What follows belongs to an exercise in optimizing a design on an open flow for small area; a production flow would make more cautious choices. RTL that was checked went through simulation tests only; none was proved equivalent to the original. Some runs may be left out. An edit can pass the tests and still lose a function that they never use. The RTL of runs 2 to 8 was laid out without a check of its function.

Fig. 1: run 1, zoomed window
Region (115, 32) to (135, 52) um. Cells in gray, sequential cells in the stronger gray; small squares are vias.
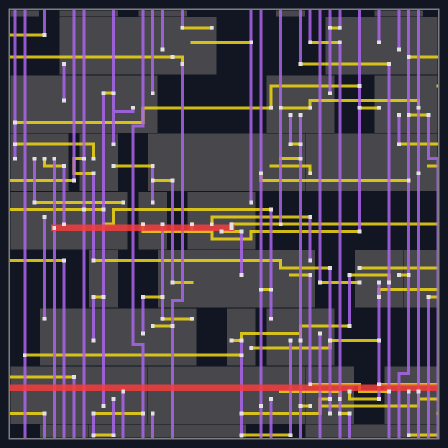
Fig. 2: run 1, sequential cells grouped by signal name
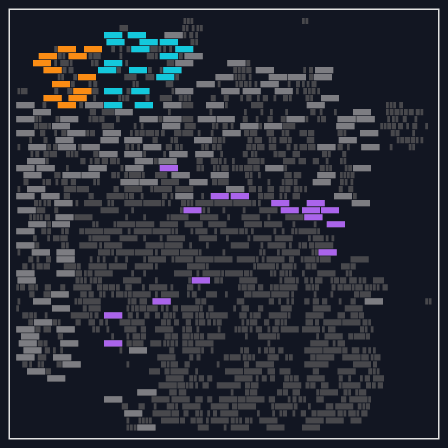
Fig. 3: run 1, met1 routing
The bar under the picture is 50 um long. Supply wires on this layer in gray.
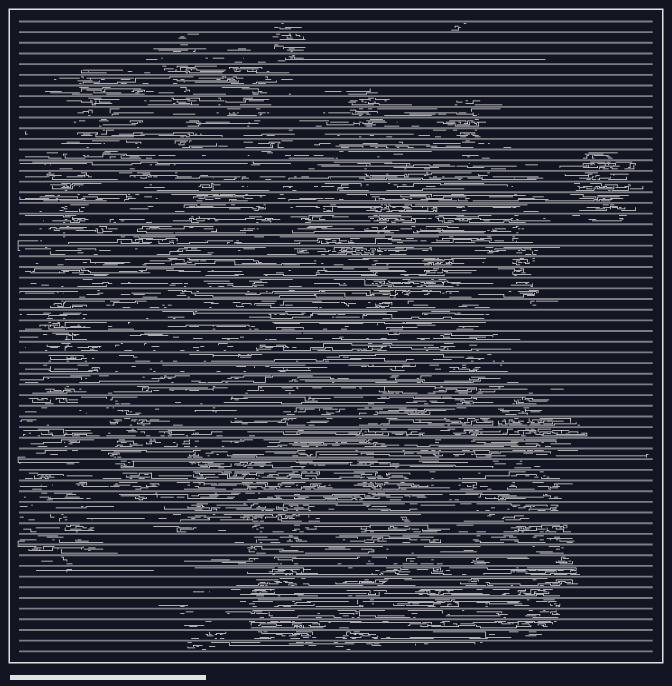
## design/flow/design.v

```verilog
`timescale 1ns / 1ps
module ButtonDebounce
    (
        input wire clk,
        input wire reset,
        input wire sig,
        output reg pls
    );
    localparam [11:0] INV = 12'hAAA;
    reg [11:0] s;
    reg lastSig;
    reg stable;
    wire [11:0] lf = s ^ INV;
    wire low_zero = ~|lf[10:0];
    wire full = low_zero & ~lf[11];
    wire fb = (lf[11] ^ lf[5] ^ lf[3] ^ lf[0]) & ~low_zero;
    wire clr = reset | (sig ^ lastSig);
    wire [11:0] lf_next = clr ? 12'h001 : {lf[10:0], fb};
    always @(posedge clk)
    begin
        s <= lf_next ^ INV;
        lastSig <= ~reset & sig;
        if (reset)
            stable <= 1'b0;
        else if (~(sig ^ lastSig) & full)
            stable <= lastSig;
        pls <= ~reset & ~stable & sig & lastSig & full;
    end
endmodule
`timescale 1ns / 1ps
module hex2bcd(
    input wire sys_clk,
    input wire reset,
    input wire [15:0] HexIn,
    output reg [15:0] BCD_out
    );
    reg [3:0] digit0, digit1, digit2, digit3;
    reg [4:0] j;
    wire carry0 = digit0[3] | (digit0[2] & (digit0[1] | digit0[0]));
    wire carry1 = digit1[3] | (digit1[2] & (digit1[1] | digit1[0]));
    wire carry2 = digit2[3] | (digit2[2] & (digit2[1] | digit2[0]));
    wire [2:0] md0, md1, md2;
    assign md0 = {(digit0[2] & ~digit0[1] & ~digit0[0]) | (digit0[3] & digit0[0]),
                  (digit0[1] & (~digit0[2] | digit0[0])) | (digit0[3] & ~digit0[0]),
                  (digit0[0] & ~digit0[2] & ~digit0[3]) | (digit0[2] & digit0[1] & ~digit0[0]) | (digit0[3] & ~digit0[0])};
    assign md1 = {(digit1[2] & ~digit1[1] & ~digit1[0]) | (digit1[3] & digit1[0]),
                  (digit1[1] & (~digit1[2] | digit1[0])) | (digit1[3] & ~digit1[0]),
                  (digit1[0] & ~digit1[2] & ~digit1[3]) | (digit1[2] & digit1[1] & ~digit1[0]) | (digit1[3] & ~digit1[0])};
    assign md2 = {(digit2[2] & ~digit2[1] & ~digit2[0]) | (digit2[3] & digit2[0]),
                  (digit2[1] & (~digit2[2] | digit2[0])) | (digit2[3] & ~digit2[0]),
                  (digit2[0] & ~digit2[2] & ~digit2[3]) | (digit2[2] & digit2[1] & ~digit2[0]) | (digit2[3] & ~digit2[0])};
    wire store = j[4] & ~j[0];
    wire start = j[4] & j[0];
    wire bitin = HexIn[~j[3:0]];
    always @(posedge sys_clk) begin
        digit0 <= {md0, bitin} & {4{~start}};
        digit1 <= {md1, carry0} & {4{~start}};
        digit2 <= {md2, carry1} & {4{~start}};
        digit3 <= {digit3[2:0], carry2} & {4{~start}};
        if (reset)
            BCD_out <= 16'd0;
        else if (store)
            BCD_out <= (HexIn < 16'd10000) ? {digit3, digit2, digit1, digit0} : 16'h9999;
        if (reset | store)
            j <= 5'd31;
        else
            j <= j + 5'd1;
    end
endmodule
module LedDriver(input clk,
                 input reset,
                 input [15:0] value,
                 input bcd,
                 output [7:0] SSEG_CA,
                 output [3:0] SSEG_AN);
  reg [1:0] state;
  reg [3:0] dr;       
  reg [1:0] pos;      
  reg valid;
  wire [15:0] BCD_out;
  hex2bcd MyHex2BCD(.sys_clk(clk), .reset(reset), .HexIn(value), .BCD_out(BCD_out));
  wire [15:0] src = bcd ? BCD_out : value;
  wire [3:0] sel = {state[1] & state[0], state[1] & ~state[0],
                    ~state[1] & state[0], ~state[1] & ~state[0]};
  wire [3:0] digit = ({4{sel[0]}} & src[3:0]) | ({4{sel[1]}} & src[7:4]) |
                     ({4{sel[2]}} & src[11:8]) | ({4{sel[3]}} & src[15:12]);
  localparam [16:0] TINV = 17'h0AAAA;
  reg [16:0] tq;
  wire [16:0] timer = tq ^ TINV;
  wire term = (timer == 17'h13243);
  wire tclr = reset | term;
  wire [16:0] timer_next = tclr ? 17'h00001 : {timer[15:0], timer[16] ^ timer[13]};
  always @(posedge clk) begin
    tq <= timer_next ^ TINV;
    if (reset)
      state <= 2'd0;
    else if (term)
      state <= state + 2'd1;
    valid <= ~reset;
    dr <= digit;
    pos <= state;
  end
  localparam [15:0] PAT0 = 16'h3812, PAT1 = 16'hD860, PAT2 = 16'hD004, PAT3 = 16'h8492,
                    PAT4 = 16'h02BA, PAT5 = 16'h308E, PAT6 = 16'h0083;
  wire [15:0] oh;    
  genvar v;
  generate
    for (v = 0; v < 16; v = v + 1) begin : dec
      assign oh[v] = (dr == v);
    end
  endgenerate
  wire [6:0] pat = {|(oh & PAT6), |(oh & PAT5), |(oh & PAT4), |(oh & PAT3),
                    |(oh & PAT2), |(oh & PAT1), |(oh & PAT0)};
  assign SSEG_CA = valid ? {1'b1, pat} : 8'b0;
  assign SSEG_AN = {valid & ~(pos[1] & pos[0]), valid & ~(pos[1] & ~pos[0]),
                    valid & ~(~pos[1] & pos[0]), valid & ~(~pos[1] & ~pos[0])};
endmodule
`timescale 1ns / 1ps
module directconnection(
	input wire clk,
	input wire reset,
	input wire [7:0] sw,
	input wire [4:0] btn,
	output wire [7:0] Led,
	output wire [7:0] seg,
	output wire [3:0] an
	);
	wire add;
	wire sub;
	wire mul;
	wire div;
	wire rst;
	assign Led = sw;
	ButtonDebounce add_button_debounce(.clk(clk), .reset(reset), .sig(btn[0]), .pls(add));
	ButtonDebounce sub_button_debounce(.clk(clk), .reset(reset), .sig(btn[4]), .pls(sub));
	ButtonDebounce mul_button_debounce(.clk(clk), .reset(reset), .sig(btn[2]), .pls(mul));
	ButtonDebounce div_button_debounce(.clk(clk), .reset(reset), .sig(btn[3]), .pls(div));
	ButtonDebounce rst_button_debounce(.clk(clk), .reset(reset), .sig(btn[1]), .pls(rst));
	reg [2:0] op;
	reg [6:0] inp;               
	reg [15:0] accn;             
	wire [15:0] acc = ~accn;
	wire [6:0] m;
	assign m[0] = op[2] ? inp[0] : (op[1] | ~op[0]);
	assign m[6:1] = {6{op[2]}} & inp[6:1];
	wire subsel = op[1] & op[0];
	wire [15:0] a = {{9{subsel}}, {7{op[1]}} & (inp ^ {7{op[0]}})};
	wire divsel = op[2] & op[0];
	wire [15:0] p;
	MulAdd u_muladd(.x(acc), .m(m), .a(a), .cin(subsel), .p(p));
	wire [15:0] q;
	Div16by7 u_div(.nn(accn), .d(inp), .q(q));
	wire [15:0] val = divsel ? q : p;    
	LedDriver Display(.clk(clk), .reset(reset), .value(val), .bcd(sw[7]), .SSEG_CA(seg), .SSEG_AN(an));
	always @(posedge clk) begin
		accn <= ~val;
		inp <= sw[6:0];
		op[2] <= ~reset & ~add & ~sub & (mul | div);
		op[1] <= ~reset & (add | sub);
		op[0] <= reset | (~add & (sub | (~mul & (div | rst))));
	end
endmodule
module MulAdd(
	input wire [15:0] x,
	input wire [6:0] m,
	input wire [15:0] a,
	input wire cin,
	output wire [15:0] p
	);
	wire [15:0] s [0:6];
	genvar j, i;
	wire [16:0] c0;
	assign c0[0] = cin;
	generate
		for (i = 0; i < 16; i = i + 1) begin : r0
			wire pp = x[i] & m[0];
			assign s[0][i] = pp ^ a[i] ^ c0[i];
			assign c0[i+1] = (pp & a[i]) | (pp & c0[i]) | (a[i] & c0[i]);
		end
		for (j = 1; j < 7; j = j + 1) begin : row
			wire [16:0] c;
			assign c[j] = 1'b0;
			assign s[j][j-1:0] = s[j-1][j-1:0];
			for (i = j; i < 16; i = i + 1) begin : col
				wire pp = x[i-j] & m[j];
				assign s[j][i] = pp ^ s[j-1][i] ^ c[i];
				assign c[i+1] = (pp & s[j-1][i]) | (pp & c[i]) | (s[j-1][i] & c[i]);
			end
		end
	endgenerate
	assign p = s[6];
endmodule
module Div16by7(
	input wire [15:0] nn,
	input wire [6:0] d,
	output wire [15:0] q
	);
	wire [15:0] n = ~nn;
	wire [6:0] dn = ~d;
	wire [7:0] rr [0:16];   
	assign rr[0] = 8'd0;
	genvar k, i;
	generate
		for (k = 1; k <= 16; k = k + 1) begin : st
			localparam W = (k < 8) ? k : 8;    
			localparam POS = k % 2;             
			wire [7:0] w;                       
			if (W > 1) begin : wg
				assign w = {{(9-W){1'b0}}, rr[k-1][W-2:0], POS ? n[16-k] : nn[16-k]};
			end else begin : w1
				assign w = {7'd0, POS ? n[16-k] : nn[16-k]};
			end
			wire [W:0] c;
			wire [W-1:0] df;
			assign c[0] = POS ? 1'b1 : 1'b0;
			for (i = 0; i < W; i = i + 1) begin : bit_
				wire di = (i < 7) ? (POS ? dn[i] : d[i]) : (POS ? 1'b1 : 1'b0);
				assign df[i] = w[i] ^ di ^ c[i];
				assign c[i+1] = (w[i] & di) | (w[i] & c[i]) | (di & c[i]);
			end
			wire hz;   
			if (W < 7) begin : hzg
				assign hz = &dn[6:W];
			end else begin : hzn
				assign hz = 1'b1;
			end
			assign q[16-k] = hz & (POS ? c[W] : ~c[W]);
			wire [W-1:0] sel = q[16-k] ? df : w[W-1:0];
			assign rr[k] = {{(8-W){1'b0}}, ~sel};
		end
	endgenerate
endmodule
```

## design/flow/standard.sh

```bash
#!/bin/bash
# synth_recipe.tcl (not shown) runs the flow's synth.tcl, then flattens the netlist and writes it again
# the make line also repeats each setting of config.mk as NAME=value (left out here)
make -C /OpenROAD-flow-scripts/flow DESIGN_CONFIG=/design/flow/config.mk WORK_HOME=/design/flow/orfs CLKGATE_MAP_FILE= SYNTH_SCRIPT=/design/flow/synth_recipe.tcl "${@:-finish}"
```

## design/flow/constraint.sdc

```tcl
create_clock -name core_clock -period 40.0 [get_ports {clk}]
set_input_delay 8.0000 -clock core_clock [delete_from_list [all_inputs] [get_ports {clk}]]
set_output_delay 8.0000 -clock core_clock [all_outputs]
set_load 0.01 [all_outputs]
```

## design/flow/flow/run.sh

```bash
#!/bin/bash
# Own layout flow: the standard ORFS flow (standard.sh) with
#  - an area-oriented ABC script for the combinational logic in synthesis
#  - CTS without dummy loads and with small clock buffers
#  - port buffers of the smallest buffer cell
# Each tool's output goes to a log file in this folder.
set -euo pipefail
W=$PWD
export OWN_WORK=$W
export OWN_ABC_SCRIPT=$W/flow/area.abc
CTS="-sink_clustering_enable -repair_clock_nets -dont_use_dummy_load -buf_list {sky130_fd_sc_hd__clkbuf_4 sky130_fd_sc_hd__clkbuf_8}"
BUFP="-buffer_cell sky130_fd_sc_hd__buf_1"
export CTS_ARGS="$CTS"
export BUFFER_PORTS_ARGS="$BUFP"
bash standard.sh SYNTH_SCRIPT=$W/flow/synth.tcl "CTS_ARGS=$CTS" "BUFFER_PORTS_ARGS=$BUFP" finish > $W/orfs_make.log 2>&1
```

## design/flow/flow/area.abc

```
strash; dch; amap; topo; stime -c
```

## design/flow/config.mk

```make
export PLATFORM = sky130hd
export DESIGN_NAME = directconnection
export DESIGN_NICKNAME = directconnection
export VERILOG_FILES = /design/flow/design.v
export SDC_FILE = /design/flow/constraint.sdc
export NUM_CORES = 4
export LEC_CHECK = 0
export ABC_AREA = 1
export CAP_MARGIN = 20
export CORE_MARGIN = 2
export CORE_UTILIZATION = 40
export SLEW_MARGIN = 20
```

## design/flow/flow/synth.tcl

```tcl
# The standard synthesis (synth_recipe.tcl, sourced unchanged) with one
# difference: ABC maps the combinational logic with an area-oriented script.
proc abc {args} {
  set i [lsearch $args -script]
  if {$i >= 0} {
    set args [lreplace $args [expr {$i + 1}] [expr {$i + 1}] $::env(OWN_ABC_SCRIPT)]
  }
  yosys abc {*}$args
}
source $::env(OWN_WORK)/synth_recipe.tcl
```

==> notes.md, run 1 <==
* Non-clk invs at 136
* ANT cells at 0
* Fill count at 2535
* Mapped Area at 10500 um2
* Non-clk buf share at 1.91%
* Worst Setup Start Kind: flip-flop
* Setup crit end: Display.MyHex2BCD.digit0[0]
* Flip-flop and latch count at 164
* Mapped Nets at 1321
* Worst setup EP type: flip-flop
* Worst reg2reg path depth at 136
* Largest area contributor in the netlist: dfxtp_1
* Initial antenna violation count at 0
* Final nets at 1377
* Biggest Area Class: multi-input gates
* Fraction of area in multi-input gates at 59.0%
* Fin util at 43.9%
* Clock Path Buffers at 2
* Routed Wire Length at 24.8 mm
* Cell row count at 59
* Fin crit period at 37.13 ns
* TritonCTS clock tree: done
* Seq/Total Area, Yosys at 31.2%
* FF-to-FF Start: inp[6]
* Nonclk buf count at 46
* IO buf count at 34
* GRT Total Usage at 18.7%
* Slew @ Worst Pin at 0.819 ns
* Root Buffer: clkbuf_8
* Post-DP HPWL at 18.7 mm
* Final Max Tran Viols at 0
* Type of the worst setup path: flip-flop to flip-flop
* Main synth FF type: dfxtp_1
* Multi-In Gates at 838
* Vias at 8341
* CP peak stage delay at 0.49 ns
* Post-route ant nets at 0
* Area of the multi-input gates at 6720 um2
* Most frequent cell after synthesis: nor2_1
* Clock transition at path regs at 0.10 ns
* WL/cell at 16.2 um
* Post-route clock period utilization at 92.8%
* RePlAce Congestion at 0.855
* Synth Warn # at 6
* Pin count of the biggest net entering global routing at 51
* First-pass GRT wire length at 41.6 mm
* Clkbuf count at 17
* Final Non-Filler Cells at 1536
* DP Worst Slack at 1.04 ns
* Setup violators final at 0
* Slowest cell on the critical path: fa_1
* Vias in the first global route at 8117
* Drt pass-1 iters at 5
* EDFF count, synth at 0
* Relative slew slack at 45.1%
* Post-synth top cells: nor2_1, dfxtp_1, clkinv_1
* Clock Latency Late Sink at 0.46 ns
* Initial Util at 40.6%
* Placed Cells at 1519
* FFs w/ async S/R, synth at 0%
* Number of max-cap violations at 0
* Crit Path Max Fanout at 10
* Initial DRC count at 529
* Layout Area Growth over Synthesis at 8.31%
* Most Frequent Cell on Critical Path: fa_1
* Average size of a mapped cell at 9.17 um2
* Final TNS setup at 0 ns
* Synth Instances at 1147
* Min-Delay Endpoint: add_button_debounce.s[5]
* Core box area at 25900 um2
* Reg2reg setup slack at 2.87 ns
* Hold buffers post-CTS at 0
* Well tap count at 335
* Worst Setup Slack, final at 2.87 ns
* Top Ports at 35
* Die area at 27600 um2
* Clk tree area frac at 2.05%
* CTS Buf Count at 17
* Gr ovfl total at 0
* Status: timing/DRC/antenna clean
* CTS sink cnt at 164
* Worst min-delay path class: flip-flop to flip-flop
* Share of layout cells above drive strength 1 at 3.41%
* Final hold slack at 0.372 ns
* # DRC at 0
* Die height at 166 um
* H-tree depth at 4
* DR vias/cell at 5.43
* Synth area leaders: dfxtp_1, fa_1, nor2_1, clkinv_1, o22ai_1
* Reg2Reg Capture Point: Display.MyHex2BCD.digit0[0]
* Final hold viol count at 0
* Hold path start: add_button_debounce.s[4]
* Worst setup path start: inp[6]
* Number of synthesized register bits at 164
* Fmax at 0.0269 GHz
* Worst Clk Skew at 0.0445 ns
* Critical path arrival at 37.44 ns
* FF+latch area at 3280 um2
* Distinct cells, synth at 43
* Worst Path Required at 40.31 ns
* DIE WIDTH at 166 um
* Synth top area share at 31.2%
* Hold depth at 1
* DP Area at 11100 um2
* Final instance area at 11400 um2
* Seq area share at 28.8%
## Picture notes: Fig. 1
| color | layer |
|---|---|
| purple | M2 |
| yellow | M1 |
| red | M3 |
cells with their middle in the window: 22
sequential cells in the window: 0
most frequent: fa_1 (10), a22o_1 (3)

## Picture notes: Fig. 2
| color | name in the netlist | sequential cells |
|---|---|---|
| cyan | `Display.tq` | 17 |
| orange | `sub_button_debounce.s` | 12 |
| purple | `accn` | 16 |
not colored: 119

## Picture notes: Fig. 3
main direction: horizontal
longest straight run: 66.2 um
nets with wire on the layer: 1229
wire length on this layer: 11600 um
share of all routed wire: 47%

## run 1: state kept, by name, summed over array words and instances (netlist names), 5 cells and up
| signal | count |
|---|---|
| Display.tq | 17 |
| Display.MyHex2BCD.BCD_out | 16 |
| accn | 16 |
| add_button_debounce.s | 12 |
| div_button_debounce.s | 12 |
| mul_button_debounce.s | 12 |
| rst_button_debounce.s | 12 |
| sub_button_debounce.s | 12 |
| inp | 7 |
| Display.MyHex2BCD.j | 5 |
## run 1: placed cells by master, fill, tap and decap left out, types with 17 or more instances in the layout
cell type | synthesis | layout
nor2_1 | 195 | 191
dfxtp_1 | 164 | 163
clkinv_1 | 136 | 135
fa_1 | 133 | 133
o22ai_1 | 71 | 71
nand2_1 | 64 | 64
a21oi_1 | 48 | 46
nand3_1 | 40 | 40
o21ai_0 | 36 | 36
buf_1 | 0 | 34
nor3_1 | 28 | 28
ha_1 | 26 | 26
or2_0 | 25 | 25
a221oi_1 | 22 | 19
nor2b_1 | 17 | 17
clkbuf_8 | 0 | 17
## run 1: timing repair
item | 4_1_cts | 5_1_grt
resized for setup | 0 | 14
endpoints found under the setup margin | 0 | 5
hold endpoints to repair | 0 | 0
setup buffers | 0 | 0
## run 1: logic make-up (layout without fill, tap and decap cells)
group	after synthesis	after routing	share of synthesized area [%]
AO/OA/AOI/OAI	258	258	16.3
XOR/XNOR	7	7	0.583
buffers and inverters	145	199	5.50
adder cells (fa/ha/maj)	159	159	28.4
AND/OR/NAND/NOR	414	414	18.0
flip-flops	164	164	31.2
## run 1: worst max-delay path: cells and delay by family, from the launching register on
kind	cells	cell delay [ns]
compound gates	42	7.97
fa+ha+maj	55	21.76
buf+inv	16	2.40
flops	1	0.44
simple gates	23	4.37
## run 1: routing by layer
layer / track usage [%] / part of all wire, % / vias up
met4: 5.78 / 2.1 / 0
met5: 0 / 0 / -
met1: 25.5 / 47 / 4042
met3: 2.79 / 4.1 / 32
li1: - / - / 4087
met2: 30.7 / 47 / 180
Fig. 4: run 1, hierarchy map of the flops
The bar under the picture is 50 um long.
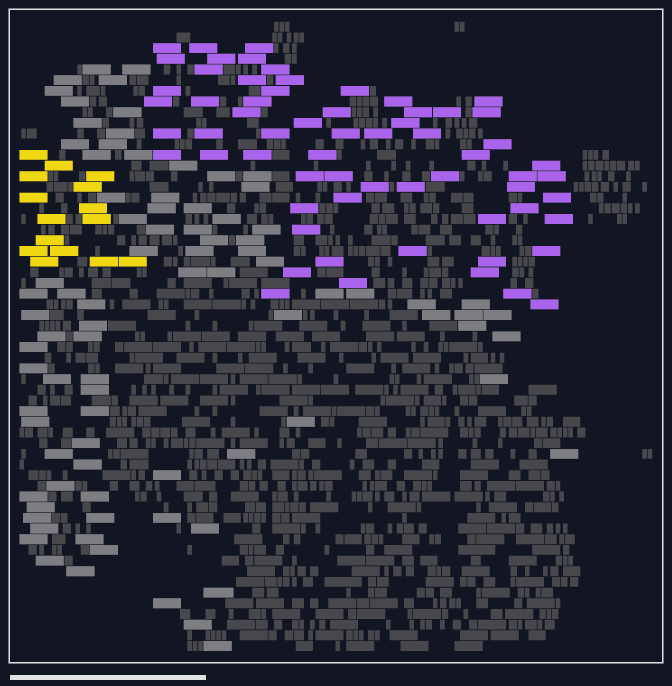

==> run 1 -> run 2 <==
--- a/design/flow/design.v
+++ b/design/flow/design.v
@@ -39,24 +39,26 @@
     wire carry0 = digit0[3] | (digit0[2] & (digit0[1] | digit0[0]));
     wire carry1 = digit1[3] | (digit1[2] & (digit1[1] | digit1[0]));
     wire carry2 = digit2[3] | (digit2[2] & (digit2[1] | digit2[0]));
-    wire [2:0] md0, md1, md2;
-    assign md0 = {(digit0[2] & ~digit0[1] & ~digit0[0]) | (digit0[3] & digit0[0]),
-                  (digit0[1] & (~digit0[2] | digit0[0])) | (digit0[3] & ~digit0[0]),
-                  (digit0[0] & ~digit0[2] & ~digit0[3]) | (digit0[2] & digit0[1] & ~digit0[0]) | (digit0[3] & ~digit0[0])};
-    assign md1 = {(digit1[2] & ~digit1[1] & ~digit1[0]) | (digit1[3] & digit1[0]),
-                  (digit1[1] & (~digit1[2] | digit1[0])) | (digit1[3] & ~digit1[0]),
-                  (digit1[0] & ~digit1[2] & ~digit1[3]) | (digit1[2] & digit1[1] & ~digit1[0]) | (digit1[3] & ~digit1[0])};
-    assign md2 = {(digit2[2] & ~digit2[1] & ~digit2[0]) | (digit2[3] & digit2[0]),
-                  (digit2[1] & (~digit2[2] | digit2[0])) | (digit2[3] & ~digit2[0]),
-                  (digit2[0] & ~digit2[2] & ~digit2[3]) | (digit2[2] & digit2[1] & ~digit2[0]) | (digit2[3] & ~digit2[0])};
+    function [2:0] mod5(input [3:0] d);
+        mod5 = {(d[2] & ~d[1] & ~d[0]) | (d[3] & d[0]),
+                (d[1] & (~d[2] | d[0])) | (d[3] & ~d[0]),
+                (d[0] & ~d[2] & ~d[3]) | (d[2] & d[1] & ~d[0]) | (d[3] & ~d[0])};
+    endfunction
     wire store = j[4] & ~j[0];
     wire start = j[4] & j[0];
     wire bitin = HexIn[~j[3:0]];
     always @(posedge sys_clk) begin
-        digit0 <= {md0, bitin} & {4{~start}};
-        digit1 <= {md1, carry0} & {4{~start}};
-        digit2 <= {md2, carry1} & {4{~start}};
-        digit3 <= {digit3[2:0], carry2} & {4{~start}};
+        if (start) begin
+            digit0 <= 4'd0;
+            digit1 <= 4'd0;
+            digit2 <= 4'd0;
+            digit3 <= 4'd0;
+        end else begin
+            digit0 <= {mod5(digit0), bitin};
+            digit1 <= {mod5(digit1), carry0};
+            digit2 <= {mod5(digit2), carry1};
+            digit3 <= {digit3[2:0], carry2};
+        end
         if (reset)
             BCD_out <= 16'd0;
         else if (store)
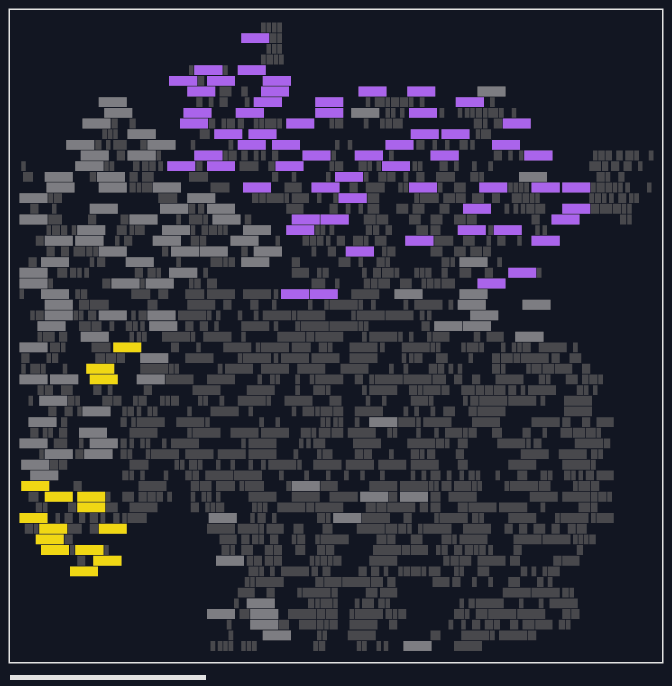
Fig. 5. Hierarchy map of the flops (run 2).
The bar under the picture is 50 um long.
| color | scope | sequential cells |
|---|---|---|
| purple | `Display` | 60 |
| yellow | `mul_button_debounce` | 15 |

==> notes.md, run 2 <==
* Synth Warn # at 6 (unchanged)
* Mapped Area at 10500 um2 (+0.24%)
* CP top delay family: adder cells
* Layout Area Growth over Synthesis at 8.42%
* Post-DP HPWL at 18.5 mm (-1.0%)
* Number of flip-flops in the largest register at 17 (unchanged)
* Routed Wire Length at 24.3 mm (-2.1%)
* Final nets at 1385 (+0.58%)
* Post-route ant nets at 0 (unchanged)
* Met3 Resource Use GR at 3.05% (+0.26 points)
* Clock transition at path regs at 0.08 ns (-0.02 ns)
* Commonest non-fill, non-tap cell in the layout: nor2_1
* Type of the worst setup path: flip-flop to flip-flop
* Worst min-delay path class: flip-flop to flip-flop
* Seq/Total Area, Yosys at 31.2% (-0.074 points)
* CTS Buf Count at 17 (unchanged)
* Final hold viol count at 0 (unchanged)
* Synth Instances at 1148 (+0.087%)
* Worst Clk Skew at 0.0338 ns (-0.0107 ns)
* Initial antenna violation count at 0 (unchanged)
* Met2 Usage GRT at 30.4% (-0.34 points)
* Clock Path Buffers at 2 (unchanged)
* Fmax at 0.0271 GHz (+0.47%)
* GRT Total Usage at 18.3% (-0.33 points)
* DR vias/cell at 5.37 (-1.1%)
* Worst Path Required at 40.30 ns (about the same)
* Fin crit period at 36.95 ns (-0.175 ns)
* Number of max-cap violations at 0 (unchanged)
* EDFF count, synth at 0 (unchanged)
* Most frequent cell after synthesis: nor2_1
* Distinct cells, synth at 44 (+2.3%)
* RePlAce Congestion at 0.879 (+2.8%)
* Synth top area share at 31.2% (-0.074 points)
* Root Buffer: clkbuf_8
* ANT cells at 0 (unchanged)
* WL met1 at 11.1 mm (-4.2%)
* Share of layout cells above drive strength 1 at 3.64% (+0.23 points)
* Vias at 8293 (-0.58%)
* Crit Path Max Fanout at 11 (+1)
* CTS sink cnt at 164 (unchanged)
* Reg2reg setup slack at 3.05 ns (+0.17 ns)
* FFs w/ async S/R, synth at 0% (unchanged)
* Worst Setup Start Kind: flip-flop
* Mapped Nets at 1322 (+0.076%)
* DIE WIDTH at 166 um (+0.12%)
* Cell row count at 59 (unchanged)
* Relative slew slack at 34.2% (-11 points)
* Post-synth top cells: nor2_1, dfxtp_1, fa_1
* Average size of a mapped cell at 9.18 um2 (+0.15%)
* Number of synthesized register bits at 164 (unchanged)
* Fill count at 2616 (+3.2%)
* H-tree depth at 4 (unchanged)
* Initial Util at 40.6% (about the same)
* Max layer used: met4
* Top Ports at 35 (unchanged)
* Initial DRC count at 452 (-15%)
* Slowest cell on the critical path: or4_1
* IO buf count at 34 (unchanged)
* Largest regs: Display.tq x17, Display.MyHex2BCD.BCD_out x16, accn x16
* Largest area contributor in the netlist: dfxtp_1
* CP peak stage delay at 0.54 ns (+0.05 ns)
* Post-route clock period utilization at 92.4% (-0.44 points)
* Top reg by flops: Display.tq
* Synth area leaders: dfxtp_1, fa_1, nor2_1, clkinv_1, o22ai_1
* Status: timing/DRC/antenna clean
* Setup violators final at 0 (unchanged)
* Die height at 166 um (+0.12%)
* WL/cell at 15.7 um (-2.6%)
* Final Max Tran Viols at 0 (unchanged)
* Gr busiest metal: met2
* Slew @ Worst Pin at 0.976 ns (+0.158 ns)
* GRT met1 Usage at 24.1% (-1.4 points)
* Core box area at 26000 um2 (+0.28%)
* Die area at 27700 um2 (+0.23%)
* Drt pass-1 iters at 6 (+1)
* Most Frequent Cell on Critical Path: fa_1
* Vias in the first global route at 8149 (+0.39%)
* Gr ovfl total at 0 (unchanged)
* Clock Latency Late Sink at 0.45 ns (about the same)
* Hold buffers post-CTS at 0 (unchanged)
* Pin count of the biggest net entering global routing at 38 (-25%)
* Worst setup EP type: flip-flop
* Most frequent cells in the layout: nor2_1, dfxtp_1, fa_1
* DR WL met2 at 11.5 mm (-1.4%)
* TritonCTS clock tree: done
* Metal3 WL at 887 um (-14%)
* # DRC at 0 (unchanged)
* Final TNS setup at 0 ns (unchanged)
* WP buf/inv at 23 (+7)
* Critical path arrival at 37.25 ns (-0.19 ns)
* First-pass GRT wire length at 40.9 mm (-1.8%)
* RSZ-0062 raised after global routing: false
* Main synth FF type: dfxtp_1
* Fin util at 44.0% (about the same)
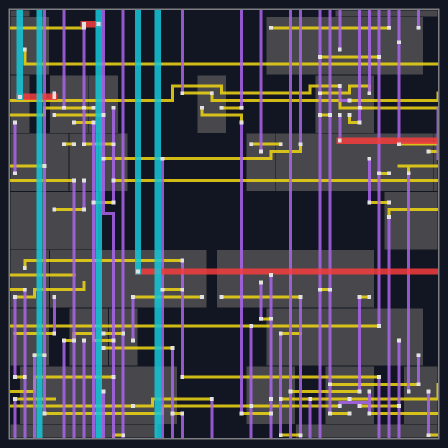
Fig. 6. Zoomed window (run 2).
Region (115, 32) to (135, 52) um. Cells in gray, sequential cells in the stronger gray; small squares are vias.

-- run 2: changes by cell type after synthesis, moves of 3 or more --
cell	delta
nand3_1	-12
or3_1	+4
o311ai_0	+4
a22oi_1	+4
o221ai_1	-3
a21oi_1	-14
nor2_1	+15
nor3_1	-12
nor2b_1	+5
o211ai_1	-4
nand2b_1	+13
o31ai_1	-3
nand2_1	+7
clkinv_1	-7
-- run 2: per-stage QoR --
| stage | cells | instance area (um2) | setup slack [ns] | hold WS, ns |
|---|---|---|---|---|
| floorplan | 1148 | 10500 | 5.70 | 0.365 |
| global placement | 1517 | 11100 | 3.11 | 0.374 |
| detailed placement | 1517 | 11100 | 1.86 | 0.376 |
| CTS | 1534 | 11300 | 1.80 | 0.370 |
| global route | 1544 | 11400 | 0.117 | 0.374 |
| finish | 1544 | 11400 | 3.05 | 0.371 |
-- run 2: timing repair --
action                                  CTS  global route
resized for setup                         0             7
endpoints found under the setup margin    0             4
setup buffers                             0            10
-- run 2: kinds of logic (layout without fill, tap and decap cells) --
kind of cell	Yosys count	after routing	synth area share (%)
compound gates	242	242	15.5
xor+xnor	9	9	0.748
fa+ha+maj	159	159	28.4
buf+inv	138	199	5.24
flops	164	164	31.2
simple gates	436	436	19.0
-- run 2: area by class of cell --
cell class | instances | area [um2] | area share [%]
clock buffers | 17 | 234 | 2.05
flip-flops and latches | 164 | 3280 | 28.7
well taps | 335 | 419 | 3.67
inverters | 129 | 495 | 4.34
multi-input cells | 846 | 6720 | 58.8
repair buffers | 53 | 270 | 2.37
-- run 2: final timing paths --
| kind | from | end | cells after the start |
|---|---|---|---|
| min | add_button_debounce.s[2] | add_button_debounce.s[3] | 1 |
| min reg2reg | add_button_debounce.s[2] | add_button_debounce.s[3] | 1 |
| max | inp[6] | Display.dr[0] | 131 |
| max reg2reg | inp[6] | Display.dr[0] | 131 |
Fig. 7: run 2, sequential cells grouped by signal name
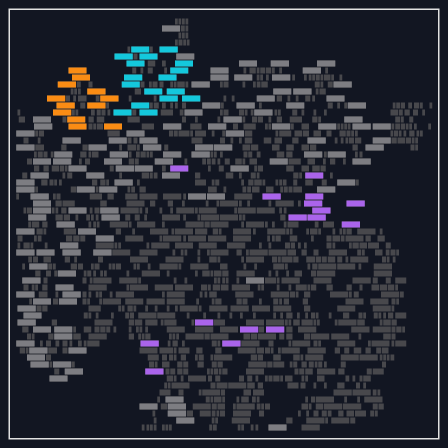

## Run 3: files that changed since run 2, shown whole
removed: design/flow/flow/run.sh
removed: design/flow/flow/area.abc
removed: design/flow/flow/synth.tcl
removed: design/flow/standard.sh
==> design/flow/design.v <==
`timescale 1ns / 1ps
module ButtonDebounce
    (
        input wire clk,
        input wire reset,
        input wire sig,
        output reg pls
    );
    reg [11:0] lf;
    reg lastSig;
    reg stable;
    wire low_zero = ~|lf[10:0];
    wire full = low_zero & ~lf[11];
    wire fb = (lf[11] ^ lf[5] ^ lf[3] ^ lf[0]) & ~low_zero;
    wire clr = reset | (sig ^ lastSig);
    always @(posedge clk)
    begin
        lf <= clr ? 12'h001 : {lf[10:0], fb};
        lastSig <= ~reset & sig;
        if (reset)
            stable <= 1'b0;
        else if (~(sig ^ lastSig) & full)
            stable <= lastSig;
        pls <= ~reset & ~stable & sig & lastSig & full;
    end
endmodule
`timescale 1ns / 1ps
module hex2bcd(
    input wire sys_clk,
    input wire reset,
    input wire [15:0] HexIn,
    output reg [15:0] BCD_out
    );
    reg [3:0] digit0, digit1, digit2, digit3;
    reg [4:0] j;
    wire carry0 = digit0[3] | (digit0[2] & (digit0[1] | digit0[0]));
    wire carry1 = digit1[3] | (digit1[2] & (digit1[1] | digit1[0]));
    wire carry2 = digit2[3] | (digit2[2] & (digit2[1] | digit2[0]));
    function [2:0] mod5(input [3:0] d);
        mod5 = {(d[2] & ~d[1] & ~d[0]) | (d[3] & d[0]),
                (d[1] & (~d[2] | d[0])) | (d[3] & ~d[0]),
                (d[0] & ~d[2] & ~d[3]) | (d[2] & d[1] & ~d[0]) | (d[3] & ~d[0])};
    endfunction
    wire shift = ~j[4];
    wire store = j[4] & ~j[0];
    wire start = j[4] & j[0];
    wire bitin = HexIn[~j[3:0]];
    always @(posedge sys_clk) begin
        if (reset | start) begin
            digit0 <= 4'd0;
            digit1 <= 4'd0;
            digit2 <= 4'd0;
            digit3 <= 4'd0;
        end else if (shift) begin
            digit0 <= {mod5(digit0), bitin};
            digit1 <= {mod5(digit1), carry0};
            digit2 <= {mod5(digit2), carry1};
            digit3 <= {digit3[2:0], carry2};
        end
        if (reset)
            BCD_out <= 16'd0;
        else if (store)
            BCD_out <= (HexIn < 16'd10000) ? {digit3, digit2, digit1, digit0} : 16'h9999;
        if (reset | store)
            j <= 5'd31;
        else
            j <= j + 5'd1;
    end
endmodule
module LedDriver(input clk,
                 input reset,
                 input [15:0] value,
                 input bcd,
                 output [7:0] SSEG_CA,
                 output [3:0] SSEG_AN);
  reg [1:0] state;
  reg [16:0] timer;
  reg [3:0] dr;       
  reg [1:0] pos;      
  reg valid;
  wire [15:0] BCD_out;
  hex2bcd MyHex2BCD(.sys_clk(clk), .reset(reset), .HexIn(value), .BCD_out(BCD_out));
  wire [15:0] src = bcd ? BCD_out : value;
  reg [3:0] digit;
  always @(*) begin
    case (state)
    2'd0: digit = src[3:0];
    2'd1: digit = src[7:4];
    2'd2: digit = src[11:8];
    default: digit = src[15:12];
    endcase
  end
  wire term = (timer == 17'h13243);
  wire tclr = reset | term;
  always @(posedge clk) begin
    timer <= tclr ? 17'h00001 : {timer[15:0], timer[16] ^ timer[13]};
    if (reset)
      state <= 2'd0;
    else if (term)
      state <= state + 2'd1;
    valid <= ~reset;
    dr <= digit;
    pos <= state;
  end
  reg [6:0] pat;
  always @(*) begin
    case (dr)
    4'd0: pat = 7'b1000000;
    4'd1: pat = 7'b1111001;
    4'd2: pat = 7'b0100100;
    4'd3: pat = 7'b0110000;
    4'd4: pat = 7'b0011001;
    4'd5: pat = 7'b0010010;
    4'd6: pat = 7'b0000010;
    4'd7: pat = 7'b1111000;
    4'd8: pat = 7'b0000000;
    4'd9: pat = 7'b0010000;
    4'd10: pat = 7'b0001000;  
    4'd11: pat = 7'b0000011;  
    4'd12: pat = 7'b0100111;  
    4'd13: pat = 7'b0100001;  
    4'd14: pat = 7'b0000110;  
    default: pat = 7'b0001110;  
    endcase
  end
  assign SSEG_CA = valid ? {1'b1, pat} : 8'b0;
  assign SSEG_AN = valid ? ~(4'b0001 << pos) : 4'b0;
endmodule
`timescale 1ns / 1ps
module directconnection(
	input wire clk,
	input wire reset,
	input wire [7:0] sw,
	input wire [4:0] btn,
	output wire [7:0] Led,
	output wire [7:0] seg,
	output wire [3:0] an
	);
	wire add;
	wire sub;
	wire mul;
	wire div;
	wire rst;
	wire [6:0] inp;
	reg [15:0] cnt;
	assign inp = sw[6:0];
	assign Led = sw;
	LedDriver Display(.clk(clk), .reset(reset), .value(cnt), .bcd(sw[7]), .SSEG_CA(seg), .SSEG_AN(an));
	ButtonDebounce add_button_debounce(.clk(clk), .reset(reset), .sig(btn[0]), .pls(add));
	ButtonDebounce sub_button_debounce(.clk(clk), .reset(reset), .sig(btn[4]), .pls(sub));
	ButtonDebounce mul_button_debounce(.clk(clk), .reset(reset), .sig(btn[2]), .pls(mul));
	ButtonDebounce div_button_debounce(.clk(clk), .reset(reset), .sig(btn[3]), .pls(div));
	ButtonDebounce rst_button_debounce(.clk(clk), .reset(reset), .sig(btn[1]), .pls(rst));
	wire nr     = ~reset;
	wire addsel = nr & add;
	wire subsel = nr & ~add & sub;
	wire mulsel = nr & ~add & ~sub & mul;
	wire divsel = nr & ~add & ~sub & ~mul & div;
	wire keep   = nr & ~add & ~sub & ~mul & ~div & ~rst;
	wire [6:0] m;
	assign m[0] = mulsel ? inp[0] : (addsel | subsel | keep);
	assign m[6:1] = {6{mulsel}} & inp[6:1];
	wire [15:0] a = {{9{subsel}}, ({7{addsel}} & inp) | ({7{subsel}} & ~inp)};
	wire [15:0] p;
	MulAdd u_muladd(.x(cnt), .m(m), .a(a), .cin(subsel), .p(p));
	wire [15:0] q;
	Div16by7 u_div(.n(cnt), .d(inp), .q(q));
	always @(posedge clk)
		cnt <= divsel ? q : p;
endmodule
module MulAdd(
	input wire [15:0] x,
	input wire [6:0] m,
	input wire [15:0] a,
	input wire cin,
	output wire [15:0] p
	);
	wire [15:0] s [0:6];
	genvar j, i;
	wire [16:0] c0;
	assign c0[0] = cin;
	generate
		for (i = 0; i < 16; i = i + 1) begin : r0
			wire pp = x[i] & m[0];
			assign s[0][i] = pp ^ a[i] ^ c0[i];
			assign c0[i+1] = (pp & a[i]) | (pp & c0[i]) | (a[i] & c0[i]);
		end
		for (j = 1; j < 7; j = j + 1) begin : row
			wire [16:0] c;
			assign c[j] = 1'b0;
			assign s[j][j-1:0] = s[j-1][j-1:0];
			for (i = j; i < 16; i = i + 1) begin : col
				wire pp = x[i-j] & m[j];
				assign s[j][i] = pp ^ s[j-1][i] ^ c[i];
				assign c[i+1] = (pp & s[j-1][i]) | (pp & c[i]) | (s[j-1][i] & c[i]);
			end
		end
	endgenerate
	assign p = s[6];
endmodule
module Div16by7(
	input wire [15:0] n,
	input wire [6:0] d,
	output wire [15:0] q
	);
	wire [6:0] r [0:16];
	assign r[0] = 7'd0;
	genvar k, i;
	generate
		for (k = 1; k <= 16; k = k + 1) begin : st
			localparam W = (k < 8) ? k : 8;    
			wire [7:0] w = {r[k-1], n[16-k]};
			wire [W:0] b;                       
			wire [W-1:0] df;
			assign b[0] = 1'b0;
			for (i = 0; i < W; i = i + 1) begin : bit_
				wire di = (i < 7) ? d[i] : 1'b0;
				assign df[i] = w[i] ^ di ^ b[i];
				assign b[i+1] = (~w[i] & di) | (~(w[i] ^ di) & b[i]);
			end
			wire hz;   
			if (W < 7) begin : hzg
				assign hz = ~|d[6:W];
			end else begin : hzn
				assign hz = 1'b1;
			end
			assign q[16-k] = hz & ~b[W];
			wire [7:0] rn = q[16-k] ? {{(8-W){1'b0}}, df} : {{(8-W){1'b0}}, w[W-1:0]};
			assign r[k] = rn[6:0];
		end
	endgenerate
endmodule
==> design/flow/run.sh <==
#!/bin/bash
# synth_recipe.tcl (not shown) runs the flow's synth.tcl, then flattens the netlist and writes it again
# the make line also repeats each setting of config.mk as NAME=value (left out here)
make -C /OpenROAD-flow-scripts/flow DESIGN_CONFIG=/design/flow/config.mk WORK_HOME=/design/flow/orfs CLKGATE_MAP_FILE= SYNTH_SCRIPT=/design/flow/synth_recipe.tcl finish
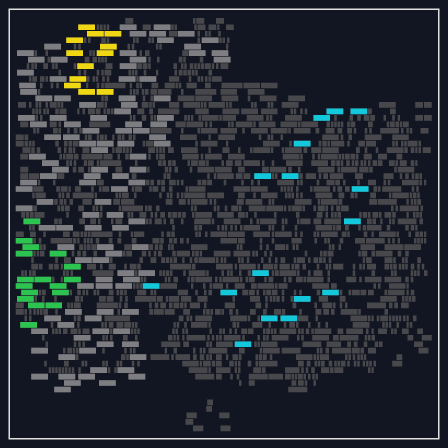
Fig. 8. Sequential cells grouped by signal name (run 3).
FF+latch area: 3140 um2
Seq area share: 22.4%
fin util: 46.0%

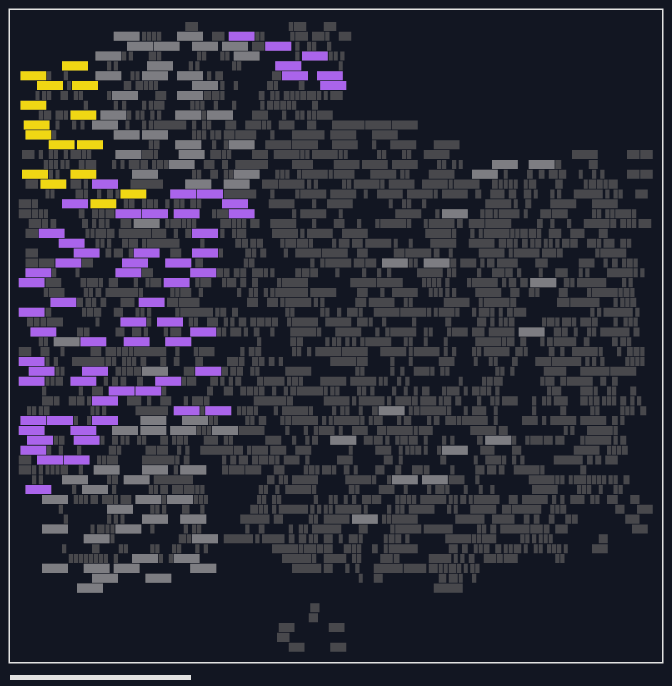
Fig. 9. Hierarchy map of the flops (run 3).
The bar under the picture is 50 um long.
| color | scope | sequential cells |
|---|---|---|
| yellow | `mul_button_debounce` | 15 |
| purple | `Display` | 63 |
not colored: 79

==> notes.md, run 3 <==
* Status: timing/DRC/antenna clean
* Setup violators final at 0 (unchanged)
* Post-synth top cells: nand2_1, inv_1, nor2_1
* Worst setup path start: sw[0]
* Setup crit end: cnt[0]
* ANT cells at 0 (unchanged)
* Initial Util at 40.6% (+0.052 points)
* Largest regs: Display.timer x17, Display.MyHex2BCD.BCD_out x16, cnt x16
* Critical path arrival at 38.84 ns (+1.59 ns)
* Worst min-delay path class: flip-flop to flip-flop
* EDFF count, synth at 0 (unchanged)
* Vias in the first global route at 9902 (+22%)
* TritonCTS clock tree: done
* Gr ovfl total at 0 (unchanged)
* Final Max Tran Viols at 0 (unchanged)
* Final instance area at 14000 um2 (+23%)
* First-pass GRT wire length at 49.2 mm (+20%)
* DP Area at 13200 um2 (+19%)
* FFs w/ async S/R, synth at 0% (unchanged)
* GRT Total Usage at 18.8% (+0.49 points)
* Reg2reg setup slack at 8.78 ns (+5.73 ns)
* H-tree depth at 4 (unchanged)
* CP peak stage delay at 0.42 ns (-0.12 ns)
* Most frequent cells in the layout: nand2_1, inv_1, nor2_1
* Top reg by flops: Display.timer
* Final nets at 1836 (+33%)
* # DRC at 0 (unchanged)
* Worst Path Required at 40.38 ns (+0.08 ns)
* Crit Path Max Fanout at 13 (+2)
* Slew @ Worst Pin at 0.823 ns (-0.153 ns)
* DP Worst Slack at -0.662 ns (-2.52 ns)
* Layout Area Growth over Synthesis at 13.3%
* Seq/Total Area, Yosys at 25.4% (-5.8 points)
* Cell row count at 64 (+8.5%)
* Clock Latency Late Sink at 0.44 ns (about the same)
* Worst Setup Start Kind: input port
* DIE WIDTH at 180 um (+8.2%)
* Clock Path Buffers at 2 (unchanged)
* Root Buffer: clkbuf_16
* Relative slew slack at 45.0% (+11 points)
* CTS sink cnt at 157 (-4.3%)
* Largest area contributor in the netlist: dfxtp_1
* Type of the worst setup path: input port to flip-flop
* Mapped Area at 12400 um2 (+18%)
* Hold depth at 0 (-1)
* Worst reg2reg path depth at 149 (+14%)
* Share of layout cells above drive strength 1 at 10.6% (+7.0 points)
* Synth area leaders: dfxtp_1, fa_1, nand2_1, inv_1, nor2_1
* Fmax at 0.0260 GHz (-3.9%)
* Worst setup EP type: flip-flop
* Routed Wire Length at 29.8 mm (+23%)
* Reg2Reg Capture Point: cnt[0]
* Post-route clock period utilization at 96.2% (+3.8 points)
* Top Ports at 35 (unchanged)
* Synth Warn # at 6 (unchanged)
* Die area at 32400 um2 (+17%)
* Initial antenna violation count at 0 (unchanged)
* CTS Buf Count at 17 (unchanged)
* Number of max-cap violations at 0 (unchanged)
* DR vias/cell at 4.92 (-8.4%)
* Vias at 10100 (+21%)
* Slowest cell on the critical path: fa_1
* Synth Instances at 1591 (+39%)
* Final TNS setup at 0 ns (unchanged)
* Most Frequent Cell on Critical Path: fa_1
* Number of synthesized register bits at 157 (-4.3%)
* Number of flip-flops in the largest register at 17 (unchanged)
* WL/cell at 14.6 um (-7.4%)
* Pin count of the biggest net entering global routing at 36 (-5.3%)
* Most frequent cell after synthesis: nand2_1
* Synth top area share at 25.4% (-5.8 points)
* Die height at 180 um (+8.2%)
* Worst Clk Skew at 0.0188 ns (-0.0150 ns)
* Core box area at 30500 um2 (+17%)
* Clock transition at path regs at 0.07 ns (about the same)
* Post-DP HPWL at 23.0 mm (+24%)
run 3: cell count changes in the layout (fill, tap and decap cells not counted), moves of 21 or more:
cell             before  now
buf_1                34    0
clkdlybuf4s50_1       0   27
clkinv_1            126   13
fa_2                  0   21
inv_1                 0  280
nand2_1              71  334
nand3_1              28   92
nor2_1              207  176
nor2b_1              22    0
o21ai_0              33   64
o22ai_1              69    1
or2_0                25    1
run 3: logic make-up (layout without fill, tap and decap cells):
family          after synthesis  in the layout  synth area share [%]
buf+inv                     348            406                  11.2
mux                           1              1                0.0808
compound gates              163            163                  7.82
simple gates                704            704                  25.7
fa+ha+maj                   185            185                  27.5
flops                       157            157                  25.4
xor+xnor                     33             33                  2.33
run 3: area by class of cell:
| type | instances | area [um2] |
|---|---|---|
| repair buffers | 74 | 666 |
| well taps | 396 | 495 |
| fillers | 3053 | 16500 |
| inverters | 300 | 1130 |
| multi-input cells | 1086 | 7970 |
| clock inverters | 15 | 200 |
| clock buffers | 17 | 425 |
| flip-flops and latches | 157 | 3140 |
run 3: per-layer routing:
metal  routed length (um)  vias to the layer above  GRT usage (%)
met3                 1170                       47           2.88
met1                13600                     4819           24.8
met2                14400                      194           31.6
li1                     -                     5003              -
met4                  665                        0           6.31
met5                    0                        -              0
run 3: worst min-delay path by stage:
stage / startpoint / end
after floorplan: Display.state[1] / Display.pos[1]
after global placement: Display.state[1] / Display.pos[1]
after detailed placement: Display.state[1] / Display.pos[1]
after CTS: Display.state[1] / Display.pos[1]
after global routing: Display.state[1] / Display.pos[1]
final: Display.state[1] / Display.pos[1]
run 3: critical path, delay by kind of cell:
kind	cells	cell delay (ns)
and+or+nand+nor	29	2.50
adders and majority gates	70	23.41
buffers and inverters	31	2.17
AOI/OAI and AO/OA	19	2.71
run 3: timing repair:
item / 4_1_cts / 5_1_grt
endpoints found under the setup margin: 1 / 2
gates resized for setup: 4 / 42
hold buffers: 0 / 0
buffers inserted: 0 / 12
pin swaps: 0 / 14
run 3: stage by stage:
step | utilization, % | hold slack, ns
3_3_place_gp | 43.2 | 0.387
2_1_floorplan | - | 0.371
6_report | 46.0 | 0.389
4_1_cts | 45.3 | 0.393
3_5_place_dp | 43.2 | 0.386
5_1_grt | 46.0 | 0.400
Fig. 10: run 3, zoomed window
Region (125, 35) to (145, 55) um. Cells in gray, sequential cells in the stronger gray; small squares are vias.
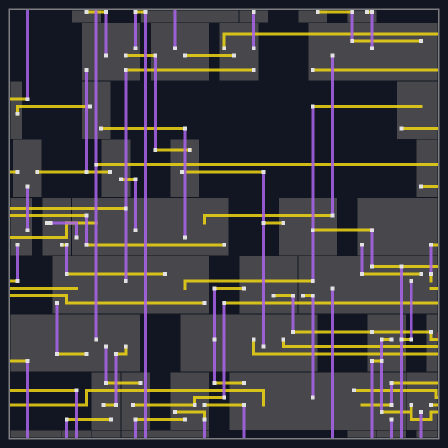

==> run 3 -> run 4 <==
--- a/design/flow/design.v
+++ b/design/flow/design.v
@@ -203,6 +203,7 @@
 	input wire [6:0] d,
 	output wire [15:0] q
 	);
+	wire [6:0] dn = ~d;
 	wire [6:0] r [0:16];
 	assign r[0] = 7'd0;
 	genvar k, i;
@@ -210,21 +211,21 @@
 		for (k = 1; k <= 16; k = k + 1) begin : st
 			localparam W = (k < 8) ? k : 8;    
 			wire [7:0] w = {r[k-1], n[16-k]};
-			wire [W:0] b;                       
+			wire [W:0] c;                       
 			wire [W-1:0] df;
-			assign b[0] = 1'b0;
+			assign c[0] = 1'b1;
 			for (i = 0; i < W; i = i + 1) begin : bit_
-				wire di = (i < 7) ? d[i] : 1'b0;
-				assign df[i] = w[i] ^ di ^ b[i];
-				assign b[i+1] = (~w[i] & di) | (~(w[i] ^ di) & b[i]);
+				wire di = (i < 7) ? dn[i] : 1'b1;
+				assign df[i] = w[i] ^ di ^ c[i];
+				assign c[i+1] = (w[i] & di) | (w[i] & c[i]) | (di & c[i]);
 			end
 			wire hz;   
 			if (W < 7) begin : hzg
-				assign hz = ~|d[6:W];
+				assign hz = &dn[6:W];
 			end else begin : hzn
 				assign hz = 1'b1;
 			end
-			assign q[16-k] = hz & ~b[W];
+			assign q[16-k] = hz & c[W];
 			wire [7:0] rn = q[16-k] ? {{(8-W){1'b0}}, df} : {{(8-W){1'b0}}, w[W-1:0]};
 			assign r[k] = rn[6:0];
 		end
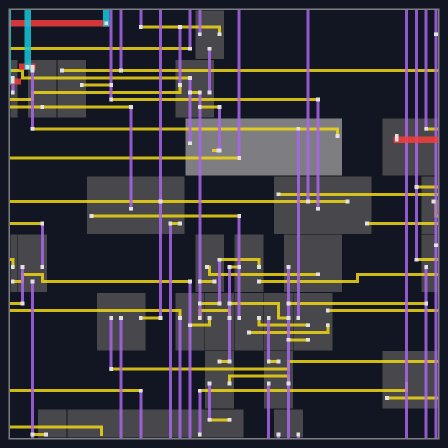
Fig. 11. Zoomed window (run 4).
Region (122, 34) to (142, 54) um. Cells in gray, sequential cells in the stronger gray; small squares are vias.

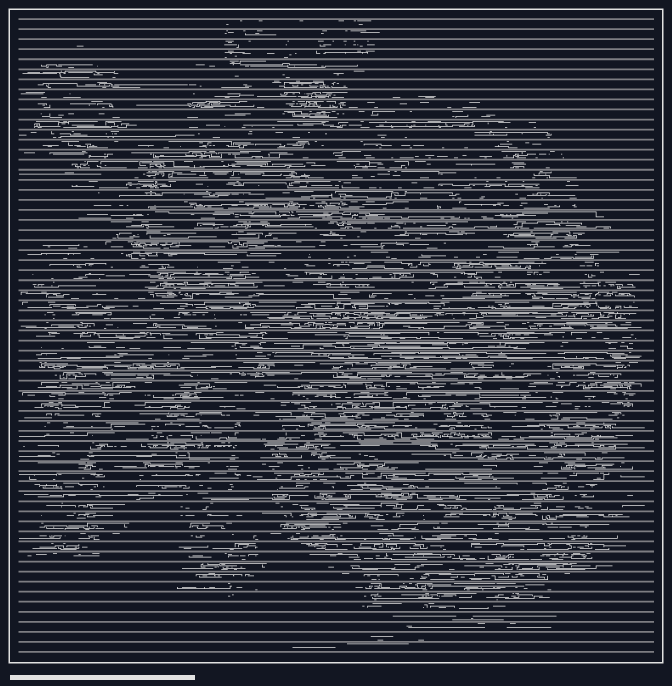
Fig. 12. Met1 routing (run 4).
The bar under the picture is 50 um long. Supply wires on this layer in gray.
vias: 9466
GRT met1 Usage: 24.3%
Routed Wire Length: 28.0 mm

==> notes.md, run 4 <==
* Status: timing/DRC/antenna clean
* Final hold slack at 0.400 ns (+0.0104 ns)
* Layout Area Growth over Synthesis at 12.3%
* Largest regs: Display.timer x17, Display.MyHex2BCD.BCD_out x16, cnt x16
* H-tree depth at 4 (unchanged)
* TritonCTS clock tree: done
* Hold path start: Display.state[1]
* Die height at 177 um (-1.9%)
* Worst reg2reg path depth at 138 (-7.4%)
* Reg2reg setup slack at 9.05 ns (+0.27 ns)
* Min-Delay Endpoint: Display.pos[1]
* FF+latch area at 3140 um2 (unchanged)
* DP Area at 12600 um2 (-4.4%)
* Reg2Reg Capture Point: cnt[0]
* WL/cell at 14.4 um (-0.91%)
* Critical path arrival at 38.87 ns (+0.03 ns)
* Die area at 31200 um2 (-3.8%)
* Worst setup EP type: flip-flop
* Worst Path Required at 40.37 ns (about the same)
* Clock Path Buffers at 2 (unchanged)
* GRT Total Usage at 18.9% (+0.13 points)
* Number of flip-flops in the largest register at 17 (unchanged)
* Synth Warn # at 6 (unchanged)
* Most frequent cells in the layout: nand2_1, inv_1, nor2_1
* Mapped Area at 11900 um2 (-3.9%)
* Pin count of the biggest net entering global routing at 37 (+2.8%)
* Worst min-delay path class: flip-flop to flip-flop
* Slowest cell on the critical path: clkdlybuf4s50_1
* Largest area contributor in the netlist: dfxtp_1
* Root Buffer: clkbuf_16
* CP peak stage delay at 0.46 ns (+0.04 ns)
* Area of the multi-input gates at 7550 um2 (-5.2%)
* Seq/Total Area, Yosys at 26.4% (+1.0 points)
* Cell row count at 63 (-1.6%)
* CTS sink cnt at 157 (unchanged)
* Post-route clock period utilization at 96.3% (+0.098 points)
* WP buf/inv at 25 (-19%)
* Number of max-cap violations at 0 (unchanged)
* Top reg by flops: Display.timer
* Final instance area at 13400 um2 (-4.7%)
* FFs w/ async S/R, synth at 0% (unchanged)
* Fin util at 45.3% (-0.65 points)
* # DRC at 0 (unchanged)
* Core box area at 29500 um2 (-3.4%)
* Slew @ Worst Pin at 1.02 ns (+0.198 ns)
* Post-DP HPWL at 21.6 mm (-5.8%)
* Final TNS setup at 0 ns (unchanged)
* Crit Path Max Fanout at 9 (-4)
* Relative slew slack at 31.5% (-13 points)
* Clock Latency Late Sink at 0.44 ns (about the same)
* Share of layout cells above drive strength 1 at 9.69% (-0.92 points)
* Most frequent cell after synthesis: nand2_1
* CTS Buf Count at 17 (unchanged)
* CP top delay family: adder cells
* Number of synthesized register bits at 157 (unchanged)
* Clock transition at path regs at 0.07 ns (about the same)
* Most Frequent Cell on Critical Path: fa_1
* Type of the worst setup path: input port to flip-flop
* First-pass GRT wire length at 46.7 mm (-5.1%)
* Synth Instances at 1492 (-6.2%)
* Vias in the first global route at 9428 (-4.8%)
* EDFF count, synth at 0 (unchanged)
* Initial Util at 40.4% (-0.21 points)
* DR vias/cell at 4.88 (-0.74%)
* DIE WIDTH at 177 um (-1.9%)
* Synth top area share at 26.4% (+1.0 points)
* Final nets at 1729 (-5.8%)
* Drt pass-1 iters at 7
* Fmax at 0.0260 GHz (-0.10%)
* Worst Clk Skew at 0.0193 ns (+0.000469 ns)
* Worst Setup Start Kind: input port
* ANT cells at 0 (unchanged)
* Gr ovfl total at 0 (unchanged)
* Synth area leaders: dfxtp_1, fa_1, nand2_1, inv_1, nor2_1
[run 4: cell count changes after synthesis, moves of 5 or more]
cell	change
nand2_1	-51
nand3_1	-41
inv_1	-24
nor2_1	+17
a32o_1	+6
buf_2	-6
nor2_4	+6
o21a_1	-6
o31ai_1	-6
a31oi_1	+5
and2_1	+5
nand3_4	-5
o21ai_0	+5
[run 4: through the flow]
| step | setup slack, ns |
|---|---|
| 4_1_cts | 0.0199 |
| 6_report | 1.49 |
| 5_1_grt | -0.115 |
| 3_3_place_gp | 0.227 |
| 2_1_floorplan | 0.935 |
| 3_5_place_dp | -0.472 |
[run 4: cell type report]
class | count | area share (%)
multi-input combinational | 1016 | 56.5
sequential | 157 | 23.5
inverter | 277 | 7.79
timing repair buffer | 66 | 4.34
tap | 390 | 3.65
clock buffer | 19 | 3.24
clock inverter | 13 | 0.964
[run 4: cells by family after synthesis]
group                      Yosys count  share of synthesized area [%]
and+or+nand+nor                    631                           23.7
buffers and inverters              319                           10.7
xor gates and xnor gates            36                           2.65
DFF                                157                           26.4
AOI/OAI and AO/OA                  170                           8.63
adders and majority gates          179                           27.9
[run 4: worst max-delay path by stage]
stage | slack [ns] | cells after the start | endpoint | from
2_1_floorplan | 0.93 | 139 | cnt[0] | sw[0]
3_3_place_gp | 0.23 | 139 | cnt[0] | sw[0]
3_5_place_dp | -0.47 | 136 | cnt[0] | sw[0]
4_1_cts | 0.02 | 138 | cnt[0] | sw[0]
5_1_grt | -0.11 | 144 | cnt[0] | sw[0]
6_report | 1.49 | 138 | cnt[0] | sw[0]
[run 4: repair_timing]
| item | CTS | global route |
|---|---|---|
| hold buffers | 0 | 0 |
| pin swaps | 0 | 6 |
| resized for setup | 1 | 29 |
| buffers inserted | 0 | 17 |
| endpoints found under the setup margin | 1 | 2 |
[run 4: routing by layer]
metal | global-route usage (%) | up-vias | share of wire, %
li1 | - | 4708 | -
met1 | 24.3 | 4501 | 44
met2 | 32.2 | 212 | 48
met3 | 3.88 | 45 | 5.2
met4 | 5.65 | 0 | 2.1
met5 | 0 | - | 0
[run 4: worst reg2reg max path: cells and delay by family (launching register included)]
family	cells	cell delay, ns
fa+ha+maj	69	24.24
simple gates	30	2.96
compound gates	14	1.49
buf+inv	25	1.96
flops	1	0.31
Fig. 13: run 4, hierarchy map of the flops
The bar under the picture is 50 um long.
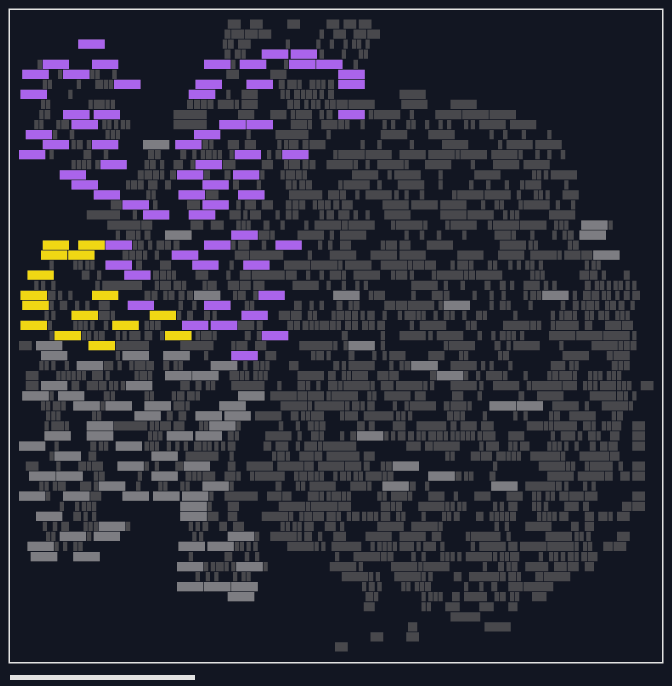

==> run 4 -> run 5 <==
==> design/flow/flow/run.sh (new file) <==
#!/bin/bash
# Own layout flow: the standard ORFS flow (standard.sh) with
#  - an area-oriented ABC script for the combinational logic in synthesis
#  - CTS without dummy loads
#  - port buffers of the smallest buffer cell
# Each tool's output goes to a log file in this folder.
set -euo pipefail
W=$PWD
export OWN_WORK=$W
export OWN_ABC_SCRIPT=$W/flow/area.abc
CTS="-sink_clustering_enable -repair_clock_nets -dont_use_dummy_load"
BUFP="-buffer_cell sky130_fd_sc_hd__buf_1"
export CTS_ARGS="$CTS"
export BUFFER_PORTS_ARGS="$BUFP"
bash standard.sh SYNTH_SCRIPT=$W/flow/synth.tcl "CTS_ARGS=$CTS" "BUFFER_PORTS_ARGS=$BUFP" finish > $W/orfs_make.log 2>&1
==> design/flow/flow/area.abc (new file) <==
strash; dch; amap; topo; stime -c
==> design/flow/flow/synth.tcl (new file) <==
# The standard synthesis (synth_recipe.tcl, sourced unchanged) with one
# difference: ABC maps the combinational logic with an area-oriented script.
proc abc {args} {
  set i [lsearch $args -script]
  if {$i >= 0} {
    set args [lreplace $args [expr {$i + 1}] [expr {$i + 1}] $::env(OWN_ABC_SCRIPT)]
  }
  yosys abc {*}$args
}
source $::env(OWN_WORK)/synth_recipe.tcl
==> design/flow/standard.sh (new file) <==
#!/bin/bash
# synth_recipe.tcl (not shown) runs the flow's synth.tcl, then flattens the netlist and writes it again
# the make line also repeats each setting of config.mk as NAME=value (left out here)
make -C /OpenROAD-flow-scripts/flow DESIGN_CONFIG=/design/flow/config.mk WORK_HOME=/design/flow/orfs CLKGATE_MAP_FILE= SYNTH_SCRIPT=/design/flow/synth_recipe.tcl "${@:-finish}"
removed: design/flow/run.sh
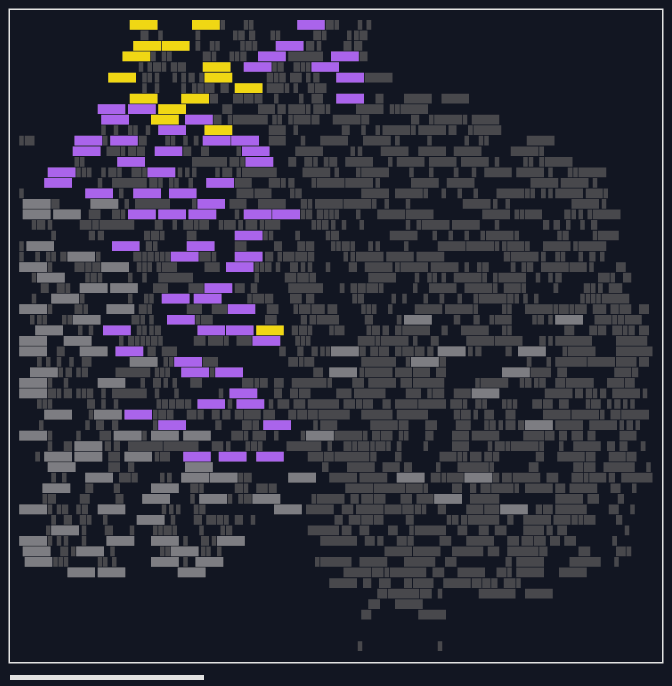
Fig. 14. Hierarchy map of the flops (run 5).
The bar under the picture is 50 um long.
| color | scope | sequential cells |
|---|---|---|
| yellow | `mul_button_debounce` | 15 |
| purple | `Display` | 63 |

==> notes.md, run 5 <==
* Status: timing/DRC/antenna clean
* Vias in the first global route at 8756 (-7.1%)
* Worst Setup Start Kind: input port
* Synth area leaders: dfxtp_1, fa_1, nor2_1, clkinv_1, ha_1
* CTS sink cnt at 157 (unchanged)
* Mapped Nets at 1391
* Largest regs: Display.timer x17, Display.MyHex2BCD.BCD_out x16, cnt x16
* Initial Util at 40.5% (+0.063 points)
* Post-route ant nets at 0
* Final Max Tran Viols at 0
* Worst Path Required at 40.31 ns (-0.06 ns)
* Relative slew slack at 45.5% (+14 points)
* Clock transition at path regs at 0.07 ns (about the same)
* GRT Total Usage at 19.4% (+0.46 points)
* DIE WIDTH at 168 um (-4.6%)
* DR vias/cell at 5.33 (+9.1%)
* Worst setup path start: sw[5]
* Main synth FF type: dfxtp_1
* Crit Path Max Fanout at 8 (-1)
* Type of the worst setup path: input port to flip-flop
* Drt pass-1 iters at 5 (-2)
* RePlAce Congestion at 0.869
* CP peak stage delay at 0.42 ns (-0.04 ns)
* Most frequent cell after synthesis: nor2_1
* CP top delay family: adder cells
* Reg2Reg Capture Point: cnt[0]
* Average size of a mapped cell at 9.03 um2
* IO buf count at 34
* Initial antenna violation count at 0
* Die height at 168 um (-4.6%)
* Slowest cell on the critical path: fa_1
* Worst min-delay path class: flip-flop to flip-flop
* Root Buffer: clkbuf_16
* Gr ovfl total at 0 (unchanged)
* Final nets at 1494 (-14%)
* Final instance area at 12500 um2 (-6.3%)
* Worst setup EP type: flip-flop
* Clock Path Buffers at 2 (unchanged)
* Critical path arrival at 38.88 ns (about the same)
* Die area at 28400 um2 (-9.0%)
* Most Frequent Cell on Critical Path: fa_1
* Synth Instances at 1197 (-20%)
* Worst Clk Skew at 0.0221 ns (+0.00284 ns)
* EDFF count, synth at 0 (unchanged)
* Slew @ Worst Pin at 0.813 ns (-0.208 ns)
* Post-route clock period utilization at 96.4% (+0.17 points)
* Initial DRC count at 473
* Commonest non-fill, non-tap cell in the layout: nor2_1
* H-tree depth at 4 (unchanged)
* Largest area contributor in the netlist: dfxtp_1
* Hold buffers post-CTS at 0 (unchanged)
* Reg2reg setup slack at 8.47 ns (-0.58 ns)
* Number of flip-flops in the largest register at 17 (unchanged)
* Fmax at 0.0259 GHz (-0.18%)
* Distinct cells, synth at 44
* Top reg by flops: Display.timer
* Post-DP HPWL at 19.9 mm (-8.0%)
* DP Area at 11800 um2 (-6.8%)
* # DRC at 0 (unchanged)
* DP Worst Slack at -0.900 ns (-0.429 ns)
* Critical Path Stages at 137 (-0.72%)
* Synth Warn # at 6 (unchanged)
* FFs w/ async S/R, synth at 0% (unchanged)
* ANT cells at 0 (unchanged)
* Fin util at 46.9% (+1.5 points)
* Hold path start: add_button_debounce.lf[6]
* Clock Latency Late Sink at 0.43 ns (about the same)
* CTS Buf Count at 17 (unchanged)
* Fin crit period at 38.57 ns
* Pin count of the biggest net entering global routing at 30 (-19%)
* Synth top area share at 29.1% (+2.7 points)
* Seq/Total Area, Yosys at 29.1% (+2.7 points)
* Layout Area Growth over Synthesis at 15.9%
* Setup violators final at 0
* Top Ports at 35
* FF-to-FF Start: cnt[15]
* Vias at 8731 (-7.8%)
* Number of max-cap violations at 0 (unchanged)
* Setup crit end: cnt[0]
* Worst Setup Slack, final at 1.43 ns (-0.0677 ns)
* WP buf/inv at 30 (+20%)
* Most frequent cells in the layout: nor2_1, clkinv_1, dfxtp_1
* Routed Wire Length at 26.1 mm (-6.9%)
* Fill count at 2629
* Share of layout cells above drive strength 1 at 11.4% (+1.7 points)
* Post-synth top cells: nor2_1, clkinv_1, dfxtp_1
* Final hold viol count at 0
* Core box area at 26700 um2 (-9.3%)
* First-pass GRT wire length at 44.0 mm (-5.8%)
* Cell row count at 60 (-4.8%)
* Worst reg2reg path depth at 134 (-2.9%)
* TritonCTS clock tree: done
* WL/cell at 15.9 um (+10%)
* Mapped Area at 10800 um2 (-9.2%)
* Number of synthesized register bits at 157 (unchanged)
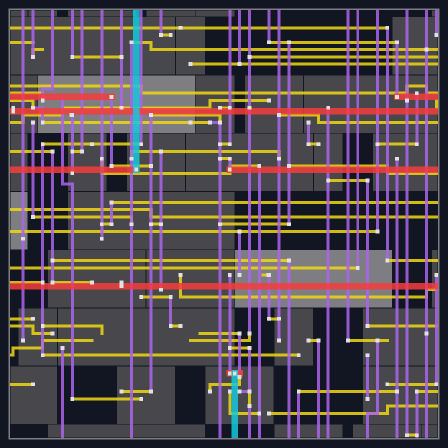
Fig. 15. Zoomed window (run 5).
Region (116, 32) to (136, 52) um. Cells in gray, sequential cells in the stronger gray; small squares are vias.
| color | layer |
|---|---|
| yellow | M1 |
| cyan | M4 |
| purple | M2 |
| red | M3 |
cells with their middle in the window: 22
netlist names of flops here include: `cnt` (2)
sequential cells in the window: 2
most frequent: buf_4 (5)

[run 5: how the worst min path moves through the flow]
stage | endpoint | slack (ns) | depth (start not counted)
after global placement | add_button_debounce.pls | 0.40 | 1
after detailed placement | sub_button_debounce.pls | 0.41 | 1
after global routing | add_button_debounce.lf[7] | 0.42 | 2
after CTS | add_button_debounce.lf[7] | 0.40 | 2
after floorplan | add_button_debounce.pls | 0.39 | 1
final | add_button_debounce.lf[7] | 0.40 | 2
[run 5: cell families (layout without fill, tap and decap cells)]
logic type                 after synthesis  after routing  share of synthesized area, %
DFF                                    157            157                          29.1
adders and majority gates              179            179                          30.7
xor gates and xnor gates                 3              3                         0.243
and+or+nand+nor                        385            385                          15.5
buffers and inverters                  216            317                          7.81
AOI/OAI and AO/OA                      257            257                          16.7
[run 5: final cells by class]
type	count	area [um2]	area share [%]
Timing Repair Buffer	93	591	4.71
Inverter	207	801	6.39
Tap cell	341	427	3.41
Sequential cell	157	3140	25.1
Clock buffer	17	425	3.40
Multi-Input combinational cell	824	7140	57.0
[run 5: metal layers]
| layer | up-vias | track usage, % | share of wire [%] |
|---|---|---|---|
| li1 | 4248 | - | - |
| met5 | - | 0 | 0 |
| met4 | 0 | 5.51 | 2.4 |
| met3 | 45 | 3.95 | 5.0 |
| met1 | 4242 | 24.4 | 43 |
| met2 | 196 | 33.9 | 49 |
[run 5: timing repair]
| action | CTS | global route |
|---|---|---|
| gates resized for setup | 3 | 51 |
| setup buffers | 7 | 15 |
| pin swaps | 3 | 15 |
| setup endpoints to repair | 1 | 2 |
[run 5: per-stage QoR]
| stage | cells | hold WS, ns | TNS, ns |
|---|---|---|---|
| after global routing | 1639 | 0.423 | -0.0773 |
| final | 1639 | 0.403 | 0 |
| after CTS | 1624 | 0.405 | 0 |
| after floorplan | 1197 | 0.386 | 0 |
| after global placement | 1600 | 0.402 | -0.0708 |
| after detailed placement | 1600 | 0.409 | -0.900 |
Fig. 16: run 5, met1 routing
The bar under the picture is 50 um long. Supply wires on this layer in gray.
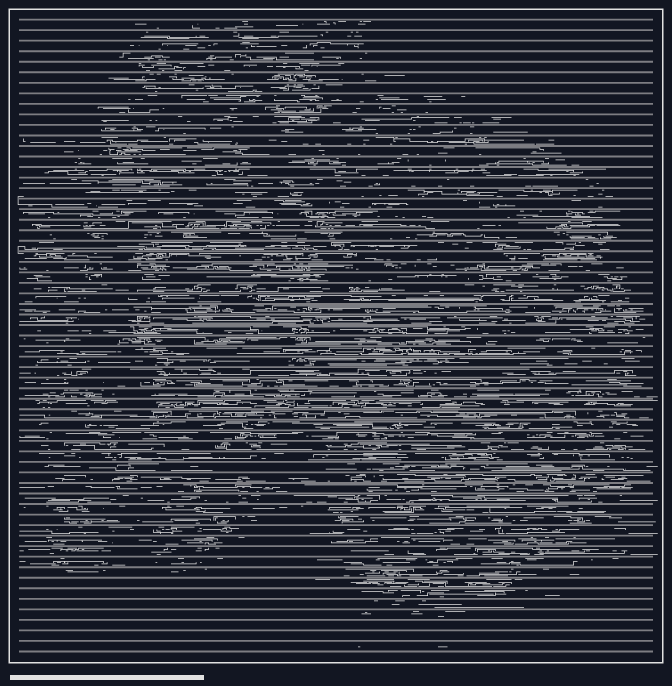

==> run 5 -> run 6 <==
--- a/design/flow/flow/run.sh
+++ b/design/flow/flow/run.sh
@@ -12,4 +12,4 @@
 BUFP="-buffer_cell sky130_fd_sc_hd__buf_1"
 export CTS_ARGS="$CTS"
 export BUFFER_PORTS_ARGS="$BUFP"
-bash standard.sh SYNTH_SCRIPT=$W/flow/synth.tcl "CTS_ARGS=$CTS" "BUFFER_PORTS_ARGS=$BUFP" finish > $W/orfs_make.log 2>&1
+bash standard.sh SYNTH_SCRIPT=$W/flow/synth.tcl "CTS_ARGS=$CTS" "BUFFER_PORTS_ARGS=$BUFP" RECOVER_POWER=100 finish > $W/orfs_make.log 2>&1
--- a/design/flow/config.mk
+++ b/design/flow/config.mk
@@ -9,4 +9,6 @@
 export CAP_MARGIN = 20
 export CORE_MARGIN = 2
 export CORE_UTILIZATION = 40
+export CTS_BUF_LIST = sky130_fd_sc_hd__clkbuf_2
+export GPL_TIMING_DRIVEN = 0
 export SLEW_MARGIN = 20
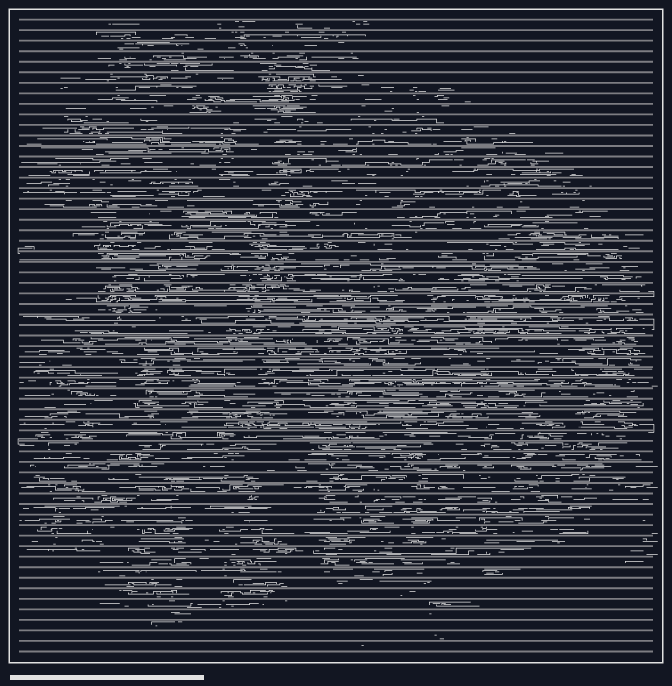
Fig. 17. Met1 routing (run 6).
The bar under the picture is 50 um long. Supply wires on this layer in gray.
main direction: horizontal
share of all routed wire: 44%
longest straight run: 50.1 um
nets with wire on the layer: 1373
wire length on this layer: 11300 um

==> notes.md, run 6 <==
* Synth Area in Compound Gates at 16.7% (unchanged)
* Distinct cells, synth at 44 (unchanged)
* GRT Total Usage at 18.3% (-1.1 points)
* CTS sink cnt at 157 (unchanged)
* DP Area at 11600 um2 (-1.5%)
* EDFF count, synth at 0 (unchanged)
* Initial DRC count at 469 (-0.85%)
* Worst Setup Start Kind: input port
* Fin crit period at 38.80 ns (+0.231 ns)
* DP Worst Slack at -3.88 ns (-2.98 ns)
* Number of max-cap violations at 2 (+2)
* Mapped Area at 10800 um2 (unchanged)
* Post-synth top cells: nor2_1, clkinv_1, dfxtp_1
* CTS Buf Count at 17 (unchanged)
* Worst Clk Skew at 0.0270 ns (+0.00483 ns)
* Clock Path Buffers at 2 (unchanged)
* Setup violators final at 0 (unchanged)
* Crit Path Max Fanout at 14 (+6)
* Post-synthesis simple-gate area fraction at 15.5% (unchanged)
* Worst Setup Slack, final at 1.20 ns (-0.231 ns)
* Top Ports at 35 (unchanged)
* DIE WIDTH at 168 um (unchanged)
* Relative slew slack at -27.4% (-73 points)
* Average size of a mapped cell at 9.03 um2 (unchanged)
* Main synth FF type: dfxtp_1
* Post-route ant nets at 0 (unchanged)
* Final hold viol count at 0 (unchanged)
* Die height at 168 um (unchanged)
* Status: failed layout checks
* Most frequent cells in the layout: nor2_1, clkinv_1, dfxtp_1
* Fmax at 0.0258 GHz (-0.60%)
* Failed Checks: capacitance limit, slew limit
* Initial antenna violation count at 0 (unchanged)
* Drt pass-1 iters at 5 (unchanged)
* Mapped Nets at 1391 (unchanged)
* Number of synthesized register bits at 157 (unchanged)
* Top reg by flops: Display.timer
* Most Frequent Cell on Critical Path: fa_2
* DR vias/cell at 5.29 (-0.76%)
* FFs w/ async S/R, synth at 0% (unchanged)
* IO buf count at 34 (unchanged)
* ANT cells at 0 (unchanged)
* Post-DP HPWL at 18.1 mm (-8.9%)
* Final Max Tran Viols at 17 (+17)
* Slew @ Worst Pin at 1.91 ns (+1.09 ns)
* Cell row count at 60 (unchanged)
* Type of the worst setup path: input port to flip-flop
* Slowest cell on the critical path: fa_1
* Mux cell area share after synthesis at 0% (unchanged)
* Final instance area at 12700 um2 (+1.4%)
* Area of the multi-input gates at 7270 um2 (+1.8%)
* Core box area at 26700 um2 (unchanged)
* Seq/Total Area, Yosys at 29.1% (unchanged)
* Commonest non-fill, non-tap cell in the layout: nor2_1
* Post-synthesis adder-cell area fraction at 30.7% (unchanged)
* TritonCTS clock tree: done
* Main combinational cell family by area after synthesis: adder cells
* Fill count at 2569 (-2.3%)
* Layout Area Growth over Synthesis at 17.5%
* Vias at 8675 (-0.64%)
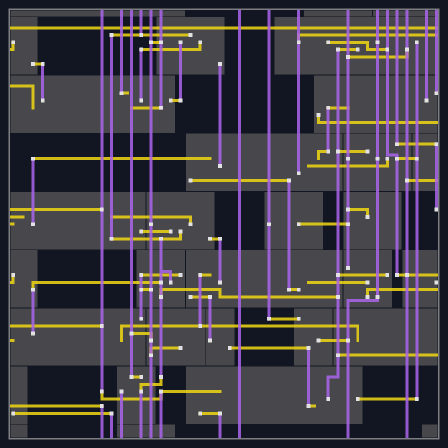
Fig. 18. Zoomed window (run 6).
Region (116, 32) to (136, 52) um. Cells in gray, sequential cells in the stronger gray; small squares are vias.
| color | layer |
|---|---|
| yellow | M1 |
| purple | M2 |
sequential cells in the window: 0
most frequent: fa_1 (5), buf_4 (4)
cells with their middle in the window: 22

run 6: cell count changes in the layout (fill, tap and decap cells not counted), sizes merged:
cell	before	now
buf	90	89
clkbuf	20	23
clkinv	198	201
clkinvlp	1	0
inv	8	6
run 6: critical path: cells and delay by family:
family          cells  cell delay (ns)
simple gates       11             1.55
compound gates     32             4.19
buf+inv            25             2.46
fa+ha+maj          68            22.87
run 6: routing by layer:
metal,share of wire (%),global-route usage (%),vias to the layer above,wire length [um]
met5,0,0,-,0
met3,3.8,3.69,31,962
met4,1.5,4.31,0,390
met1,44,23.4,4261,11300
li1,-,-,4234,-
met2,50,31.8,149,12800
run 6: logic make-up after synthesis:
group,after synthesis
AND/OR/NAND/NOR,385
AO/OA/AOI/OAI,257
buffers and inverters,216
adder cells (fa/ha/maj),179
flip-flops,157
XOR/XNOR,3
run 6: repair_timing:
item | in CTS | in global routing
pin swaps | 9 | 19
hold endpoints to repair | 0 | 0
endpoints found under the setup margin | 2 | 2
setup buffers | 32 | 19
hold buffers | 0 | 0
resized for setup | 57 | 42
run 6: final timing paths:
| kind | startpoint | end | slack, ns | cells past startpoint |
|---|---|---|---|---|
| setup / recovery | sw[5] | cnt[0] | 1.20 | 136 |
| hold / removal | Display.timer[11] | Display.timer[12] | 0.40 | 2 |
| setup reg to reg | cnt[15] | cnt[0] | 8.72 | 133 |
| hold reg to reg | Display.timer[11] | Display.timer[12] | 0.40 | 2 |
run 6: per-stage QoR:
step	setup TNS, ns	std cells
after floorplan	0	1197
after global placement	-7.31	1572
after detailed placement	-6.17	1573
after CTS	0	1622
after global routing	-0.0235	1641
final	0	1641
run 6: final cells by class:
class	count	area share (%)
multi-input combinational	824	57.2
sequential	157	24.7
inverter	207	6.44
timing repair buffer	86	4.36
tap	341	3.36
clock buffer	17	3.35
buffer	9	0.532
Fig. 19: run 6, hierarchy map of the flops
The bar under the picture is 50 um long.
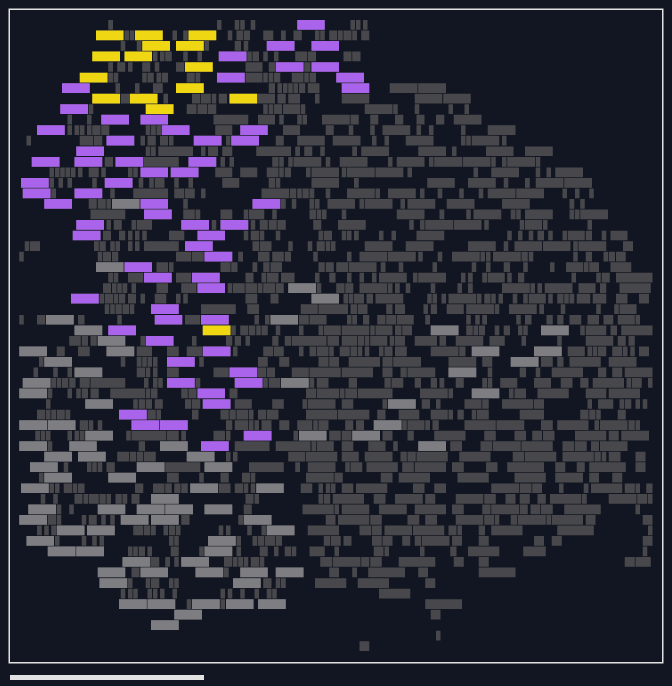

## Run 7: files that changed since run 6, shown whole
removed: design/flow/flow/run.sh
removed: design/flow/flow/area.abc
removed: design/flow/flow/synth.tcl
removed: design/flow/standard.sh
==> design/flow/design.v <==
`timescale 1ns / 1ps
module ButtonDebounce
    #(
        parameter NR_OF_CLKS=4096
    )
    (
        input wire clk,
        input wire reset,
        input wire sig,
        output wire pls
    );
    localparam COUNTER_WIDTH=$clog2(NR_OF_CLKS);
    reg [COUNTER_WIDTH-1:0] counter;
    reg lastSig;
    reg stable;
    reg lastStable;
    assign pls = ((lastStable == 1'b0) && (stable == 1'b1)) ? 1'b1 : 1'b0;
    always @(posedge clk)
    begin
        if (reset)
        begin
            counter <= {COUNTER_WIDTH{1'b0}};
            lastSig <= 1'b0;
            stable <= 1'b0;
        end
        else if (sig == lastSig)
        begin
            if (counter == NR_OF_CLKS-1)
                stable <= lastSig;
            else
                counter <= counter + 1'b1;
        end
        else
        begin
            counter <= {COUNTER_WIDTH{1'b0}};
            lastSig <= sig;
        end
    end
    always @(posedge clk)
    begin
        if (reset)
            lastStable <= 1'b0;
        else
            lastStable <= stable;
    end
endmodule
`timescale 1ns / 1ps
module hex2bcd(sys_clk, reset, HexIn, BCD_out, busy);
        input [15:0] HexIn;     
    input sys_clk;
    input reset;
    output reg [15:0] BCD_out;
        output reg busy;
       reg [3:0] digit0, digit1, digit2, digit3;
       wire carry0, carry1, carry2;
       reg [4:0] counter;
       assign carry0=(digit0>4);
       assign carry1=(digit1>4);
       assign carry2=(digit2>4);
       always @(posedge sys_clk) begin
              if (reset) begin
                     BCD_out <= 16'd0;
                     busy <= 1'b0;
                     counter <= 5'd0;
                     digit0<=0;
                     digit1<=0;
                     digit2<=0;
                     digit3<=0;
              end
              else if (counter==0) begin
                     digit0<=0;
                     digit1<=0;
                     digit2<=0;
                     digit3<=0;
                     busy <= 1'b1;
                     counter <= counter + 1;
              end
              else if (counter<17) begin
                if (carry0)
                           digit0<={digit0-4'd5,HexIn[16-counter]};
                else
                           digit0<={digit0[2:0],HexIn[16-counter]};
                if (carry1)
                           digit1<={digit1-4'd5,carry0};
                else
                           digit1<={digit1[2:0],carry0};
                if (carry2)
                           digit2<={digit2-4'd5,carry1};
                else
                           digit2<={digit2[2:0],carry1};
                digit3<={digit3[2:0],carry2};
                counter <= counter + 1;
              end
              else if (counter == 17 ) begin
                     if( HexIn < 10000 )  
                           BCD_out <= {digit3,digit2,digit1,digit0};  
                     else
                           BCD_out <= 16'h9999;  
                     busy <= 1'b0;
                           counter <= 0;
              end
       end
endmodule
module LedDriver(input clk,
                 input reset,
                 input [15:0] value,
                 input [3:0] enable,
					  input bcd,
                 output reg [7:0] SSEG_CA,
                 output reg [3:0] SSEG_AN);
  reg [1:0] state;
  reg [3:0] digit;
  reg [16:0] timer;
  wire [15:0] BCD_out;
  wire busy;
  hex2bcd MyHex2BCD(clk, reset, value, BCD_out, busy);
  always @(*) begin
    case (state)
    2'd0: digit = bcd ? BCD_out[3:0] : value[3:0];
    2'd1: digit = bcd ? BCD_out[7:4] : value[7:4];
    2'd2: digit = bcd ? BCD_out[11:8] : value[11:8];
    default: digit = bcd ? BCD_out[15:12] : value[15:12];
    endcase
  end
  always @(posedge clk) begin
    if (reset) begin
      timer <= 17'd0;
      state <= 2'd0;
      SSEG_AN <= 4'b0000;
      SSEG_CA <= 8'b00000000;
    end else begin
    timer <= timer + 1'b1;
    if (timer == 17'd20000) begin
      timer <= 17'd0;
      state <= state + 1'b1;
    end
    case (state)
    2'd0: SSEG_AN <= enable[0] ? 4'b1110 : 4'b1111;
    2'd1: SSEG_AN <= enable[1] ? 4'b1101 : 4'b1111;
    2'd2: SSEG_AN <= enable[2] ? 4'b1011 : 4'b1111;
    default: SSEG_AN <= enable[3] ? 4'b0111 : 4'b1111;
    endcase
    case (digit)
    4'd0: SSEG_CA  <= 8'b11000000;
    4'd1: SSEG_CA  <= 8'b11111001;
    4'd2: SSEG_CA  <= 8'b10100100;
    4'd3: SSEG_CA  <= 8'b10110000;
    4'd4: SSEG_CA  <= 8'b10011001;
    4'd5: SSEG_CA  <= 8'b10010010;
    4'd6: SSEG_CA  <= 8'b10000010;
    4'd7: SSEG_CA  <= 8'b11111000;
    4'd8: SSEG_CA  <= 8'b10000000;
    4'd9: SSEG_CA  <= 8'b10010000;
    4'd10: SSEG_CA <= 8'b10001000;  
    4'd11: SSEG_CA <= 8'b10000011;  
    4'd12: SSEG_CA <= 8'b10100111;  
    4'd13: SSEG_CA <= 8'b10100001;  
    4'd14: SSEG_CA <= 8'b10000110;  
    default: SSEG_CA <= 8'b10001110;  
    endcase
    end
  end
endmodule
`timescale 1ns / 1ps
module directconnection(
	input wire clk,
	input wire reset,
   input wire [7:0] sw,
	input wire [4:0] btn,
   output wire [7:0] Led,
	output wire [7:0] seg,
	output wire [3:0] an
   );
	wire add;
	wire sub;
	wire mul;
	wire div;
	wire rst;
	wire [6:0] inp;
	reg [15:0] cnt;
	assign inp = sw[6:0];
	assign Led = sw;
	LedDriver Display(.clk(clk), .reset(reset), .value(cnt), .enable(4'b1111), .bcd(sw[7]), .SSEG_CA(seg), .SSEG_AN(an));
	ButtonDebounce add_button_debounce(.clk(clk), .reset(reset), .sig(btn[0]), .pls(add));
	ButtonDebounce sub_button_debounce(.clk(clk), .reset(reset), .sig(btn[4]), .pls(sub));
	ButtonDebounce mul_button_debounce(.clk(clk), .reset(reset), .sig(btn[2]), .pls(mul));
	ButtonDebounce div_button_debounce(.clk(clk), .reset(reset), .sig(btn[3]), .pls(div));
	ButtonDebounce rst_button_debounce(.clk(clk), .reset(reset), .sig(btn[1]), .pls(rst));
	always @(posedge clk)
	begin
		if (reset)
			cnt <= 16'b0;
		else if (add == 1'b1)
			cnt <= cnt + inp;
		else if (sub == 1'b1)
			cnt <= cnt - inp;
		else if (mul == 1'b1)
			cnt <= cnt * inp;
		else if (div == 1'b1)
			cnt <= (inp == 7'd0) ? 16'hFFFF : cnt / inp;
		else if (rst == 1'b1)
			cnt <= 16'b0;
	end
endmodule
==> design/flow/run.sh <==
#!/bin/bash
# synth_recipe.tcl (not shown) runs the flow's synth.tcl, then flattens the netlist and writes it again
# the make line also repeats each setting of config.mk as NAME=value (left out here)
make -C /OpenROAD-flow-scripts/flow DESIGN_CONFIG=/design/flow/config.mk WORK_HOME=/design/flow/orfs CLKGATE_MAP_FILE= SYNTH_SCRIPT=/design/flow/synth_recipe.tcl finish
==> design/flow/config.mk <==
export PLATFORM = sky130hd
export DESIGN_NAME = directconnection
export DESIGN_NICKNAME = directconnection
export VERILOG_FILES = /design/flow/design.v
export SDC_FILE = /design/flow/constraint.sdc
export NUM_CORES = 4
export LEC_CHECK = 0
export ABC_AREA = 1
export CAP_MARGIN = 20
export CORE_MARGIN = 2
export CORE_UTILIZATION = 40
export SLEW_MARGIN = 20
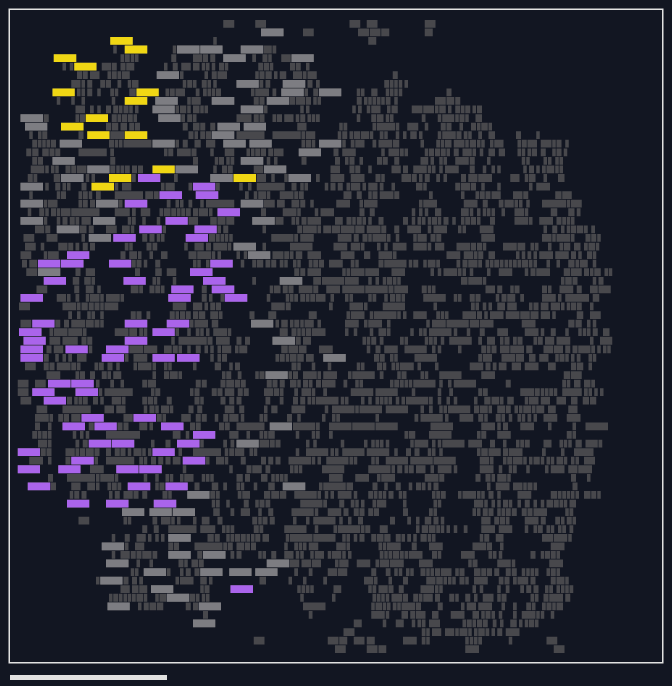
Fig. 20. Hierarchy map of the flops (run 7).
The bar under the picture is 50 um long.
| color | scope | sequential cells | where |
|---|---|---|---|
| yellow | `mul_button_debounce` | 15 | upper left |
| purple | `Display` | 68 | middle left |
not colored: 76

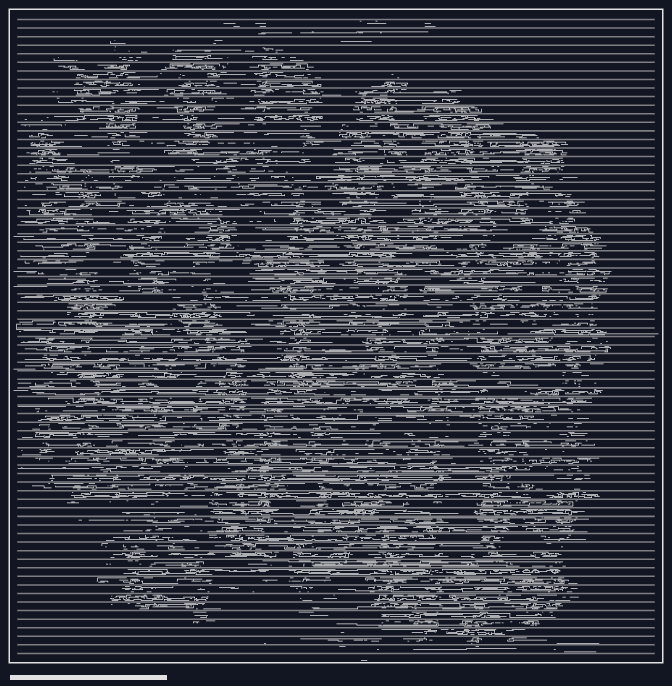
Fig. 21. Met1 routing (run 7).
The bar under the picture is 50 um long. Supply wires on this layer in gray.
main direction: horizontal
longest straight run: 76.4 um

==> notes.md, run 7 <==
* Drt pass-1 iters at 5 (unchanged)
* Fmax at 0.0279 GHz (+8.4%)
* Final TNS setup at 0 ns (unchanged)
* Worst Path Required at 40.28 ns
* CTS sink cnt at 159 (+1.3%)
* Root Buffer: clkbuf_16
* Number of flip-flops in the largest register at 17
* Reg2reg setup slack at 12.20 ns (+3.48 ns)
* Resized cells post-CTS at 0 (-100%)
* Final nets at 2699
* RePlAce Congestion at 0.866
* Main synth FF type: dfxtp_1
* Fin crit period at 35.80 ns (-3.01 ns)
* CP peak stage delay at 0.46 ns
* Largest regs: Display.timer x17, Display.MyHex2BCD.BCD_out x16, cnt x16
* Average size of a mapped cell at 6.64 um2 (-26%)
* FF-to-FF Start: cnt[15]
* Number of synthesized register bits at 159 (+1.3%)
* Worst setup EP type: flip-flop
* Most Frequent Cell on Critical Path: nand2_1
* Worst Clk Skew at 0.00683 ns (-0.0201 ns)
* Final Max Tran Viols at 0 (-17)
* Initial Util at 40.5%
* TritonCTS clock tree: done
* Vias at 15400 (+78%)
* Routed Wire Length at 41.2 mm
* Fill count at 4243 (+65%)
* FF+latch area at 3180 um2
* Number of max-cap violations at 0 (-2)
* Clock Path Buffers at 2 (unchanged)
* Die area at 42900 um2
* Post-route clock period utilization at 89.5%
* Synth top area share at 19.3%
* Post-DP HPWL at 31.4 mm (+73%)
* Type of the worst setup path: input port to flip-flop
* Worst Setup Start Kind: input port
* Worst min-delay path class: flip-flop to flip-flop
* Hold buffers post-CTS at 0 (unchanged)
* Most frequent cells in the layout: nand2_1, inv_1, o21ai_0
* Commonest non-fill, non-tap cell in the layout: nand2_1
* Area of the multi-input gates at 11400 um2 (+56%)
* Status: timing/DRC/antenna clean
* DP Worst Slack at 4.07 ns (+7.95 ns)
* Top Ports at 35 (unchanged)
* Seq/Total Area, Yosys at 19.3% (-9.8 points)
* Gr ovfl total at 0
* Post-route ant nets at 0 (unchanged)
* Clock transition at path regs at 0.06 ns
* Initial antenna violation count at 0 (unchanged)
* Setup violators final at 0 (unchanged)
* Worst Setup Slack, final at 4.20 ns (+3.01 ns)
* IO buf count at 34 (unchanged)
* Synth area leaders: dfxtp_1, ha_1, nand2_1, inv_1, fa_1
* Mapped Area at 16500 um2 (+52%)
* Largest area contributor in the netlist: dfxtp_1
* Core box area at 40700 um2 (+52%)
* Mapped Nets at 2710 (+95%)
* Die height at 207 um (+23%)
* Layout Area Growth over Synthesis at 8.18%
* Distinct cells, synth at 65 (+48%)
* Top reg by flops: Display.timer
* Cell row count at 74 (+23%)
* Clock Latency Late Sink at 0.42 ns
* Post-CTS Setup Bufs at 0 (-100%)
* Worst setup path start: sw[0]
* Pin count of the biggest net entering global routing at 52
* DP Area at 17300 um2 (+49%)
* H-tree depth at 4
* Final hold slack at 0.445 ns
* Final hold viol count at 0 (unchanged)
* Synth Instances at 2483
* Post-synth top cells: nand2_1, inv_1, o21ai_0
* Slowest cell on the critical path: clkdlybuf4s50_1
* Most frequent cell after synthesis: nand2_1
* Critical path arrival at 36.08 ns
* EDFF count, synth at 0 (unchanged)
* DR vias/cell at 5.12 (-3.2%)
* GRT Total Usage at 19.1% (+0.87 points)
* Relative slew slack at 30.6% (+58 points)
* FFs w/ async S/R, synth at 0% (unchanged)
* First-pass GRT wire length at 69.6 mm
* WL/cell at 13.6 um
* Hold path start: add_button_debounce.stable
* Vias in the first global route at 14800
* DIE WIDTH at 207 um (+23%)
* Crit Path Max Fanout at 20 (+6)
* Synth Warn # at 4
* Share of layout cells above drive strength 1 at 6.32%
* ANT cells at 0 (unchanged)
* Initial DRC count at 911 (+94%)
* Slew @ Worst Pin at 1.04 ns (-0.868 ns)
* Final instance area at 17800 um2 (+40%)
* RSZ-0062 raised after global routing: false
* # DRC at 0
* CTS Buf Count at 17 (unchanged)
run 7: changes by cell type in the layout (fill, tap and decap cells not counted), moves of 43 or more:
| cell | delta |
|---|---|
| fa_1 | -47 |
| o21ai_0 | +155 |
| a21oi_1 | +108 |
| inv_1 | +401 |
| clkinv_1 | -183 |
| fa_2 | -43 |
| xor2_1 | +63 |
| ha_1 | +125 |
| nand3_1 | +138 |
| xnor2_1 | +46 |
| nand2_1 | +456 |
run 7: per-layer routing:
| layer | up-vias | track usage, % | part of all wire (%) |
|---|---|---|---|
| li1 | 8018 | - | - |
| met1 | 7141 | 24.8 | 48 |
| met2 | 240 | 34.1 | 48 |
| met3 | 42 | 2.02 | 3.1 |
| met4 | 0 | 4.21 | 1.2 |
| met5 | - | 0 | 0 |
run 7: cell families (layout without fill, tap and decap cells):
logic type                 after synthesis  in the layout  synth area share (%)
and+or+nand+nor                       1044           1044                  28.7
AOI/OAI and AO/OA                      455            455                  15.5
DFF                                    159            159                  19.3
muxes                                    2              2                 0.121
adders and majority gates              212            212                  18.5
xor gates and xnor gates               112            112                  5.95
buffers and inverters                  499            501                  11.9
run 7: worst max-delay path, delay by kind of cell:
| family | cells | cell delay [ns] |
|---|---|---|
| buffers and inverters | 29 | 4.04 |
| AND/OR/NAND/NOR | 89 | 10.45 |
| AO/OA/AOI/OAI | 51 | 8.48 |
| adder cells (fa/ha/maj) | 16 | 5.05 |
run 7: per-stage QoR:
step / std cells / utilization (%)
after floorplan: 2483 / -
after global placement: 2985 / 42.3
after detailed placement: 2985 / 42.3
after CTS: 3017 / 43.8
after global routing: 3017 / 43.8
final: 3017 / 43.8
run 7: cell type report:
cell class | count | share of cell area (%)
clock buffer | 22 | 2.71
clock inverter | 10 | 0.568
inverter | 416 | 8.77
multi-input combinational | 1825 | 63.7
sequential | 159 | 17.8
tap | 532 | 3.73
timing repair buffer | 53 | 2.68
run 7: worst paths after layout:
| kind | to | cells past startpoint |
|---|---|---|
| worst min register to register | add_button_debounce.lastStable | 2 |
| worst max register to register | cnt[0] | 182 |
| worst max-delay path | cnt[0] | 185 |
| worst min-delay path | add_button_debounce.lastStable | 2 |
Fig. 22: run 7, sequential cells grouped by signal name
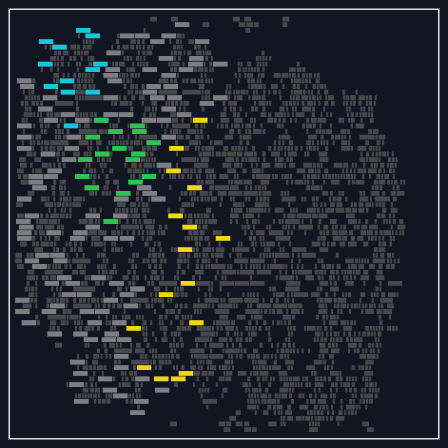

--- run 8: outline of the changes from run 7 ---
design/flow/design.v: 204 -> 252 lines; modules unchanged: 0
  ButtonDebounce: edited, 45 -> 28 lines
  hex2bcd: edited, 56 -> 39 lines
  LedDriver: edited, 60 -> 66 lines
  directconnection: edited, 40 -> 46 lines
  MulAdd: new, 30 lines
  Div16by7: new, 40 lines
==> module MulAdd as of run 8 <==
module MulAdd(
	input wire [15:0] x,
	input wire [6:0] m,
	input wire [15:0] a,
	input wire cin,
	output wire [15:0] p
	);
	wire [15:0] s [0:6];
	genvar j, i;
	wire [16:0] c0;
	assign c0[0] = cin;
	generate
		for (i = 0; i < 16; i = i + 1) begin : r0
			wire pp = x[i] & m[0];
			assign s[0][i] = pp ^ a[i] ^ c0[i];
			assign c0[i+1] = (pp & a[i]) | (pp & c0[i]) | (a[i] & c0[i]);
		end
		for (j = 1; j < 7; j = j + 1) begin : row
			wire [16:0] c;
			assign c[j] = 1'b0;
			assign s[j][j-1:0] = s[j-1][j-1:0];
			for (i = j; i < 16; i = i + 1) begin : col
				wire pp = x[i-j] & m[j];
				assign s[j][i] = pp ^ s[j-1][i] ^ c[i];
				assign c[i+1] = (pp & s[j-1][i]) | (pp & c[i]) | (s[j-1][i] & c[i]);
			end
		end
	endgenerate
	assign p = s[6];
endmodule
==> module hex2bcd as of run 8 <==
module hex2bcd(
    input wire sys_clk,
    input wire reset,
    input wire [15:0] HexIn,
    output wire [15:0] digits,    
    output wire lt,               
    output wire store             
    );
    reg [3:0] digit0, digit1, digit2, digit3;
    reg [4:0] j;
    wire carry0 = digit0[3] | (digit0[2] & (digit0[1] | digit0[0]));
    wire carry1 = digit1[3] | (digit1[2] & (digit1[1] | digit1[0]));
    wire carry2 = digit2[3] | (digit2[2] & (digit2[1] | digit2[0]));
    wire [2:0] md0, md1, md2;
    assign md0 = {(digit0[2] & ~digit0[1] & ~digit0[0]) | (digit0[3] & digit0[0]),
                  (digit0[1] & (~digit0[2] | digit0[0])) | (digit0[3] & ~digit0[0]),
                  (digit0[0] & ~digit0[2] & ~digit0[3]) | (digit0[2] & digit0[1] & ~digit0[0]) | (digit0[3] & ~digit0[0])};
    assign md1 = {(digit1[2] & ~digit1[1] & ~digit1[0]) | (digit1[3] & digit1[0]),
                  (digit1[1] & (~digit1[2] | digit1[0])) | (digit1[3] & ~digit1[0]),
                  (digit1[0] & ~digit1[2] & ~digit1[3]) | (digit1[2] & digit1[1] & ~digit1[0]) | (digit1[3] & ~digit1[0])};
    assign md2 = {(digit2[2] & ~digit2[1] & ~digit2[0]) | (digit2[3] & digit2[0]),
                  (digit2[1] & (~digit2[2] | digit2[0])) | (digit2[3] & ~digit2[0]),
                  (digit2[0] & ~digit2[2] & ~digit2[3]) | (digit2[2] & digit2[1] & ~digit2[0]) | (digit2[3] & ~digit2[0])};
    assign store = j[4] & ~j[0];
    assign digits = {digit3, digit2, digit1, digit0};
    assign lt = (HexIn < 16'd10000);
    wire start = j[4] & j[0];
    wire bitin = HexIn[~j[3:0]];
    always @(posedge sys_clk) begin
        digit0 <= {md0, bitin} & {4{~start}};
        digit1 <= {md1, carry0} & {4{~start}};
        digit2 <= {md2, carry1} & {4{~start}};
        digit3 <= {digit3[2:0], carry2} & {4{~start}};
        if (reset | store)
            j <= 5'd31;
        else
            j <= j + 5'd1;
    end
endmodule
==> module ButtonDebounce as of run 8 <==
module ButtonDebounce
    (
        input wire clk,
        input wire reset,
        input wire sig,
        output wire pnext
    );
    localparam [11:0] INV = 12'hAAA;
    reg [11:0] s;
    reg lastSig;
    reg stable;
    wire [11:0] lf = s ^ INV;
    wire low_zero = ~|lf[10:0];
    wire full = low_zero & ~lf[11];
    wire fb = (lf[11] ^ lf[5] ^ lf[3] ^ lf[0]) & ~low_zero;
    wire clr = reset | (sig ^ lastSig);
    assign pnext = ~stable & sig & lastSig & full;
    wire [11:0] lf_next = clr ? 12'h001 : {lf[10:0], fb};
    always @(posedge clk)
    begin
        s <= lf_next ^ INV;
        lastSig <= ~reset & sig;
        if (reset)
            stable <= 1'b0;
        else if (~(sig ^ lastSig) & full)
            stable <= lastSig;
    end
endmodule
==> module Div16by7 as of run 8 <==
module Div16by7(
	input wire [15:0] nn,
	input wire [6:0] d,
	output wire [15:0] q
	);
	wire [15:0] n = ~nn;
	wire [6:0] dn = ~d;
	wire [7:0] rr [0:16];   
	assign rr[0] = 8'd0;
	genvar k, i;
	generate
		for (k = 1; k <= 16; k = k + 1) begin : st
			localparam W = (k < 8) ? k : 8;    
			localparam POS = k % 2;             
			wire [7:0] w;                       
			if (W > 1) begin : wg
				assign w = {{(9-W){1'b0}}, rr[k-1][W-2:0], POS ? n[16-k] : nn[16-k]};
			end else begin : w1
				assign w = {7'd0, POS ? n[16-k] : nn[16-k]};
			end
			wire [W:0] c;
			wire [W-1:0] df;
			assign c[0] = POS ? 1'b1 : 1'b0;
			for (i = 0; i < W; i = i + 1) begin : bit_
				wire di = (i < 7) ? (POS ? dn[i] : d[i]) : (POS ? 1'b1 : 1'b0);
				assign df[i] = w[i] ^ di ^ c[i];
				assign c[i+1] = (w[i] & di) | (w[i] & c[i]) | (di & c[i]);
			end
			wire hz;   
			if (W < 7) begin : hzg
				assign hz = &dn[6:W];
			end else begin : hzn
				assign hz = 1'b1;
			end
			assign q[16-k] = hz & (POS ? c[W] : ~c[W]);
			wire [W-1:0] sel = q[16-k] ? df : w[W-1:0];
			assign rr[k] = {{(8-W){1'b0}}, ~sel};
		end
	endgenerate
endmodule
==> design/flow/flow/run.sh (new file) <==
#!/bin/bash
# Own layout flow: the standard ORFS flow (standard.sh) with
#  - an area-oriented ABC script for the combinational logic in synthesis
#  - CTS without dummy loads and with small clock buffers
#  - port buffers of the smallest buffer cell
# Each tool's output goes to a log file in this folder.
set -euo pipefail
W=$PWD
export OWN_WORK=$W
export OWN_ABC_SCRIPT=$W/flow/area.abc
CTS="-sink_clustering_enable -repair_clock_nets -dont_use_dummy_load -buf_list {sky130_fd_sc_hd__clkbuf_4 sky130_fd_sc_hd__clkbuf_8}"
BUFP="-buffer_cell sky130_fd_sc_hd__buf_1"
export CTS_ARGS="$CTS"
export BUFFER_PORTS_ARGS="$BUFP"
bash standard.sh SYNTH_SCRIPT=$W/flow/synth.tcl "CTS_ARGS=$CTS" "BUFFER_PORTS_ARGS=$BUFP" finish > $W/orfs_make.log 2>&1
==> design/flow/flow/area.abc (new file) <==
strash; &get -n; &deepsyn -T 60; &put; dc2; dch -f; amap; strash; dch -f; amap; topo; stime -c
==> design/flow/flow/synth.tcl (new file) <==
# The standard synthesis (synth_recipe.tcl, sourced unchanged) with one
# difference: ABC maps the combinational logic with an area-oriented script.
proc abc {args} {
  set i [lsearch $args -script]
  if {$i >= 0} {
    set args [lreplace $args [expr {$i + 1}] [expr {$i + 1}] $::env(OWN_ABC_SCRIPT)]
  }
  yosys abc {*}$args
}
source $::env(OWN_WORK)/synth_recipe.tcl
==> design/flow/standard.sh (new file) <==
#!/bin/bash
# synth_recipe.tcl (not shown) runs the flow's synth.tcl, then flattens the netlist and writes it again
# the make line also repeats each setting of config.mk as NAME=value (left out here)
make -C /OpenROAD-flow-scripts/flow DESIGN_CONFIG=/design/flow/config.mk WORK_HOME=/design/flow/orfs CLKGATE_MAP_FILE= SYNTH_SCRIPT=/design/flow/synth_recipe.tcl "${@:-finish}"
removed: design/flow/run.sh
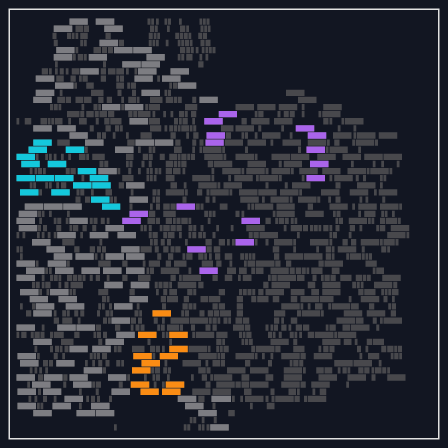
Fig. 23. Sequential cells grouped by signal name (run 8).
| color | name in the netlist | sequential cells |
|---|---|---|
| orange | `sub_button_debounce.s` | 12 |
| cyan | `Display.tq` | 17 |
| purple | `accn` | 16 |
not colored: 109

==> notes.md, run 8 <==
* Placed Cells at 1518 (-49%)
* Routed Wire Length at 23.1 mm (-44%)
* Number of max-cap violations at 0 (unchanged)
* Root Buffer: clkbuf_8
* Mapped Nets at 1327 (-51%)
* Post-synth top cells: nor2_1, dfxtp_1, fa_1
* Distinct cells, synth at 39 (-40%)
* Slew @ Worst Pin at 0.813 ns (-0.224 ns)
* RSZ-0062 raised after global routing: false
* # DRC at 0 (unchanged)
* Most frequent cells in the layout: nor2_1, dfxtp_1, fa_1
* Synth Warn # at 6 (+2)
* Worst reg2reg path depth at 137 (-25%)
* Gr ovfl total at 0 (unchanged)
* Reg2reg setup slack at 3.12 ns (-9.08 ns)
* Final nets at 1395 (-48%)
* Top reg by flops: Display.tq
* Largest area contributor in the netlist: dfxtp_1
* CP peak stage delay at 0.56 ns (+0.10 ns)
* Worst setup path start: inp[6]
* Clock transition at path regs at 0.11 ns (+0.05 ns)
* Core box area at 25100 um2 (-38%)
* CTS sink cnt at 154 (-3.1%)
* Vias in the first global route at 7912 (-46%)
* Initial antenna violation count at 0 (unchanged)
* Relative slew slack at 45.6% (+15 points)
* Min-Delay Endpoint: add_button_debounce.s[7]
* Most Frequent Cell on Critical Path: fa_1
* Final TNS setup at 0 ns (unchanged)
* Final Max Tran Viols at 0 (unchanged)
* DP Area at 10700 um2 (-38%)
* Most frequent cell after synthesis: nor2_1
* Fmax at 0.0271 GHz (-2.9%)
* Worst Path Required at 40.33 ns (+0.05 ns)
* Setup violators final at 0 (unchanged)
* TritonCTS clock tree: done
* Final Non-Filler Cells at 1548 (-49%)
* Vias at 8064 (-48%)
* Main synth FF type: dfxtp_1
* Largest regs: Display.tq x17, accn x16
* Cell row count at 58 (-22%)
* Mapped Area at 10200 um2 (-38%)
* Commonest non-fill, non-tap cell in the layout: nor2_1
* H-tree depth at 4 (unchanged)
* Die height at 164 um (-21%)
* Final hold slack at 0.360 ns (-0.0849 ns)
* Critical path arrival at 37.22 ns (+1.14 ns)
* Post-route ant nets at 0 (unchanged)
* Initial DRC count at 334 (-63%)
* IO buf count at 34 (unchanged)
* Number of flip-flops in the largest register at 17 (unchanged)
* Reg2Reg Capture Point: Display.MyHex2BCD.digit0[0]
* Synth Instances at 1152 (-54%)
* Clock Latency Late Sink at 0.47 ns (+0.05 ns)
* CTS Buf Count at 17 (unchanged)
* Worst Clk Skew at 0.0398 ns (+0.0330 ns)
* GRT Total Usage at 18.5% (-0.64 points)
* Worst setup EP type: flip-flop
* Type of the worst setup path: flip-flop to flip-flop
* ANT cells at 0 (unchanged)
* Number of synthesized register bits at 154 (-3.1%)
* EDFF count, synth at 0 (unchanged)
* Crit Path Max Fanout at 9 (-55%)
* Hold depth at 1 (-1)
* Hold buffers post-CTS at 0 (unchanged)
* Initial Util at 40.6% (+0.092 points)
* Worst min-delay path class: flip-flop to flip-flop
* Top Ports at 35 (unchanged)
* Final instance area at 11100 um2 (-38%)
* Final hold viol count at 0 (unchanged)
* Slowest cell on the critical path: fa_1
* Synth area leaders: dfxtp_1, fa_1, nor2_1, clkinv_1, o22ai_1
* Hold path start: add_button_debounce.s[6]
* Average size of a mapped cell at 8.84 um2 (+33%)
* Post-route clock period utilization at 92.2% (+2.7 points)
* RePlAce Congestion at 0.896 (+3.5%)
* WL/cell at 14.9 um (+9.2%)
* Worst Setup Start Kind: flip-flop
* Status: timing/DRC/antenna clean
* Post-DP HPWL at 17.8 mm (-43%)
* Share of layout cells above drive strength 1 at 4.11% (-2.2 points)
* Pin count of the biggest net entering global routing at 33 (-37%)
* DR vias/cell at 5.21 (+1.8%)
* Fin crit period at 36.88 ns (+1.09 ns)
* Die area at 26800 um2 (-38%)
* DIE WIDTH at 164 um (-21%)
* Layout Area Growth over Synthesis at 9.08%
* FF-to-FF Start: inp[6]
* FFs w/ async S/R, synth at 0% (unchanged)
* Post-CTS Setup Bufs at 0 (unchanged)
* Synth top area share at 30.3% (+11 points)
* Seq/Total Area, Yosys at 30.3% (+11 points)
* Clock Path Buffers at 2 (unchanged)
* Drt pass-1 iters at 4 (-1)
* First-pass GRT wire length at 39.4 mm (-43%)
* Resized cells post-CTS at 0 (unchanged)
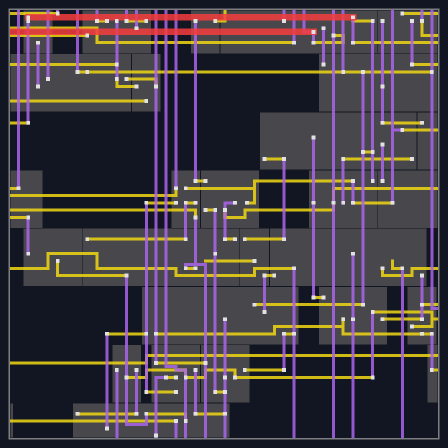
Fig. 24. Zoomed window (run 8).
Region (113, 31) to (133, 51) um. Cells in gray, sequential cells in the stronger gray; small squares are vias.

==> run 8: cell types whose count changed after synthesis, moves of 63 or more <==
cell,previous run,this run
fa_1,54,133
nand3_1,159,11
ha_1,158,27
a21oi_1,144,70
nand2_1,525,100
o22ai_1,2,65
inv_1,402,0
clkinv_1,6,123
xor2_1,65,1
o21ai_0,196,45
==> run 8: layout make-up <==
class / count / area, um2
sequential: 154 / 3080
timing repair buffer: 58 / 308
tap: 330 / 413
fill: 2583 / 14000
inverter: 123 / 473
multi-input combinational: 866 / 6600
clock buffer: 17 / 234
==> run 8: kinds of logic (layout without fill, tap and decap cells) <==
group,Yosys count,in the layout,share of synthesized area [%]
compound gates,256,256,16.0
xor+xnor,1,1,0.0860
fa+ha+maj,160,160,29.5
buf+inv,132,198,5.20
flops,154,154,30.3
simple gates,449,449,19.0
==> run 8: per-layer routing <==
layer / global-route usage [%] / routed length, um
met5: 0 / 0
met4: 4.55 / 280
met3: 3.02 / 888
met2: 30.9 / 11200
met1: 25.1 / 10700
==> run 8: per-stage QoR <==
step,utilization (%),setup WS [ns]
after floorplan,-,5.30
after global placement,42.8,1.59
after detailed placement,42.8,1.08
after CTS,43.7,0.958
after global routing,44.2,0.0376
final,44.2,3.12
==> run 8: critical path: cells and delay by family (launching register included) <==
| kind | cells | cell delay (ns) |
|---|---|---|
| adder cells (fa/ha/maj) | 55 | 21.08 |
| flip-flops | 1 | 0.55 |
| buffers and inverters | 17 | 3.19 |
| AND/OR/NAND/NOR | 33 | 5.66 |
| AO/OA/AOI/OAI | 32 | 6.30 |
==> run 8: how the worst max path moves through the flow <==
stage / slack, ns / end
after CTS: 0.96 / Display.MyHex2BCD.digit0[0]
after detailed placement: 1.08 / Display.MyHex2BCD.digit0[0]
after floorplan: 5.30 / Display.MyHex2BCD.digit0[0]
final: 3.12 / Display.MyHex2BCD.digit0[0]
after global placement: 1.59 / Display.MyHex2BCD.digit0[0]
after global routing: 0.04 / Display.MyHex2BCD.digit0[0]

==> screenshots <==
Sequential cells grouped by signal name.
Plate I
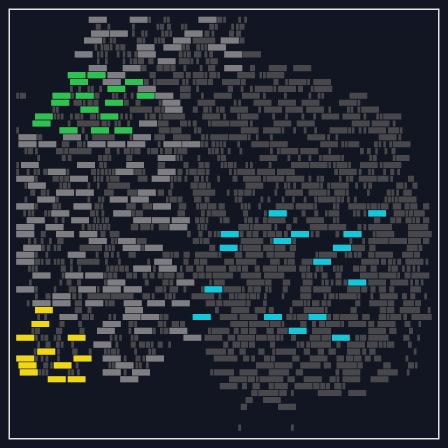
Plate II
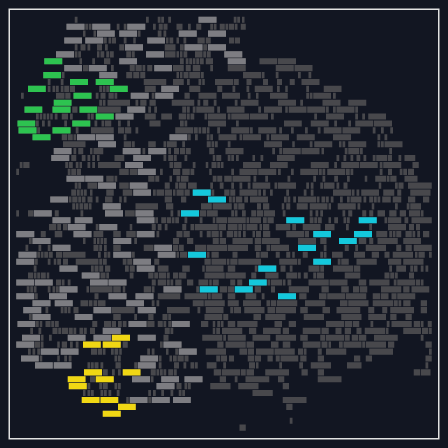
Plate III
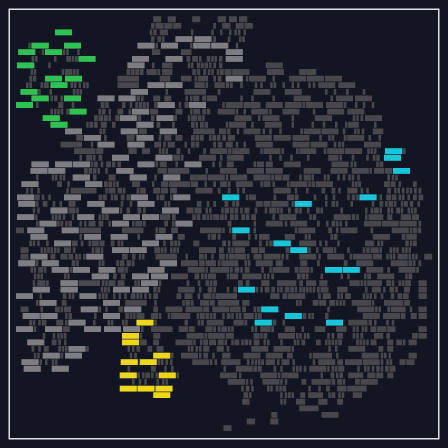
run 6: Plate II
run 4: Plate III
run 5: Plate I


## Gallery

Met1 routing.
The bar under the picture is 50 um long. Supply wires on this layer in gray.
image #1
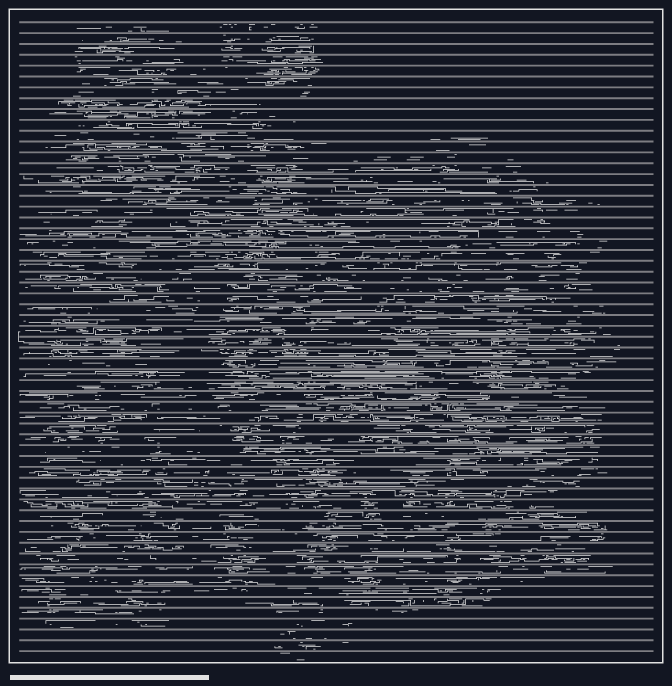
image #2
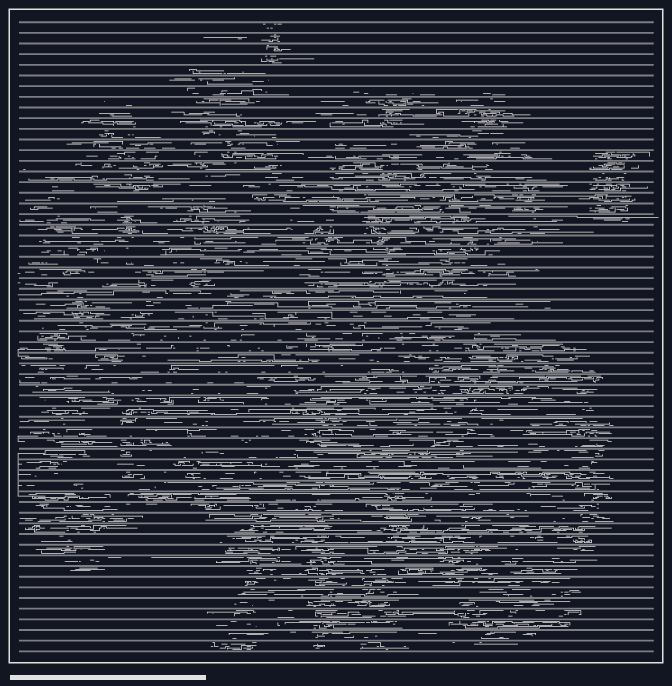
image #3
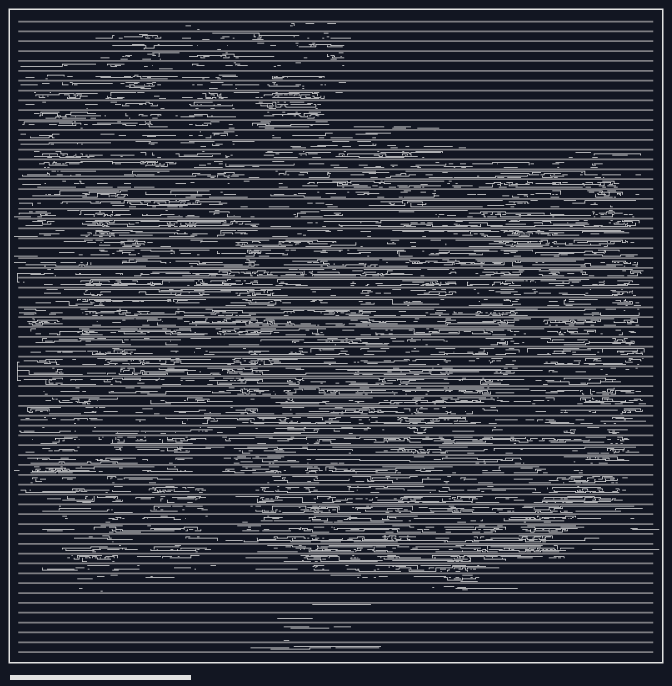
The one with the largest die is image #3.
Image #2 comes from run 2.
Image #3 comes from run 3.
Image #1 comes from run 8.

Key to image #2:
share of all routed wire: 46%
main direction: horizontal
wire length on this layer: 11100 um
longest straight run: 47.4 um
nets with wire on the layer: 1260

==> re-timing with driven ports <==
In the flow no input, the clock included, has a driving cell. The finished layouts below were timed again as built, in two steps. Step 1 (the two cells are an assumption about what drives the block):
set clk [get_ports {clk}]
set_driving_cell -lib_cell sky130_fd_sc_hd__clkbuf_16 $clk
set_driving_cell -lib_cell sky130_fd_sc_hd__buf_2 [delete_from_list [all_inputs] $clk]
Step 2 moves the port delays by t, midway between the first and last clock arrival at a register: inputs arrive t later, outputs are due t later. That takes back most of the time a late clock gives input paths. a / b / c = ideal / step 1 / step 2; a / b = the first two.
run | t (ns) | slack for setup (ns) | hold WS [ns] | worst setup path after step 2 | worst register clock-pin slew, ns
run 1 | 0.480 | 2.874 / 2.874 / 2.874 | 0.372 / 0.372 / 0.372 | register to register | 0.10 / 0.10
run 2 | 0.472 | 3.049 / 3.049 / 3.049 | 0.371 / 0.371 / 0.371 | register to register | 0.10 / 0.10
run 3 | 0.473 | 1.534 / 1.557 / 1.085 | 0.389 / 0.389 / 0.389 | input to register | 0.08 / 0.08
run 4 | 0.476 | 1.495 / 1.523 / 1.048 | 0.400 / 0.400 / 0.400 | input to register | 0.08 / 0.08
run 5 | 0.461 | 1.427 / 1.447 / 0.986 | 0.403 / 0.403 / 0.403 | input to register | 0.07 / 0.07
run 6 | 0.461 | 1.196 / 1.216 / 0.755 | 0.401 / 0.401 / 0.401 | input to register | 0.07 / 0.07
run 7 | 0.467 | 4.205 / 4.227 / 3.761 | 0.445 / 0.445 / 0.445 | input to register | 0.06 / 0.06
run 8 | 0.485 | 3.117 / 3.117 / 3.117 | 0.360 / 0.360 / 0.360 | register to register | 0.11 / 0.11
The setup slack of run 3, which loses most, moves by +0.023 ns with the drivers and by -0.449 ns with both steps.
